Background: an optimization exercise with open tools, aiming at small area. Do not read the settings as production practice.
Where RTL was checked, it was by simulation tests only, not by an equivalence proof against the original.
Not every run is shown, and edits may drop behaviour that the tests do not exercise.
Function not checked in run 1: the RTL went through the layout flow alone.
Power is estimated from default activity; no workload was simulated.

==> flow/config.mk <==
export PLATFORM = sky130hd
export DESIGN_NAME = cardinal_nic
export DESIGN_NICKNAME = cardinal_nic
export VERILOG_FILES = /design/flow/design.v
export SDC_FILE = /design/flow/constraint.sdc
export NUM_CORES = 4
export LEC_CHECK = 0
export CAP_MARGIN = 20
export CORE_MARGIN = 2
export CORE_UTILIZATION = 40
export SLEW_MARGIN = 20
==> flow/constraint.sdc <==
create_clock -name core_clock -period 3.0 [get_ports {clk}]
set_input_delay 0.6000 -clock core_clock [delete_from_list [all_inputs] [get_ports {clk}]]
set_output_delay 0.6000 -clock core_clock [all_outputs]
set_load 0.01 [all_outputs]
==> flow/run.sh <==
#!/bin/bash
# synth_recipe.tcl (not shown) runs the flow's synth.tcl, then flattens the netlist and writes it again
# the make line also repeats each setting of config.mk as NAME=value (left out here)
make -C /OpenROAD-flow-scripts/flow DESIGN_CONFIG=/design/flow/config.mk WORK_HOME=/design/flow/orfs CLKGATE_MAP_FILE= SYNTH_SCRIPT=/design/flow/synth_recipe.tcl finish
==> flow/design.v <==
module cardinal_nic(
  input             clk, 
  input             reset, 
  input [1:0]       addr, 
  input [63:0]      d_in,
  input             nicEn, 
  input             nicWrEn, 
  input             net_ro, 
  input             net_polarity, 
  input             net_si, 
  input [63:0]      net_di, 
  output reg        net_ri, 
  output reg        net_so, 
  output reg [63:0] net_do,
  output reg [63:0] d_out
);
parameter INPUT_CHANNEL_BUFFER             = 2'b00;
parameter INPUT_CHANNEL_STATUE_REGISTER    = 2'b01;
parameter OUTPUT_CHANNEL_BUFFER            = 2'b10;
parameter OUTPUT_CHANNEL_STATUE_REGISTER   = 2'b11;
reg input_statue_reg;
reg output_statue_reg;
reg[63:0] input_buffer;
reg[63:0] output_buffer;
always @(posedge clk) begin
  if(reset) begin
    net_do <= 64'b0;
    net_so <= 1'b0;
  end 
  else begin
    if(output_statue_reg == 1'b1 && net_ro == 1'b1 && net_polarity == output_buffer[63]) begin
       net_do <= output_buffer;
       net_so            <= 1'b1;
    end 
    else begin
       net_do <= net_do;
       net_so            <= 1'b0;
    end
  end
end
always @(posedge clk) begin 
  if(reset) begin
    output_buffer <= 64'b0;
  end 
  else begin
    if(nicEn && nicWrEn && addr == OUTPUT_CHANNEL_BUFFER) begin
      output_buffer <= d_in;
    end 
    else begin
      output_buffer <= output_buffer;
    end
  end 
end
always @(posedge clk) begin
  if(reset) begin
    output_statue_reg <= 1'b0;
  end 
  else begin
    if(output_statue_reg == 1'b1 && net_ro == 1'b1 && net_polarity == output_buffer[63]) begin
      output_statue_reg <= 1'b0;
    end 
    else if(nicEn && nicWrEn && addr == OUTPUT_CHANNEL_BUFFER) begin
      output_statue_reg <= 1'b1;
    end 
    else begin
      output_statue_reg <= output_statue_reg;
    end
  end
end 
always @(posedge clk) begin
  if(reset) begin
    input_buffer <= 64'b0;
  end 
  else begin
    if(net_ri == 1'b1 && net_si == 1'b1) begin
      input_buffer <= net_di;
    end 
    else begin
      input_buffer <= input_buffer;
    end 
  end
end
always @(posedge clk) begin
  if(reset) begin
    d_out <= 64'b0;
  end 
  else begin
    if(nicEn && !nicWrEn) begin
      case(addr)
        INPUT_CHANNEL_BUFFER:            d_out <= input_buffer;        
        INPUT_CHANNEL_STATUE_REGISTER:   d_out <= {input_statue_reg, 63'b0};  
        OUTPUT_CHANNEL_STATUE_REGISTER:  d_out <= {output_statue_reg, 63'b0};  
        default:                         d_out <= 64'b0;
      endcase
    end 
    else begin
      d_out <= d_out;
    end
  end
end
always @(posedge clk) begin
  if(reset) begin
    input_statue_reg <= 1'b0;
    net_ri           <= 1'b1;
  end 
  else begin
    if(nicEn && !nicWrEn && addr == INPUT_CHANNEL_BUFFER) begin
      input_statue_reg <= 1'b0;
      net_ri           <= 1'b1;
    end 
    else if(net_ri == 1'b1 && net_si == 1'b1) begin
      input_statue_reg <= 1'b1;
      net_ri           <= 1'b0;
    end 
    else begin
      input_statue_reg <= input_statue_reg;
      net_ri           <= net_ri;
    end
  end
end
endmodule
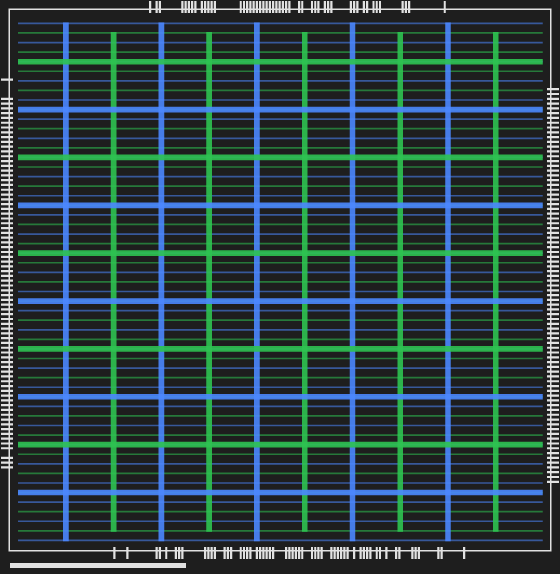
**Above:** run 1 (power grid).
The bar under the picture is 50 microns long. Pins as bars on the die edge.
VDD: shown in green. VSS: shown in blue.
267 signal pins sit on the boundary. 10 straps on met4. 10 straps on met5. The core has 54 rows.

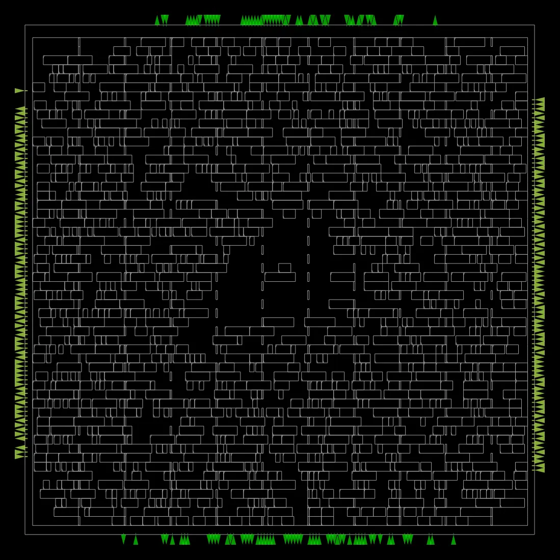
**Above:** run 1 (cell placement).
Post-Route Utilization: 0.577
Tapcells: 280
final std cells w/o fill: 1,465
Seq Cell Count: 260
row cnt: 54

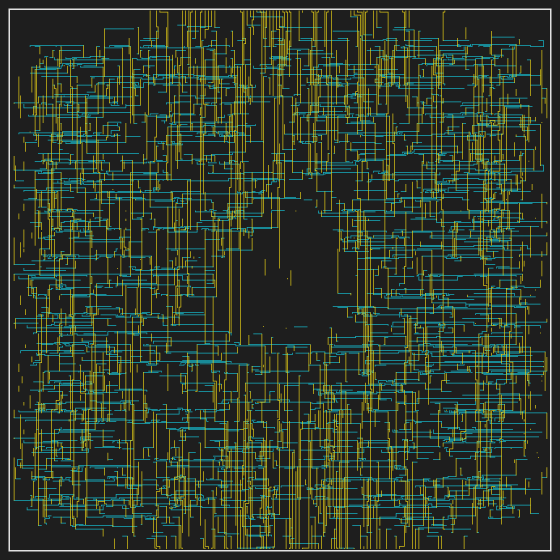
**Above:** run 1 (wiring by layer).
Only two layers are drawn.
metal 1: shown in cyan, wire length 10,300 microns. metal 2: shown in yellow, wire length 10,500 microns.

==> results.yml, run 1 <==
status:
  outcome: "complete, no violations"
synthesis:
  synth-adder-area-share: 0
  syn_area_sq_um: 8930
  yosys_warnings: 1
  muxShareOfSynthArea: 0.00112
  synth_top_family_by_area: "compound AO/OA/AOI/OAI gates"
  syn_avg_cell_area_sq_um: 9.59
  synth-edff-count: 0
  yosys.area_share.simple: 0.144
  synth_cells: 931
  synth_compound_area_frac: 0.214
  yosysSeqAreaShare: 0.583
  synth_ff_type: "dfxtp_1"
  synthDistinctLibCells: 27
  post-synth-top-count-cell: "dfxtp_1"
  synth_largest_area_cell: "dfxtp_1"
  synthTopCellsByArea: "dfxtp_1, nand2_1, a21oi_1"
  synthArstFlopShare: 0
power:
  pg_comb_mw: 0.493
  pg_clk_mw: 3.37
  switchingPower_mw: 1.58
  power_density_nw_per_um2: 589
  pwr-share-comb: 0.066
  seq-power_mw: 3.57
  finalPower_mw: 7.44
  p_sw_frac: 0.212
  maxPowerGroup: "registers"
  irDropWorstVdd_mv: 0.419
  leakage_nw: 4.50
sta:
  whs_ps: 452
  finalHoldViolations: 0
  min_period_ps: 2100
  period_share: 0.700
  finalSetupTns_ps: 0
  setup_viol: 0
  rsz0062_at_grt: "false"
  skew_ps: 10.9
  slew_violations: 0
  finalWorstSetupSlack_ps: 899
cells_and_area:
  inv_count: 1
  fill_cells: 2012
  multiInputGateArea_sq_um: 3240
  final-seq-area_sq_um: 5200
  final-clk-cell-share: 0.0727
  layout-drive-gt1-share: 0.0870
  post-route-cell-area_sq_um: 12600
  multi_input_cells: 593
  area_growth_pct: 41.5
  seq_share: 0.412
  layout_common_cells: "clkdlybuf4s50_1, dfxtp_1, nand2_1"
  signal_buffers: 281
  multi_input_area_share: 0.256
  nonClkBufAreaFrac: 0.231
  clockBufferCount: 43
grt:
  use_met2: 0.306
  grt_usage: 0.195
  use_met3: 0.0726
  antenna_found_initial: 1
  grt_pass1_vias: 7095
  top_usage_layer: "met2"
  gr-usage-met1: 0.258
detailed_routing:
  drt-met1-wl_mm: 10.3
  route.met3.wl_mm: 2.48
  ant_nets: 0
  route.vias.total: 7248
  wirelength_mm: 23.8
  drtPass1Iterations: 5
  wl_per_cell_microns: 16.2
  drc: 0
  routed.top_layer: "met5"
  avgViaCountPerCell: 4.95
floorplan:
  fp.dieH_microns: 153
  coreArea_sq_um: 21900
  die_w_microns: 153
  die_area_sq_um: 23500
  initial_core_util: 0.408
place:
  placed_cells_incl_taps: 1415
  dp_slack_ps: 644
  port_buffers: 266
  place.gp.congestion: 0.721
min_path:
  min_path_cells: 2
  min_path_type: "flop to flop"
  min_from: "input_buffer[9]"
clocking:
  clockRootBuffer: "clkbuf_16"
  cts.path.max_buffers: 3
  clock_sinks: 260
  clock_latency_ps: 520
  cts_buffers: 28
  clk_pin_slew_worst_paths_ps: 60
  htreeDepth: 1
  post_cts_resized: 0
critical_path:
  arrival_ps: 1500
  crit_path_max_incr_delay_ps: 620
  cpMaxStageDelayCell: "clkdlybuf4s50_1"
  crit_chain: "clkdlybuf4s50_1"
  crit_end: "d_out[61]"
  reg2reg_slack_ps: 1410
  worst-setup-path-type: "flop to primary output"
  r2r_end: "net_do[8]"
  worstSetupEndpointType: "primary output"
  timing.critical_path.buf_inv: 1
  cp_max_fo: 2
flow_run:
  max-cap-violations: 0
==> run 2, diff against run 1 <==
==> flow/design.v (replaced) <==
module cardinal_nic(
  input             clk,
  input             reset,
  input [1:0]       addr,
  input [63:0]      d_in,
  input             nicEn,
  input             nicWrEn,
  input             net_ro,
  input             net_polarity,
  input             net_si,
  input [63:0]      net_di,
  output reg        net_ri,
  output reg        net_so,
  output [63:0]     net_do,
  output reg [63:0] d_out
);
reg        out_stat;
reg [63:0] out_buf;
reg        ib_valid;
reg [63:0] in_buf;
wire send = out_stat & net_ro & (net_polarity == out_buf[63]);
wire wr_ob = nicEn & nicWrEn & (addr == 2'b10);
wire rd_ib = nicEn & ~nicWrEn & (addr == 2'b00);
wire recv = net_ri & net_si;
assign net_do = out_buf;
always @(posedge clk) begin
  if (wr_ob & ~send)
    out_buf <= d_in;
end
always @(posedge clk) begin
  if (reset) begin
    out_stat <= 1'b0;
    net_so   <= 1'b0;
  end else begin
    net_so   <= send;
    out_stat <= send ? 1'b0 : (wr_ob | out_stat);
  end
end
always @(posedge clk) begin
  if (recv)
    in_buf <= net_di;
end
always @(posedge clk) begin
  if (reset) begin
    ib_valid <= 1'b0;
    net_ri   <= 1'b1;
  end else begin
    ib_valid <= ib_valid | recv;
    net_ri   <= rd_ib | (net_ri & ~net_si);
  end
end
wire sel_ib = (addr == 2'b00) & ib_valid;
always @(posedge clk) begin
  d_out[62:0] <= in_buf[62:0] & {63{sel_ib}};
  case (addr)
    2'b00: d_out[63] <= in_buf[63] & ib_valid;
    2'b01: d_out[63] <= ~net_ri;
    2'b10: d_out[63] <= 1'b0;
    2'b11: d_out[63] <= out_stat;
  endcase
end
endmodule
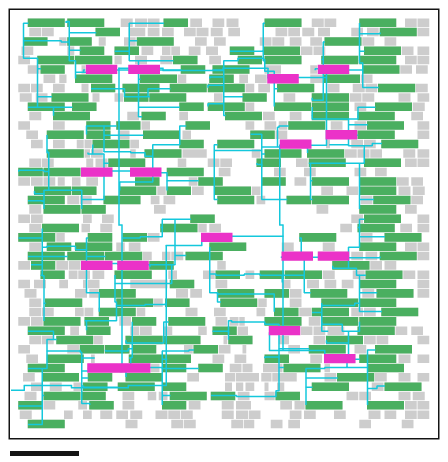
**Above:** run 2 (clock distribution).
The bar under the picture is 20 microns long.
clock drivers: shown in magenta, count 17. clock wires: shown in cyan, length 1,990 microns. flip-flops: shown in green, count 196.
There are 18 routed clock nets. Position of the flops: all over the die.

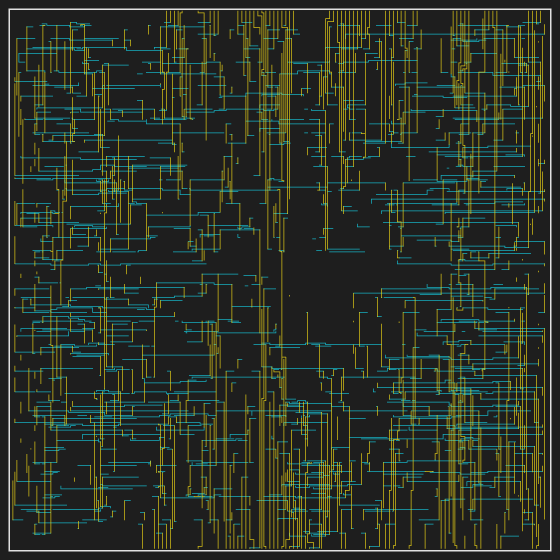
**Above:** run 2 (wiring by layer).
Only two layers are drawn.
metal 2: shown in yellow, wire length 6,440 microns. metal 1: shown in cyan, wire length 5,240 microns.

==> run 2 against run 1 <==
Via count fell by 54%. Clock skew fell by 1.2 ps. Sequential power fell by 16%. Non-clock buffer count fell by 11. Design area fell by 26%. Die area fell by 34%. Power fell by 27%. Maximum frequency rose by 6.1%. Area after synthesis fell by 35%. Sequential share of layout area rose by 15 points. Critical endpoint is now net_ri. Highest routed layer is now met4.
==> results.yml, run 2 <==
status:
  outcome: "complete, no violations"
detailed_routing:
  route.met3.wl_mm: 1.42
  avgViaCountPerCell: 4.34
  drt-met1-wl_mm: 5.24
  drc: 0
  wirelength_mm: 13.3
  routed.top_layer: "met4"
  drtPass1Iterations: 4
  ant_nets: 0
cells_and_area:
  inv_count: 2
  clockBufferCount: 24
  multi_input_area_share: 0.0647
  multiInputGateArea_sq_um: 603
  signal_buffers: 270
  layout_common_cells: "clkdlybuf4s50_1, edfxtp_1, dfxtp_1"
  final-seq-area_sq_um: 5200
  nonClkBufAreaFrac: 0.292
  multi_input_cells: 79
  fill_cells: 1030
synthesis:
  synth_top_family_by_area: "simple AND/OR/NAND/NOR gates"
  yosys_warnings: 1
  synth_cells: 283
  yosys.area_share.simple: 0.0935
  synth-edff-count: 128
  synth_largest_area_cell: "edfxtp_1"
  synthArstFlopShare: 0
  synth_ff_type: "edfxtp_1"
  synth-adder-area-share: 0
  synthTopCellsByArea: "edfxtp_1, dfxtp_1, and2_2"
  synth_compound_area_frac: 0.00622
  post-synth-top-count-cell: "edfxtp_1"
power:
  seq-power_mw: 2.99
  irDropWorstVdd_mv: 0.386
  p_sw_frac: 0.190
  power_density_nw_per_um2: 585
  pg_clk_mw: 2.12
  pwr-share-comb: 0.063
  switchingPower_mw: 1.04
  pg_comb_mw: 0.343
  leakage_nw: 3.34
sta:
  whs_ps: 440
  slew_violations: 0
  finalSetupTns_ps: 0
  finalHoldViolations: 0
  rsz0062_at_grt: "false"
  period_share: 0.660
floorplan:
  fp.dieH_microns: 125
  die_area_sq_um: 15600
  initial_core_util: 0.406
  die_w_microns: 125
  rows: 44
clocking:
  cts_buffers: 17
  cts.path.max_buffers: 2
  post_cts_resized: 0
  clockRootBuffer: "clkbuf_16"
  clk_pin_slew_worst_paths_ps: 60
critical_path:
  reg2reg_slack_ps: 1450
  arrival_ps: 1380
  timing.critical_path.buf_inv: 1
  crit_path_max_incr_delay_ps: 570
  cp_max_fo: 5
  crit_end: "net_ri"
  cpMaxStageDelayCell: "clkdlybuf4s50_1"
grt:
  use_met3: 0.0876
  grt_pass1_vias: 3376
  gr-usage-met1: 0.194
place:
  port_buffers: 266
  dp_slack_ps: 690
  placed_cells_incl_taps: 731
flow_run:
  max-cap-violations: 0
min_path:
  min_path_type: "flop to flop"
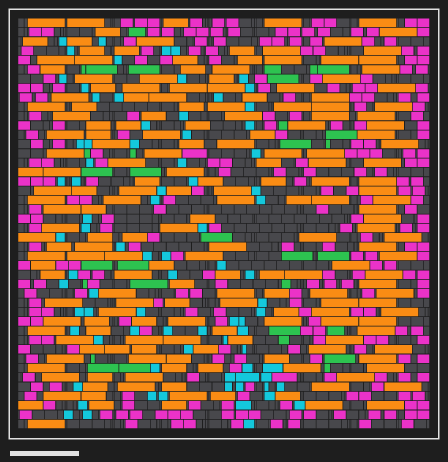
**Above:** run 2 (cells colored by class).
The bar under the picture is 20 microns long. Fill, decap, tap and diode cells in gray.
combinational and other logic: shown in cyan, cells 81, share of their area 6.7%. sequential cells: shown in orange, cells 196, share of their area 57%. clock drivers and dummy loads: shown in green, cells 32, share of their area 6.1%. remaining buffers and delay cells: shown in magenta, cells 270, share of their area 30%.

==> run 3, diff against run 2 <==
==> flow/flow/run.sh (new file) <==
#!/bin/bash
# Standard synthesis and layout; the only change is that the port buffers
# buffer_ports inserts are the smallest buffer (buf_1) instead of its default pick.
set -euo pipefail
bash standard.sh synth > synth.log 2>&1
bash standard.sh BUFFER_PORTS_ARGS="-buffer_cell sky130_fd_sc_hd__buf_1" finish > layout.log 2>&1
==> flow/standard.sh (new file) <==
#!/bin/bash
# synth_recipe.tcl (not shown) runs the flow's synth.tcl, then flattens the netlist and writes it again
# the make line also repeats each setting of config.mk as NAME=value (left out here)
make -C /OpenROAD-flow-scripts/flow DESIGN_CONFIG=/design/flow/config.mk WORK_HOME=/design/flow/orfs CLKGATE_MAP_FILE= SYNTH_SCRIPT=/design/flow/synth_recipe.tcl "${@:-finish}"
removed: flow/run.sh
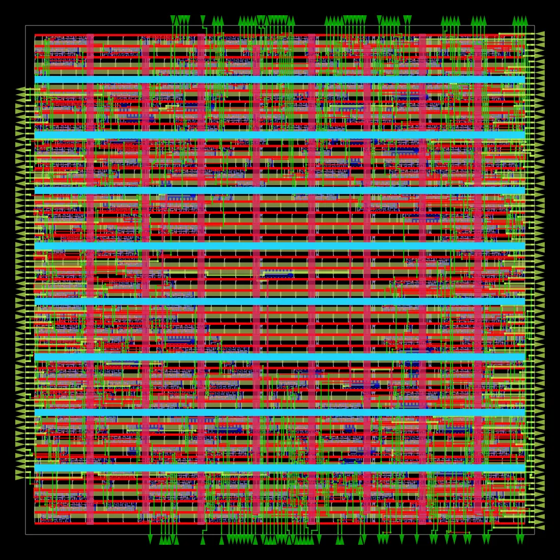
**Above:** run 3 (top view of the die).
row cnt: 44
final std cells w/o fill: 762
die area: 15,600 sq um
num ports: 267
Post-Route Utilization: 0.535

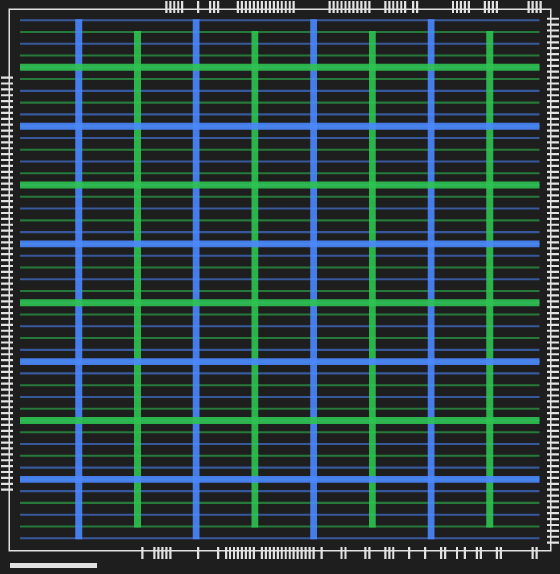
**Above:** run 3 (power grid).
The bar under the picture is 20 microns long. Pins as bars on the die edge.
VSS: shown in blue. VDD: shown in green.
8 straps on met4. 8 straps on met5.

==> run 3 against run 2 <==
Still clean on timing, DRC and antenna. Design area is 18% lower. Combinational power is 46% lower. Global-route usage is 1.9 points lower. Sequential power hardly changed. Worst setup slack better by 400 ps. Non-clock buffer count is 1 lower.
==> results.yml, run 3 <==
flow_run:
  max-cap-violations: 0
synthesis:
  yosysSeqAreaShare: 0.892
  synth_cells: 283
  muxShareOfSynthArea: 0
  synth-adder-area-share: 0
  synth_compound_area_frac: 0.00622
  yosys_warnings: 1
  synthArstFlopShare: 0
  synth_top_family_by_area: "simple AND/OR/NAND/NOR gates"
  synth-edff-count: 128
  syn_avg_cell_area_sq_um: 20.6
  syn_area_sq_um: 5830
  synthTopCellsByArea: "edfxtp_1, dfxtp_1, and2_2"
  synth_ff_type: "edfxtp_1"
  post-synth-top-count-cell: "edfxtp_1"
  synthDistinctLibCells: 18
  synth_nets: 420
  yosys.area_share.simple: 0.0935
critical_path:
  arrival_ps: 980
  r2r_end: "out_buf[8]"
  cp_max_fo: 5
  crit_end: "net_ri"
  crit_path_max_incr_delay_ps: 400
  timing.critical_path.buf_inv: 1
  worstSetupEndpointType: "primary output"
  worst-setup-path-type: "flop to primary output"
  critical_path_depth: 1
  cpMaxStageDelayCell: "dfxtp_1"
  reg2reg_slack_ps: 1530
  crit_chain: "buf_1"
floorplan:
  initial_core_util: 0.406
  coreArea_sq_um: 14400
  tapCellCount: 184
  die_w_microns: 125
  fp.dieH_microns: 125
cells_and_area:
  area_growth_pct: 31.8
  post-route-cell-area_sq_um: 7690
  layout_common_cells: "buf_1, edfxtp_1, dfxtp_1"
  final-seq-area_sq_um: 5200
  mostFrequentLayoutCell: "buf_1"
  multi_input_cells: 79
  layout-drive-gt1-share: 0.156
  final_nets: 702
  nonClkBufAreaFrac: 0.136
  seq_share: 0.677
  multiInputGateArea_sq_um: 603
  seq_cell_count: 196
  multi_input_area_share: 0.0785
  fill_cells: 1249
  clockBufferCount: 20
  signal_buffers: 269
  inv_count: 2
  final-clk-cell-share: 0.0773
sta:
  finalSetupTns_ps: 0
  min_period_ps: 1580
  setup_viol: 0
  period_share: 0.527
  finalWorstSetupSlack_ps: 1420
  rsz0062_at_grt: "false"
  skew_ps: 5.53
  finalHoldViolations: 0
  slew_violations: 0
  whs_ps: 345
clocking:
  clockRootBuffer: "clkbuf_16"
  post_cts_resized: 0
  clk_pin_slew_worst_paths_ps: 70
  clock_sinks: 196
  htreeDepth: 4
  clock_latency_ps: 420
  cts_buffers: 17
  cts.path.max_buffers: 2
power:
  finalPower_mw: 5.41
  seq-power_mw: 2.99
  pwr-share-comb: 0.034
  switchingPower_mw: 1.10
  irDropWorstVdd_mv: 0.363
  pg_clk_mw: 2.23
  maxPowerGroup: "registers"
  pg_comb_mw: 0.185
  power_density_nw_per_um2: 704
  leakage_nw: 2.66
  p_sw_frac: 0.203
detailed_routing:
  drt-met1-wl_mm: 4.68
  ant_nets: 0
  routed.top_layer: "met4"
  drtPass1Iterations: 4
  drc: 0
  route.met3.wl_mm: 1.28
  avgViaCountPerCell: 4.35
  wl_per_cell_microns: 15.4
  wirelength_mm: 11.8
  route.vias.total: 3316
grt:
  grt_pass1_wl_mm: 17.9
  gr-usage-met1: 0.189
  grt_usage: 0.153
  top_usage_layer: "met2"
  grt_pass1_vias: 3271
  use_met2: 0.233
  antenna_found_initial: 0
  use_met3: 0.0722
min_path:
  min_path_type: "input pin to flop"
  min_path_cells: 1
  min_from: "net_di[15]"
place:
  port_buffers: 266
  place.gp.congestion: 0.788
  dp_slack_ps: 1060
  placed_cells_incl_taps: 730
status:
  outcome: "complete, no violations"
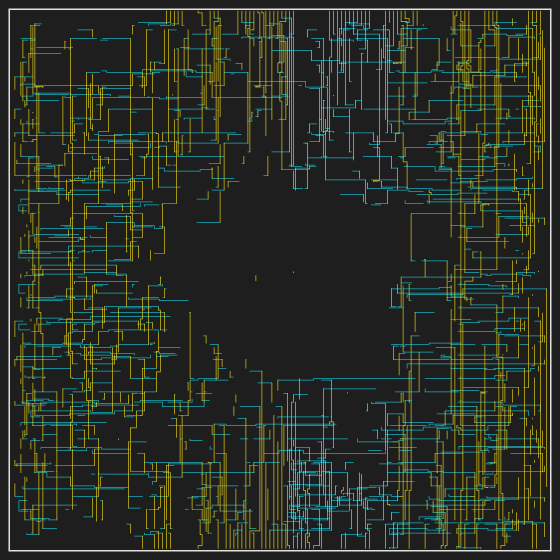
**Above:** run 3 (wiring by layer).
Only two layers are drawn.
metal 1: shown in cyan, wire length 4,680 microns. metal 2: shown in yellow, wire length 5,630 microns.

==> run 4, diff against run 3 <==
--- a/flow/config.mk
+++ b/flow/config.mk
@@ -5,7 +5,8 @@
 export SDC_FILE = /design/flow/constraint.sdc
 export NUM_CORES = 4
 export LEC_CHECK = 0
+export ABC_AREA = 1
 export CAP_MARGIN = 20
 export CORE_MARGIN = 2
-export CORE_UTILIZATION = 40
+export CORE_UTILIZATION = 60
 export SLEW_MARGIN = 20
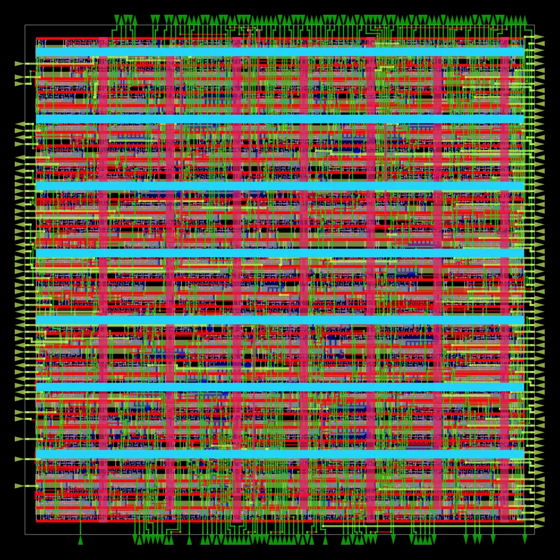
**Above:** run 4 (top view of the die).
final std cells w/o fill: 789
Die H: 103 microns
row cnt: 36
routed wire length: 11.9 mm

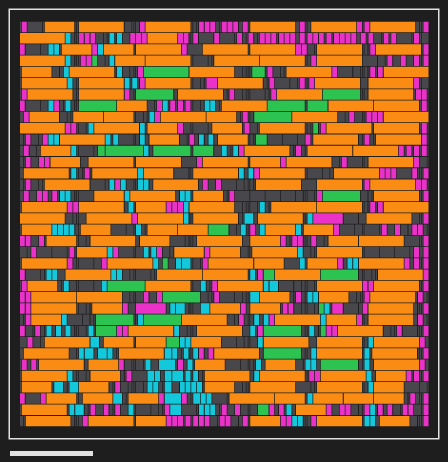
**Above:** run 4 (cells colored by class).
The bar under the picture is 20 microns long. Fill, decap, tap and diode cells in gray.
clock drivers and dummy loads: shown in green, cells 32, share of their area 7.4%. remaining buffers and delay cells: shown in magenta, cells 270, share of their area 14%. combinational and other logic: shown in cyan, cells 158, share of their area 8.8%. sequential cells: shown in orange, cells 196, share of their area 70%.

==> run 4 against run 3 <==
Worst setup slack got worse by 150 ps. Clock-buffer cell count rose by 4. Synthesized cell count increased by 27%. Critical path depth grew 5. Combinational power rose by 14%. Final cell count grew 3.5%. Register-to-register slack got worse by 260 ps. Design area fell by 0.75%. Critical endpoint is now out_buf[47].
==> results.yml, run 4 <==
flow_run:
  max-cap-violations: 0
clocking:
  htreeDepth: 4
  cts_buffers: 17
  clock_sinks: 196
  clockRootBuffer: "clkbuf_8"
  clk_pin_slew_worst_paths_ps: 70
  post_cts_resized: 0
detailed_routing:
  drc: 0
  routed.top_layer: "met4"
  drt-met1-wl_mm: 4.16
  route.vias.total: 3527
  ant_nets: 0
  avgViaCountPerCell: 4.47
  route.met3.wl_mm: 1.16
sta:
  slew_violations: 0
  skew_ps: 5.04
  finalWorstSetupSlack_ps: 1270
  setup_viol: 0
  period_share: 0.577
  whs_ps: 245
  rsz0062_at_grt: "false"
  finalHoldViolations: 0
  min_period_ps: 1730
grt:
  antenna_found_initial: 0
  grt_usage: 0.217
  grt_pass1_vias: 3316
  use_met3: 0.0948
  gr-usage-met1: 0.232
critical_path:
  worst-setup-path-type: "flop to flop"
  crit_path_max_incr_delay_ps: 420
  crit_chain: "inv_1 > nand2_1 > nand3_1 > nand2_1 > inv_2 > buf_4"
  reg2reg_slack_ps: 1270
  cp_max_fo: 21
  timing.critical_path.buf_inv: 3
  cpMaxStageDelayCell: "edfxtp_1"
  critical_path_depth: 6
  arrival_ps: 1950
cells_and_area:
  multiInputGateArea_sq_um: 388
  post-route-cell-area_sq_um: 7630
  final-clk-cell-share: 0.0720
  layout_common_cells: "buf_1, edfxtp_1, inv_1"
  layout-drive-gt1-share: 0.0732
  mostFrequentLayoutCell: "buf_1"
  final_nets: 780
  final-seq-area_sq_um: 5200
  area_growth_pct: 28.7
  signal_buffers: 270
  nonClkBufAreaFrac: 0.138
  clockBufferCount: 24
synthesis:
  synth-adder-area-share: 0
  syn_avg_cell_area_sq_um: 16.5
  synth_nets: 497
  post-synth-top-count-cell: "edfxtp_1"
  yosysSeqAreaShare: 0.878
  syn_area_sq_um: 5930
  muxShareOfSynthArea: 0
  synth_largest_area_cell: "edfxtp_1"
  synth_top_family_by_area: "simple AND/OR/NAND/NOR gates"
  synth_cells: 360
  synth_compound_area_frac: 0.000844
power:
  pwr-share-comb: 0.040
  pg_comb_mw: 0.211
  p_sw_frac: 0.197
  irDropWorstVdd_mv: 0.404
  finalPower_mw: 5.27
  leakage_nw: 2.92
  pg_clk_mw: 2.05
  maxPowerGroup: "registers"
  seq-power_mw: 3.01
floorplan:
  die_w_microns: 103
  die_area_sq_um: 10700
  initial_core_util: 0.612
  coreArea_sq_um: 9680
place:
  dp_slack_ps: 902
  place.gp.congestion: 0.804
  port_buffers: 266
min_path:
  min_path_type: "input pin to flop"
  min_path_cells: 1
  min_from: "net_di[57]"
status:
  outcome: "complete, no violations"
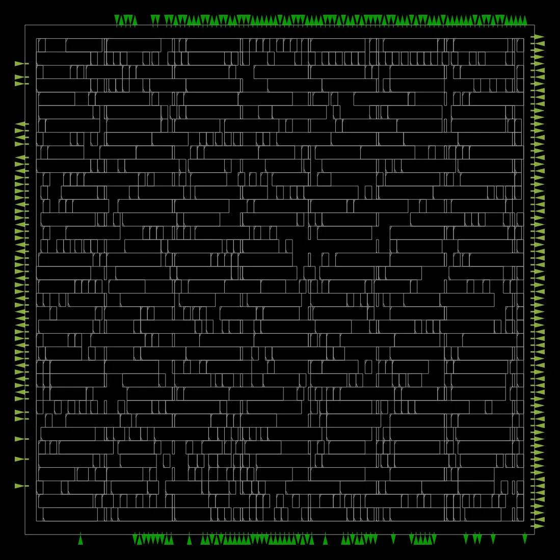
**Above:** run 4 (cell placement).
sequential cell area share: 0.682
Seq Cell Count: 196
Tapcells: 133
Post-Route Utilization: 0.788
fillcell total: 625

==> run 5, diff against run 4 <==
--- a/flow/config.mk
+++ b/flow/config.mk
@@ -5,8 +5,8 @@
 export SDC_FILE = /design/flow/constraint.sdc
 export NUM_CORES = 4
 export LEC_CHECK = 0
-export ABC_AREA = 1
 export CAP_MARGIN = 20
 export CORE_MARGIN = 2
-export CORE_UTILIZATION = 60
+export CORE_UTILIZATION = 40
+export CTS_BUF_LIST = sky130_fd_sc_hd__clkbuf_8
 export SLEW_MARGIN = 20
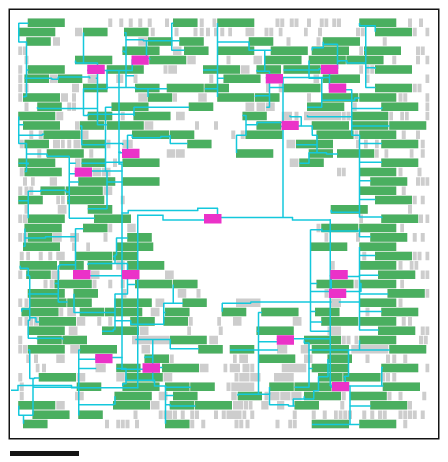
**Above:** run 5 (clock distribution).
The bar under the picture is 20 microns long.
flip-flops: shown in green, count 196. clock wires: shown in cyan, length 2,050 microns. clock drivers: shown in magenta, count 17.
Position of the flops: all over the die.

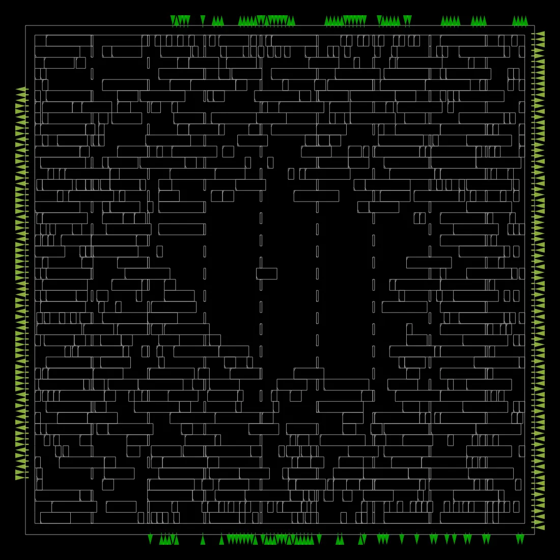
**Above:** run 5 (cell placement).
fillcell total: 1,272
Core Footprint: 14,400 sq um
Post-Route Utilization: 0.522
sequential cell area share: 0.694

==> run 5 against run 4 <==
Core utilization shrank 27 points. First-iteration DRC count grew 10%. Critical endpoint is now net_ri. Flip-flop and latch count is the same. Routed wire length shrank 1.0%. Largest power group unchanged. Area after synthesis shrank 1.6%.
==> results.yml, run 5 <==
status:
  outcome: "complete, no violations"
power:
  p_sw_frac: 0.211
  seq-power_mw: 2.99
  irDropWorstVdd_mv: 0.403
  switchingPower_mw: 1.04
  leakage_nw: 2.58
  pg_clk_mw: 1.75
  pwr-share-comb: 0.038
  finalPower_mw: 4.92
  pg_comb_mw: 0.185
  maxPowerGroup: "registers"
cells_and_area:
  layout-drive-gt1-share: 0.156
  nonClkBufAreaFrac: 0.139
  seq_cell_count: 196
  final_nets: 702
  inv_count: 2
  multi_input_area_share: 0.0804
  multiInputGateArea_sq_um: 603
  area_growth_pct: 28.7
  signal_buffers: 269
  final-clk-cell-share: 0.0550
  final-seq-area_sq_um: 5200
  multi_input_cells: 79
  clockBufferCount: 17
synthesis:
  synthArstFlopShare: 0
  synth_nets: 420
  synth_top_family_by_area: "simple AND/OR/NAND/NOR gates"
  yosysSeqAreaShare: 0.892
  syn_area_sq_um: 5830
  synth_compound_area_frac: 0.00622
  muxShareOfSynthArea: 0
  yosys.area_share.simple: 0.0935
  synthDistinctLibCells: 18
  synth_xor_area_frac: 0.00150
  synthTopCellsByArea: "edfxtp_1, dfxtp_1, and2_2"
  syn_avg_cell_area_sq_um: 20.6
  yosys_warnings: 1
  synth-edff-count: 128
  synth_cells: 283
  synth-adder-area-share: 0
grt:
  use_met3: 0.0709
  top_usage_layer: "met2"
  gr-usage-met1: 0.187
  grt_usage: 0.153
  grt_pass1_wl_mm: 17.8
  grt_pass1_vias: 3272
  use_met2: 0.234
  overflow: 0
clocking:
  clockRootBuffer: "clkbuf_8"
  post_cts_resized: 0
  clk_pin_slew_worst_paths_ps: 100
  cts.path.max_buffers: 2
  cts_buffers: 17
  clock_sinks: 196
  clock_latency_ps: 450
place:
  dp_slack_ps: 1060
  place.gp.congestion: 0.788
  port_buffers: 266
  placed_cells_incl_taps: 730
sta:
  min_period_ps: 1630
  finalWorstSetupSlack_ps: 1370
  finalHoldViolations: 0
  slew_violations: 0
  setup_viol: 0
  skew_ps: 8.75
  finalSetupTns_ps: 0
  whs_ps: 308
  period_share: 0.543
  rsz0062_at_grt: "false"
critical_path:
  r2r_end: "out_buf[8]"
  cp_max_fo: 5
  worstSetupEndpointType: "primary output"
  crit_required_ps: 2400
  critical_path_depth: 1
  arrival_ps: 1030
  timing.critical_path.buf_inv: 1
  crit_end: "net_ri"
  cpMaxStageDelayCell: "dfxtp_1"
  reg2reg_slack_ps: 1520
  crit_chain: "buf_1"
  crit_path_max_incr_delay_ps: 410
  worst-setup-path-type: "flop to primary output"
min_path:
  min_path_cells: 1
  min_path_type: "input pin to flop"
  min_from: "net_di[29]"
floorplan:
  rows: 44
  die_area_sq_um: 15600
  initial_core_util: 0.406
  ioPinCount: 267
  tapCellCount: 184
detailed_routing:
  avgViaCountPerCell: 4.32
  wl_per_cell_microns: 15.5
  ant_nets: 0
  routed.top_layer: "met4"
  route.vias.total: 3293
  drc: 0
  drt-met1-wl_mm: 4.62
  route.met3.wl_mm: 1.43
  drtPass1Iterations: 4
flow_run:
  max-cap-violations: 0
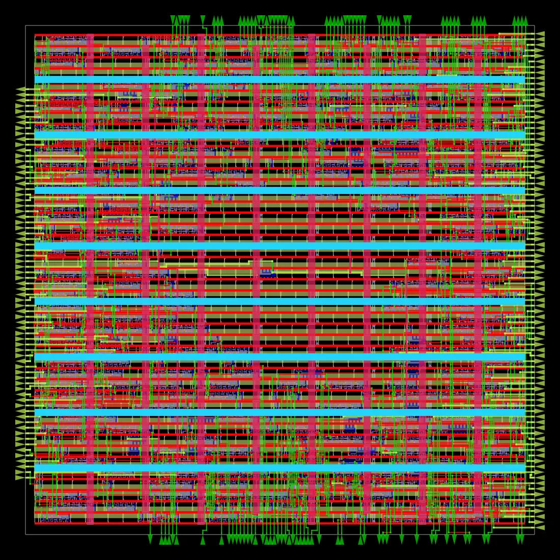
**Above:** run 5 (top view of the die).
routed wire length: 11.8 mm
fin area: 7500 sq um
Die Wd: 125 microns
final std cells w/o fill: 762
Die H: 125 microns

==> run 6, diff against run 5 <==
==> flow/flow/run.sh (replaced) <==
#!/bin/bash
# Standard synthesis and layout with smaller port buffers and a lighter clock tree.
set -euo pipefail
bash standard.sh synth > synth.log 2>&1
bash standard.sh BUFFER_PORTS_ARGS="-buffer_cell sky130_fd_sc_hd__buf_1" \
  CTS_ARGS="-sink_clustering_enable -repair_clock_nets -dont_use_dummy_load -buf_list sky130_fd_sc_hd__clkbuf_16 -sink_clustering_size 100 -sink_clustering_max_diameter 500" finish > layout.log 2>&1
--- a/flow/config.mk
+++ b/flow/config.mk
@@ -8,5 +8,4 @@
 export CAP_MARGIN = 20
 export CORE_MARGIN = 2
 export CORE_UTILIZATION = 40
-export CTS_BUF_LIST = sky130_fd_sc_hd__clkbuf_8
 export SLEW_MARGIN = 20
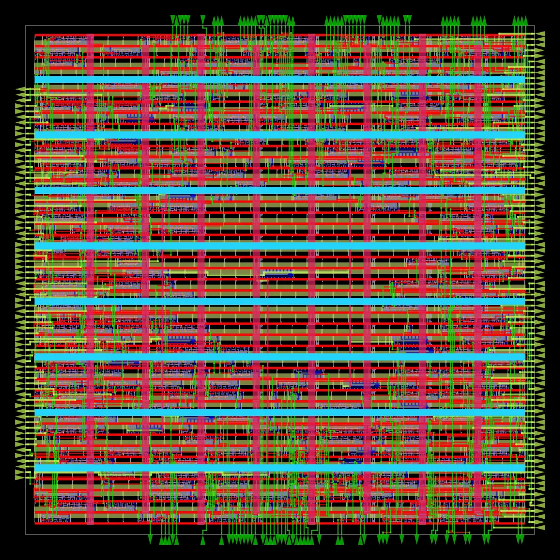
**Above:** run 6 (top view of the die).
fin area: 7520 sq um
final std cells w/o fill: 747
row cnt: 44
Post-Route Utilization: 0.523
routed wire length: 11.7 mm

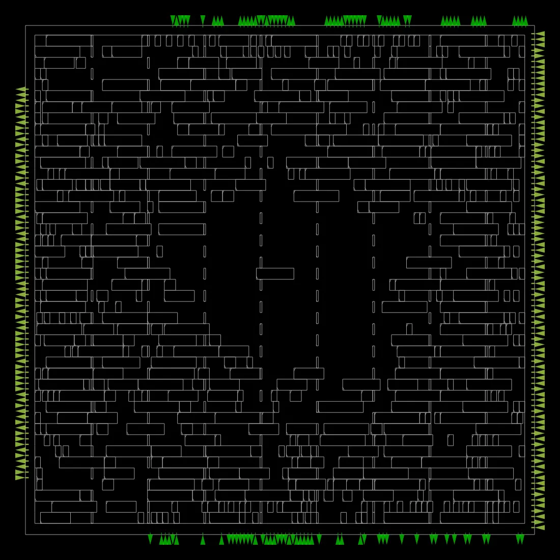
**Above:** run 6 (cell placement).
fillcell total: 1,261
sequential cell area share: 0.692
Tapcells: 184

==> run 6 against run 5 <==
Still clean on timing, DRC and antenna. Maximum frequency up 3.6%. Global-route usage shrank 0.15 points. Synthesized cell count stayed put. Routed wire length is 0.98% lower. First-iteration DRC count increased by 25%. Combinational power is essentially flat. Die area stayed put. Critical path type unchanged. Highest routed layer unchanged.
==> results.yml, run 6 <==
grt:
  antenna_found_initial: 0
  top_usage_layer: "met2"
  overflow: 0
  grt_pass1_vias: 3222
  use_met3: 0.0683
  grt_pass1_wl_mm: 17.7
  use_met2: 0.232
cells_and_area:
  clockBufferCount: 17
  final_nets: 702
  signal_buffers: 269
  seq_cell_count: 196
  mostFrequentLayoutCell: "buf_1"
  multiInputGateArea_sq_um: 603
synthesis:
  synthArstFlopShare: 0
  yosys.area_share.simple: 0.0935
  synth_nets: 420
  synth-edff-count: 128
  syn_area_sq_um: 5830
  synth_top_family_by_area: "simple AND/OR/NAND/NOR gates"
  synth_ff_type: "edfxtp_1"
  synthTopCellsByArea: "edfxtp_1, dfxtp_1, and2_2"
  muxShareOfSynthArea: 0
  yosys_warnings: 1
  synth_largest_area_cell: "edfxtp_1"
  synth_xor_area_frac: 0.00150
  synth-adder-area-share: 0
critical_path:
  arrival_ps: 970
  r2r_end: "out_buf[9]"
  crit_path_max_incr_delay_ps: 410
  cp_max_fo: 2
  crit_end: "net_do[63]"
  timing.critical_path.buf_inv: 1
  reg2reg_slack_ps: 1520
  cpMaxStageDelayCell: "edfxtp_1"
place:
  port_buffers: 266
  place.gp.congestion: 0.788
power:
  pg_clk_mw: 1.80
  finalPower_mw: 4.98
  power_density_nw_per_um2: 662
  pg_comb_mw: 0.185
  switchingPower_mw: 0.938
detailed_routing:
  routed.top_layer: "met4"
  drtPass1Iterations: 4
  ant_nets: 0
  route.met3.wl_mm: 1.28
  drt-met1-wl_mm: 4.68
  avgViaCountPerCell: 4.36
  drc: 0
clocking:
  clk_pin_slew_worst_paths_ps: 70
  clock_sinks: 196
  cts.path.max_buffers: 2
  clockRootBuffer: "clkbuf_16"
  clock_latency_ps: 410
  cts_buffers: 17
min_path:
  min_from: "net_di[29]"
  min_path_cells: 1
sta:
  period_share: 0.523
  setup_viol: 0
  finalSetupTns_ps: 0
  finalHoldViolations: 0
  slew_violations: 0
  finalWorstSetupSlack_ps: 1430
floorplan:
  die_area_sq_um: 15600
  initial_core_util: 0.406
  die_w_microns: 125
flow_run:
  max-cap-violations: 0
status:
  outcome: "complete, no violations"
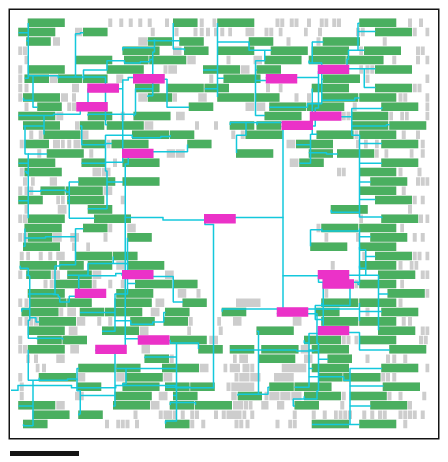
**Above:** run 6 (clock distribution).
The bar under the picture is 20 microns long.
clock drivers: shown in magenta, count 17. clock wires: shown in cyan, length 1,980 microns. flip-flops: shown in green, count 196.
Position of the flops: all over the die.

==> run 7, diff against run 6 <==
==> flow/flow/run.sh (replaced) <==
#!/bin/bash
# Standard synthesis and layout with smaller port buffers and a lighter clock tree.
set -euo pipefail
bash standard.sh synth > synth.log 2>&1
bash standard.sh BUFFER_PORTS_ARGS="-buffer_cell sky130_fd_sc_hd__buf_1" \
  CTS_ARGS="-sink_clustering_enable -repair_clock_nets -dont_use_dummy_load -buf_list sky130_fd_sc_hd__clkbuf_8 -sink_clustering_size 40" finish > layout.log 2>&1
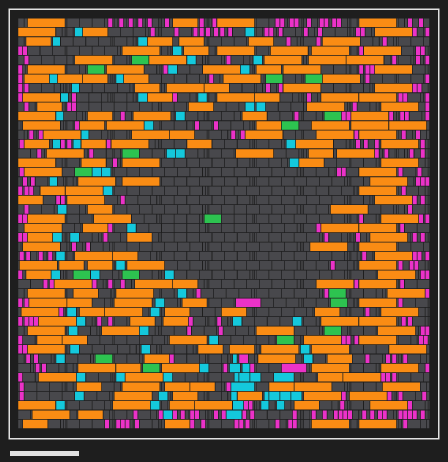
**Above:** run 7 (cells colored by class).
The bar under the picture is 20 microns long. Fill, decap, tap and diode cells in gray.
sequential cells: shown in orange, cells 196, share of their area 73%. remaining buffers and delay cells: shown in magenta, cells 269, share of their area 15%. clock drivers: shown in green, cells 17, share of their area 3.3%. combinational and other logic: shown in cyan, cells 81, share of their area 8.6%.

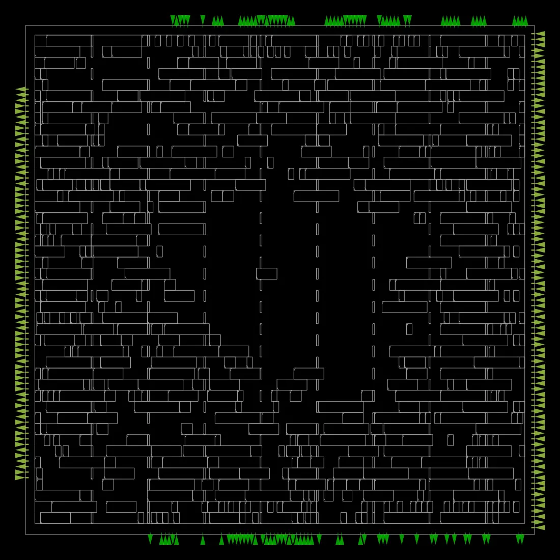
**Above:** run 7 (cell placement).
Post-Route Utilization: 0.510
fillcell total: 1,282
sequential cell area share: 0.711

==> run 7 against run 6 <==
First-iteration DRC count fell by 25%. Critical path depth did not move. Worst setup slack got worse by 42 ps. Routed wire length fell by 0.53%. Area after synthesis did not move. Largest power group unchanged. Largest cell class unchanged.
==> results.yml, run 7 <==
cells_and_area:
  final_nets: 702
  mostFrequentLayoutCell: "buf_1"
  instances_no_fill: 747
  inv_count: 2
  layout_common_cells: "buf_1, edfxtp_1, dfxtp_1"
  nonClkBufAreaFrac: 0.143
  multi_input_area_share: 0.0823
  post-route-cell-area_sq_um: 7330
  clockBufferCount: 17
  final-clk-cell-share: 0.0319
  signal_buffers: 269
  area_growth_pct: 25.6
  multi_input_cells: 79
clocking:
  htreeDepth: 4
  clk_pin_slew_worst_paths_ps: 100
  clock_sinks: 196
  cts.path.max_buffers: 2
  cts_buffers: 17
critical_path:
  crit_required_ps: 2400
  cp_max_fo: 2
  crit_chain: "buf_1"
  critical_path_depth: 1
  r2r_end: "out_buf[9]"
  crit_end: "net_do[63]"
  arrival_ps: 1010
  cpMaxStageDelayCell: "edfxtp_1"
  crit_path_max_incr_delay_ps: 420
sta:
  finalSetupTns_ps: 0
  finalHoldViolations: 0
  setup_viol: 0
  rsz0062_at_grt: "false"
  min_period_ps: 1610
  whs_ps: 311
  finalWorstSetupSlack_ps: 1390
synthesis:
  yosysSeqAreaShare: 0.892
  muxShareOfSynthArea: 0
  synthDistinctLibCells: 18
  synth_largest_area_cell: "edfxtp_1"
  syn_area_sq_um: 5830
  synth_xor_area_frac: 0.00150
  synth-adder-area-share: 0
  synthArstFlopShare: 0
  synthTopCellsByArea: "edfxtp_1, dfxtp_1, and2_2"
  synth_top_family_by_area: "simple AND/OR/NAND/NOR gates"
  synth_ff_type: "edfxtp_1"
  yosys.area_share.simple: 0.0935
  synth_nets: 420
  syn_avg_cell_area_sq_um: 20.6
  synth_cells: 283
  yosys_warnings: 1
grt:
  top_usage_layer: "met2"
  gr-usage-met1: 0.182
  use_met2: 0.232
  antenna_found_initial: 0
  grt_pass1_wl_mm: 17.6
  use_met3: 0.0730
  overflow: 0
  grt_usage: 0.151
power:
  seq-power_mw: 2.99
  p_sw_frac: 0.198
  pg_clk_mw: 1.25
  maxPowerGroup: "registers"
  leakage_nw: 2.49
  irDropWorstVdd_mv: 0.400
  power_density_nw_per_um2: 604
  pwr-share-comb: 0.042
  pg_comb_mw: 0.184
floorplan:
  ioPinCount: 267
  die_area_sq_um: 15600
  initial_core_util: 0.406
  fp.dieH_microns: 125
  rows: 44
place:
  port_buffers: 266
  place.gp.congestion: 0.788
  placed_cells_incl_taps: 730
detailed_routing:
  route.met3.wl_mm: 1.34
  drc: 0
  avgViaCountPerCell: 4.35
  drt-met1-wl_mm: 4.64
  route.vias.total: 3247
  wirelength_mm: 11.6
  wl_per_cell_microns: 15.5
  routed.top_layer: "met4"
  drtPass1Iterations: 4
min_path:
  min_path_cells: 1
  min_from: "net_di[29]"
  min_path_type: "input pin to flop"
status:
  outcome: "complete, no violations"
flow_run:
  max-cap-violations: 0
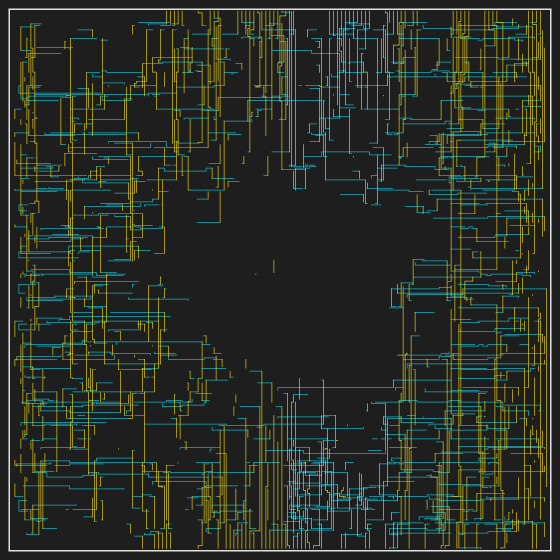
**Above:** run 7 (wiring by layer).
Only two layers are drawn.
metal 1: shown in cyan, wire length 4,640 microns. metal 2: shown in yellow, wire length 5,430 microns.

==> run 8, diff against run 7 <==
==> flow/flow/run.sh (replaced) <==
#!/bin/bash
# Standard synthesis and layout with smaller port buffers and a lighter clock tree.
set -euo pipefail
bash standard.sh synth > synth.log 2>&1
bash standard.sh BUFFER_PORTS_ARGS="-buffer_cell sky130_fd_sc_hd__buf_1" \
  CTS_ARGS="-sink_clustering_enable -repair_clock_nets -dont_use_dummy_load -buf_list sky130_fd_sc_hd__clkbuf_8" finish > layout.log 2>&1
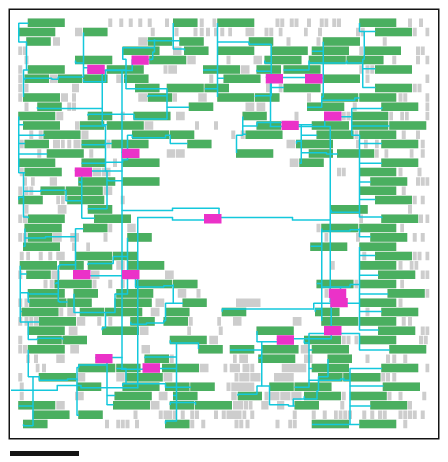
**Above:** run 8 (clock distribution).
The bar under the picture is 20 microns long.
clock drivers: shown in magenta, count 17. flip-flops: shown in green, count 196. clock wires: shown in cyan, length 1,970 microns.
There are 18 routed clock nets. Position of the flops: all over the die.

==> run 8 against run 7 <==
Still clean on timing, DRC and antenna. Clock power about the same. Core utilization is the same. Clock skew unchanged. Clock-buffer cell count did not move. Routed wire length unchanged. Design area unchanged. Critical path depth stayed put. Worst setup slack unchanged. First-iteration DRC count stayed put. Sequential share of layout area unchanged. Flip-flop and latch count stayed put. Critical endpoint unchanged. Largest power group unchanged.
==> results.yml, run 8 <==
critical_path:
  reg2reg_slack_ps: 1510
  crit_end: "net_do[63]"
  worstSetupEndpointType: "primary output"
  arrival_ps: 1010
  worst-setup-path-type: "flop to primary output"
  crit_path_max_incr_delay_ps: 420
  critical_path_depth: 1
synthesis:
  synth_largest_area_cell: "edfxtp_1"
  synth-edff-count: 128
  synth_xor_area_frac: 0.00150
  yosys_warnings: 1
  syn_avg_cell_area_sq_um: 20.6
  synthArstFlopShare: 0
  synth_top_family_by_area: "simple AND/OR/NAND/NOR gates"
  synth_ff_type: "edfxtp_1"
  post-synth-top-count-cell: "edfxtp_1"
  synth_compound_area_frac: 0.00622
  synthDistinctLibCells: 18
  synth-adder-area-share: 0
  yosys.area_share.simple: 0.0935
  muxShareOfSynthArea: 0
power:
  p_sw_frac: 0.198
  irDropWorstVdd_mv: 0.400
  leakage_nw: 2.49
  pg_clk_mw: 1.25
  switchingPower_mw: 0.877
  maxPowerGroup: "registers"
  finalPower_mw: 4.43
  pg_comb_mw: 0.184
floorplan:
  tapCellCount: 184
  rows: 44
  die_w_microns: 125
  initial_core_util: 0.406
  fp.dieH_microns: 125
  coreArea_sq_um: 14400
  die_area_sq_um: 15600
min_path:
  min_path_cells: 1
  min_path_type: "input pin to flop"
  min_from: "net_di[29]"
cells_and_area:
  instances_no_fill: 747
  final_core_util: 0.510
  area_growth_pct: 25.6
  multi_input_area_share: 0.0823
  inv_count: 2
  seq_share: 0.711
  signal_buffers: 269
  multi_input_cells: 79
  seq_cell_count: 196
  clockBufferCount: 17
  mostFrequentLayoutCell: "buf_1"
  final_nets: 702
clocking:
  clock_latency_ps: 450
  post_cts_resized: 0
  clock_sinks: 196
  cts.path.max_buffers: 2
  cts_buffers: 17
  clk_pin_slew_worst_paths_ps: 100
grt:
  gr-usage-met1: 0.182
  overflow: 0
  top_usage_layer: "met2"
  grt_usage: 0.151
  antenna_found_initial: 0
  use_met2: 0.232
sta:
  period_share: 0.538
  finalSetupTns_ps: 0
  skew_ps: 22.5
  setup_viol: 0
  slew_violations: 0
  finalWorstSetupSlack_ps: 1390
  whs_ps: 311
flow_run:
  max-cap-violations: 0
detailed_routing:
  drt-met1-wl_mm: 4.64
  route.met3.wl_mm: 1.34
  ant_nets: 0
  wl_per_cell_microns: 15.5
  route.vias.total: 3247
  routed.top_layer: "met4"
  avgViaCountPerCell: 4.35
place:
  place.gp.congestion: 0.788
  placed_cells_incl_taps: 730
  dp_slack_ps: 1060
status:
  outcome: "complete, no violations"
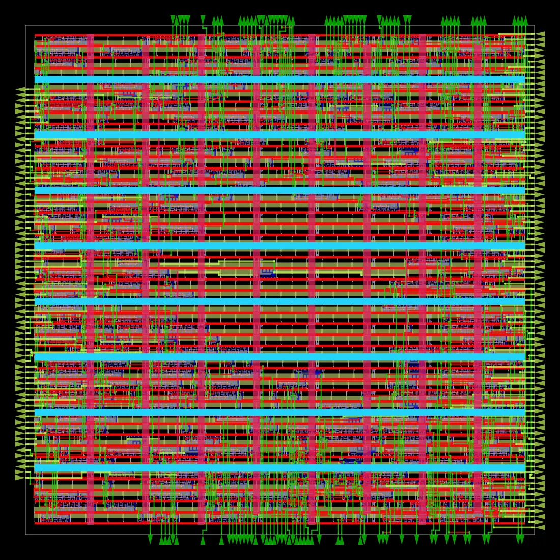
**Above:** run 8 (top view of the die).
routed wire length: 11.6 mm
fin area: 7330 sq um

==> run 9, diff against run 8 <==
==> flow/flow/run.sh (replaced) <==
#!/bin/bash
# Standard synthesis and layout with smaller port buffers and a lighter clock tree.
set -euo pipefail
bash standard.sh synth > synth.log 2>&1
bash standard.sh BUFFER_PORTS_ARGS="-buffer_cell sky130_fd_sc_hd__buf_1" \
  CTS_ARGS="-sink_clustering_enable -repair_clock_nets -dont_use_dummy_load -buf_list sky130_fd_sc_hd__clkbuf_8" RECOVER_POWER=100 finish > layout.log 2>&1
--- a/flow/config.mk
+++ b/flow/config.mk
@@ -7,5 +7,5 @@
 export LEC_CHECK = 0
 export CAP_MARGIN = 20
 export CORE_MARGIN = 2
-export CORE_UTILIZATION = 40
+export CORE_UTILIZATION = 70
 export SLEW_MARGIN = 20
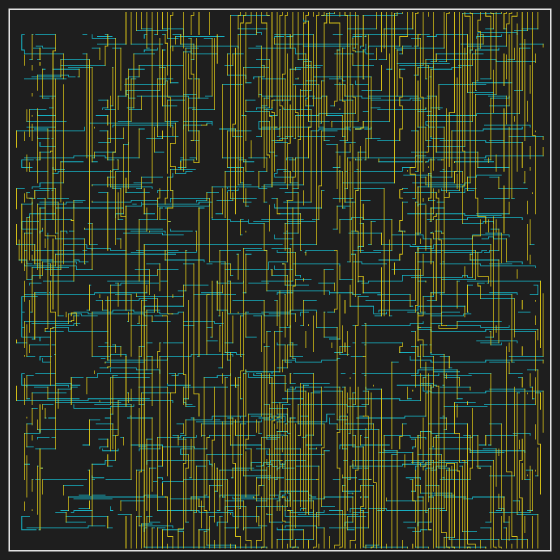
**Above:** run 9 (wiring by layer).
Only two layers are drawn.
metal 2: shown in yellow, wire length 6,690 microns. metal 1: shown in cyan, wire length 4,080 microns.

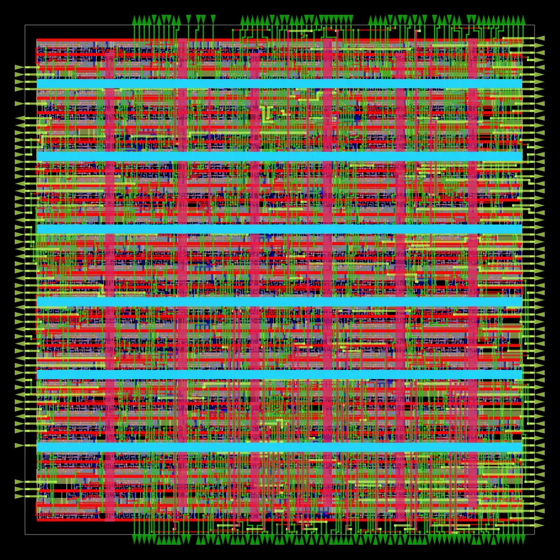
**Above:** run 9 (top view of the die).
Die H: 95.3 microns
routed wire length: 13.0 mm

==> run 9 against run 8 <==
Flip-flop and latch count unchanged. Area after synthesis unchanged. Combinational power about the same. Final cell count decreased by 10%. Worst setup slack got worse by 430 ps. Maximum frequency decreased by 21%. Critical path type is now flop to flop. Largest power group unchanged. Highest routed layer unchanged.
==> results.yml, run 9 <==
critical_path:
  r2r_end: "in_buf[43]"
  crit_end: "in_buf[43]"
  critical_path_depth: 2
  crit_required_ps: 3040
  worst-setup-path-type: "flop to flop"
  cp_max_fo: 20
  crit_path_max_incr_delay_ps: 740
  crit_chain: "and2_2 > clkbuf_1"
  arrival_ps: 2080
  worstSetupEndpointType: "flop"
  timing.critical_path.buf_inv: 1
  cpMaxStageDelayCell: "clkbuf_1"
detailed_routing:
  drtPass1Iterations: 4
  route.met3.wl_mm: 1.35
  avgViaCountPerCell: 5.22
  route.vias.total: 3489
  drt-met1-wl_mm: 4.08
  wl_per_cell_microns: 19.5
  drc: 0
  routed.top_layer: "met4"
synthesis:
  synth_compound_area_frac: 0.00622
  synth_cells: 283
  yosys_warnings: 1
  synth-edff-count: 128
  synthArstFlopShare: 0
  post-synth-top-count-cell: "edfxtp_1"
  yosysSeqAreaShare: 0.892
  synth_nets: 420
  synth_xor_area_frac: 0.00150
  synthDistinctLibCells: 18
  syn_area_sq_um: 5830
  synth-adder-area-share: 0
  muxShareOfSynthArea: 0
  synth_largest_area_cell: "edfxtp_1"
  synth_ff_type: "edfxtp_1"
  yosys.area_share.simple: 0.0935
  synthTopCellsByArea: "edfxtp_1, dfxtp_1, and2_2"
sta:
  min_period_ps: 2040
  setup_viol: 0
  period_share: 0.680
  finalSetupTns_ps: 0
  slew_violations: 0
  skew_ps: 27.9
  finalHoldViolations: 0
  finalWorstSetupSlack_ps: 960
  rsz0062_at_grt: "false"
cells_and_area:
  nonClkBufAreaFrac: 0.144
  final-seq-area_sq_um: 5200
  signal_buffers: 270
  layout-drive-gt1-share: 0.135
  inv_count: 2
  mostFrequentLayoutCell: "buf_1"
  final-clk-cell-share: 0.0325
  multi_input_area_share: 0.0821
  instances_no_fill: 669
  final_core_util: 0.886
  clockBufferCount: 17
  fill_cells: 337
  post-route-cell-area_sq_um: 7210
  layout_common_cells: "buf_1, edfxtp_1, dfxtp_1"
  final_nets: 703
  seq_cell_count: 196
  multi_input_cells: 79
  seq_share: 0.722
  multiInputGateArea_sq_um: 592
clocking:
  post_cts_resized: 0
  clock_latency_ps: 430
  clk_pin_slew_worst_paths_ps: 100
  cts.path.max_buffers: 2
  cts_buffers: 17
  clockRootBuffer: "clkbuf_8"
  htreeDepth: 4
grt:
  overflow: 0
  gr-usage-met1: 0.304
  use_met2: 0.499
  grt_pass1_vias: 3508
  antenna_found_initial: 0
  grt_usage: 0.296
  top_usage_layer: "met2"
  grt_pass1_wl_mm: 18.7
  use_met3: 0.109
place:
  place.gp.congestion: 0.926
  dp_slack_ps: 1030
  port_buffers: 266
  placed_cells_incl_taps: 652
floorplan:
  tapCellCount: 105
  die_area_sq_um: 9080
  ioPinCount: 267
  initial_core_util: 0.717
  die_w_microns: 95.3
  rows: 33
  coreArea_sq_um: 8130
min_path:
  min_path_type: "input pin to flop"
  min_from: "d_in[59]"
  min_path_cells: 1
power:
  seq-power_mw: 3.00
  leakage_nw: 2.48
  pg_clk_mw: 1.21
  maxPowerGroup: "registers"
  finalPower_mw: 4.39
  pwr-share-comb: 0.043
  pg_comb_mw: 0.187
  p_sw_frac: 0.191
status:
  outcome: "complete, no violations"
flow_run:
  max-cap-violations: 0
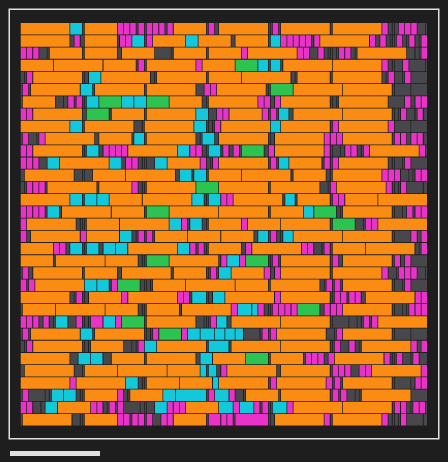
**Above:** run 9 (cells colored by class).
The bar under the picture is 20 microns long. Fill, decap, tap and diode cells in gray.
combinational and other logic: shown in cyan, cells 81, share of their area 8.5%. remaining buffers and delay cells: shown in magenta, cells 270, share of their area 15%. sequential cells: shown in orange, cells 196, share of their area 74%. clock drivers: shown in green, cells 17, share of their area 3.3%.

==> run 10, diff against run 9 <==
--- a/flow/config.mk
+++ b/flow/config.mk
@@ -7,5 +7,5 @@
 export LEC_CHECK = 0
 export CAP_MARGIN = 20
 export CORE_MARGIN = 2
-export CORE_UTILIZATION = 70
+export CORE_UTILIZATION = 40
 export SLEW_MARGIN = 20
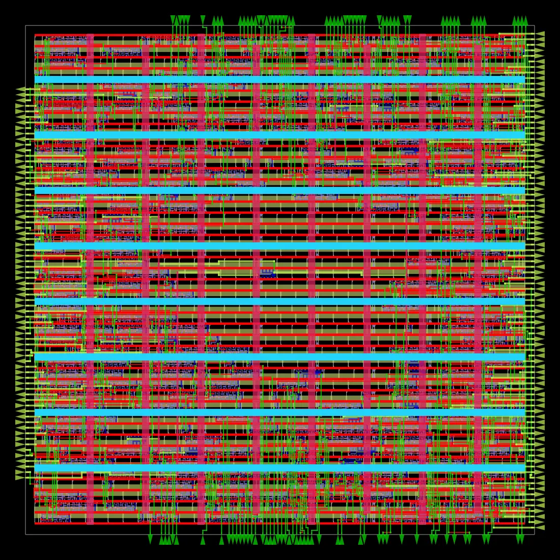
**Above:** run 10 (top view of the die).
Die H: 125 microns
fin area: 7310 sq um
routed wire length: 11.6 mm

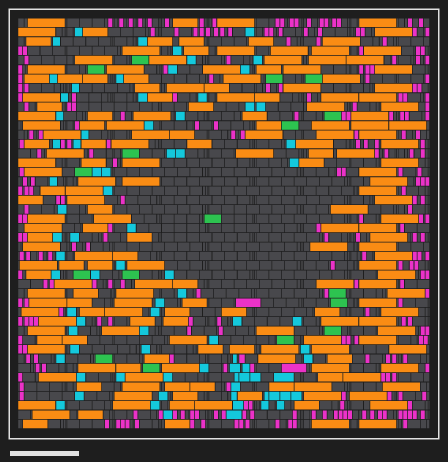
**Above:** run 10 (cells colored by class).
The bar under the picture is 20 microns long. Fill, decap, tap and diode cells in gray.
combinational and other logic: shown in cyan, cells 81, share of their area 8.5%. remaining buffers and delay cells: shown in magenta, cells 269, share of their area 15%. sequential cells: shown in orange, cells 196, share of their area 73%. clock drivers: shown in green, cells 17, share of their area 3.3%.

==> run 10 against run 9 <==
Combinational power is 3% lower. Final cell count is 12% higher. Clock power up 3%. Maximum frequency increased by 21%. Sequential share of layout area decreased by 1.0 points. Critical endpoint is now d_out[44]. Largest cell class unchanged.
==> results.yml, run 10 <==
cells_and_area:
  inv_count: 2
  multiInputGateArea_sq_um: 592
  layout_common_cells: "buf_1, edfxtp_1, dfxtp_1"
  layout-drive-gt1-share: 0.135
  area_growth_pct: 25.4
  mostFrequentLayoutCell: "buf_1"
  clockBufferCount: 17
  seq_cell_count: 196
  multi_input_area_share: 0.0809
detailed_routing:
  drc: 0
  routed.top_layer: "met4"
  drt-met1-wl_mm: 4.64
grt:
  use_met2: 0.232
  grt_pass1_wl_mm: 17.6
  antenna_found_initial: 0
  use_met3: 0.0730
critical_path:
  arrival_ps: 2050
  worst-setup-path-type: "flop to flop"
  timing.critical_path.buf_inv: 1
  cp_max_fo: 63
  cpMaxStageDelayCell: "clkbuf_2"
  critical_path_depth: 3
sta:
  finalWorstSetupSlack_ps: 1320
  min_period_ps: 1680
  period_share: 0.561
power:
  seq-power_mw: 2.99
  irDropWorstVdd_mv: 0.400
  maxPowerGroup: "registers"
  pg_clk_mw: 1.25
synthesis:
  synth_top_family_by_area: "simple AND/OR/NAND/NOR gates"
  synth_ff_type: "edfxtp_1"
  synth_largest_area_cell: "edfxtp_1"
  yosys_warnings: 1
  synth-adder-area-share: 0
  syn_avg_cell_area_sq_um: 20.6
  synthDistinctLibCells: 18
  syn_area_sq_um: 5830
min_path:
  min_path_type: "input pin to flop"
floorplan:
  tapCellCount: 184
  ioPinCount: 267
  die_w_microns: 125
status:
  outcome: "complete, no violations"
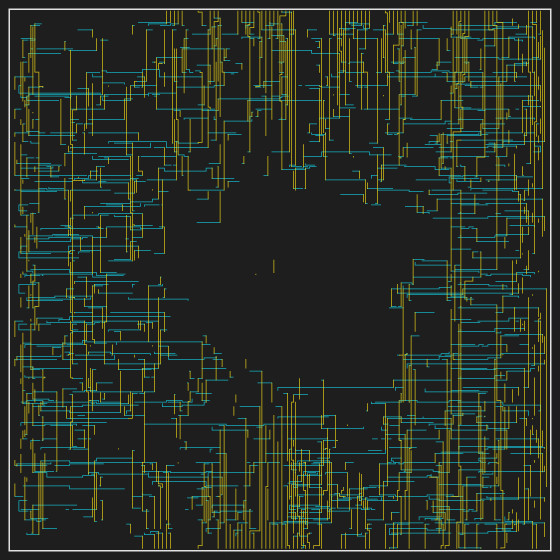
**Above:** run 10 (wiring by layer).
Only two layers are drawn.
metal 2: shown in yellow, wire length 5,430 microns. metal 1: shown in cyan, wire length 4,640 microns.

==> run 11, diff against run 10 <==
--- a/flow/config.mk
+++ b/flow/config.mk
@@ -5,7 +5,8 @@
 export SDC_FILE = /design/flow/constraint.sdc
 export NUM_CORES = 4
 export LEC_CHECK = 0
+export ABC_CLOCK_PERIOD_IN_PS = 20000
 export CAP_MARGIN = 20
 export CORE_MARGIN = 2
-export CORE_UTILIZATION = 40
+export CORE_UTILIZATION = 70
 export SLEW_MARGIN = 20
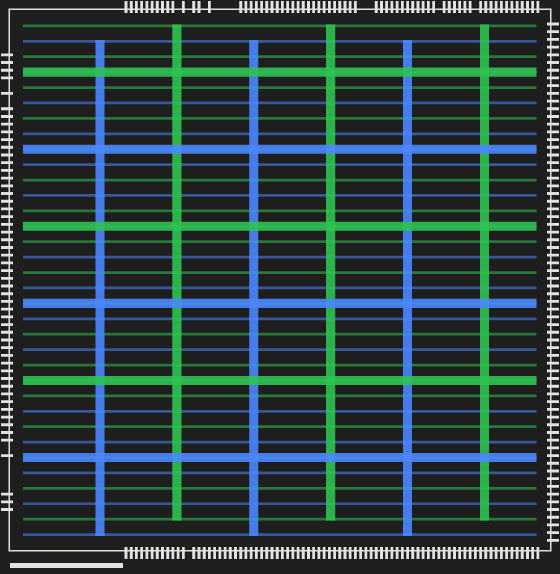
**Above:** run 11 (power grid).
The bar under the picture is 20 microns long. Pins as bars on the die edge.
VSS: shown in blue. VDD: shown in green.
6 straps on met5. The core has 33 rows. 6 straps on met4. 267 signal pins sit on the boundary.

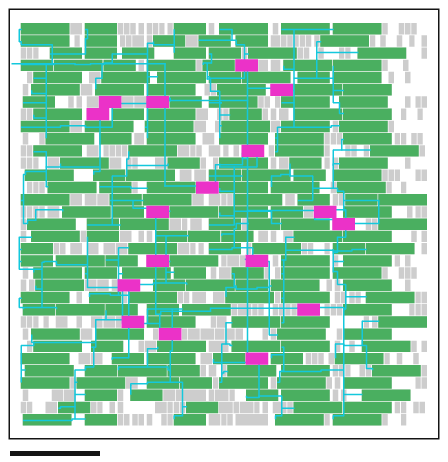
**Above:** run 11 (clock distribution).
The bar under the picture is 20 microns long.
clock wires: shown in cyan, length 1,520 microns. flip-flops: shown in green, count 196. clock drivers: shown in magenta, count 17.
Position of the flops: all over the die. There are 18 routed clock nets.

==> run 11 against run 10 <==
Still clean. Sequential power about the same. Worst setup slack worse by 360 ps. Global-route usage is 15 points higher. Largest cell class unchanged.
==> results.yml, run 11 <==
power:
  power_density_nw_per_um2: 609
  maxPowerGroup: "registers"
  p_sw_frac: 0.191
  pg_comb_mw: 0.187
synthesis:
  synth_ff_type: "edfxtp_1"
  synth_nets: 420
  synth_xor_area_frac: 0.00150
  yosys.area_share.simple: 0.0935
  syn_avg_cell_area_sq_um: 20.6
  synth-adder-area-share: 0
  syn_area_sq_um: 5830
  synth_top_family_by_area: "simple AND/OR/NAND/NOR gates"
  synthTopCellsByArea: "edfxtp_1, dfxtp_1, and2_2"
  yosys_warnings: 1
  synthDistinctLibCells: 18
detailed_routing:
  avgViaCountPerCell: 5.22
  routed.top_layer: "met4"
  ant_nets: 0
  route.vias.total: 3489
  route.met3.wl_mm: 1.35
  drt-met1-wl_mm: 4.08
  drtPass1Iterations: 4
grt:
  grt_pass1_wl_mm: 18.7
  overflow: 0
  grt_usage: 0.296
  grt_pass1_vias: 3508
  use_met3: 0.109
  gr-usage-met1: 0.304
cells_and_area:
  final_nets: 703
  seq_cell_count: 196
  final_core_util: 0.886
  clockBufferCount: 17
  multi_input_cells: 79
  mostFrequentLayoutCell: "buf_1"
  final-seq-area_sq_um: 5200
  final-clk-cell-share: 0.0325
  multiInputGateArea_sq_um: 592
sta:
  period_share: 0.680
  finalWorstSetupSlack_ps: 960
  finalSetupTns_ps: 0
critical_path:
  crit_required_ps: 3040
  worstSetupEndpointType: "flop"
  cpMaxStageDelayCell: "clkbuf_1"
  r2r_end: "in_buf[43]"
  worst-setup-path-type: "flop to flop"
  reg2reg_slack_ps: 960
place:
  dp_slack_ps: 1030
  place.gp.congestion: 0.926
floorplan:
  coreArea_sq_um: 8130
  ioPinCount: 267
  die_w_microns: 95.3
  die_area_sq_um: 9080
  fp.dieH_microns: 95.3
  initial_core_util: 0.717
min_path:
  min_path_type: "input pin to flop"
  min_from: "d_in[59]"
  min_path_cells: 1
status:
  outcome: "complete, no violations"
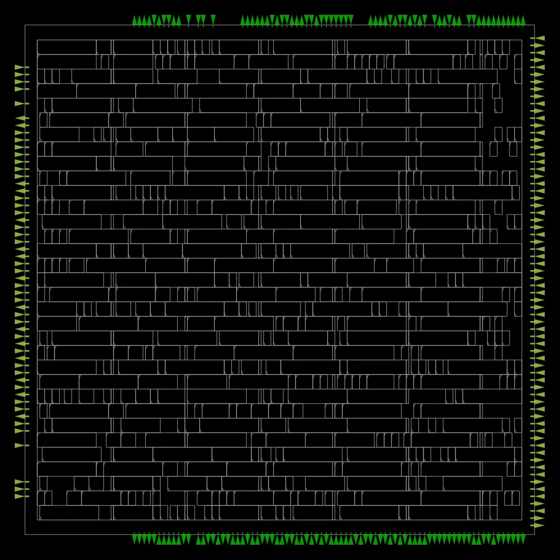
**Above:** run 11 (cell placement).
row cnt: 33
sequential cell area share: 0.722

-- afterwards: timing with drivers on the ports --
The flow's constraints put no driver on any port. The routed layouts listed below were extracted and timed again, unchanged, in two steps. Step 1 (the two cells are an assumption about what drives the block):
set clk [get_ports {clk}]
set_driving_cell -lib_cell sky130_fd_sc_hd__clkbuf_16 $clk
set_driving_cell -lib_cell sky130_fd_sc_hd__buf_2 [delete_from_list [all_inputs] $clk]
Step 2 adds t to the input delays and takes it off the output delays; t is the mean of the earliest and latest rising clock arrival at the registers after step 1. Input paths then give back, and output paths get back, about the clock's delay inside the block. Three values: ideal ports, drivers, drivers and shift; two values: the first two.
run | t (ns) | setup slack, ns | latest minus earliest clock arrival (ns) | worst data-port slew with drivers (ns) | pins driven straight from the clock port
run 1 | 0.558 | 0.899 / 0.852 / 0.648 | 0.014 / 0.014 | 0.07 | 1
run 2 | 0.455 | 1.020 / 0.980 / 0.620 | 0.012 / 0.012 | 0.07 | 1
run 3 | 0.455 | 1.418 / 1.377 / 1.041 | 0.009 / 0.008 | 0.07 | 1
run 4 | 0.549 | 1.268 / 1.268 / 0.903 | 0.006 / 0.006 | 0.07 | 1
run 5 | 0.481 | 1.372 / 1.339 / 1.046 | 0.011 / 0.011 | 0.07 | 1
run 6 | 0.445 | 1.430 / 1.388 / 1.032 | 0.021 / 0.021 | 0.07 | 1
run 7 | 0.467 | 1.387 / 1.354 / 1.032 | 0.030 / 0.030 | 0.07 | 1
run 8 | 0.467 | 1.387 / 1.354 / 1.032 | 0.030 / 0.030 | 0.07 | 1
run 9 | 0.448 | 0.960 / 0.960 / 0.661 | 0.030 / 0.030 | 0.07 | 1
run 10 | 0.467 | 1.316 / 1.316 / 0.903 | 0.030 / 0.030 | 0.07 | 1
run 11 | 0.448 | 0.960 / 0.960 / 0.661 | 0.030 / 0.030 | 0.07 | 1
After both steps setup and hold are still met in every run listed. The setup slack of run 10, which loses most, moves by 0.000 ns with the drivers and by -0.413 ns with both steps.
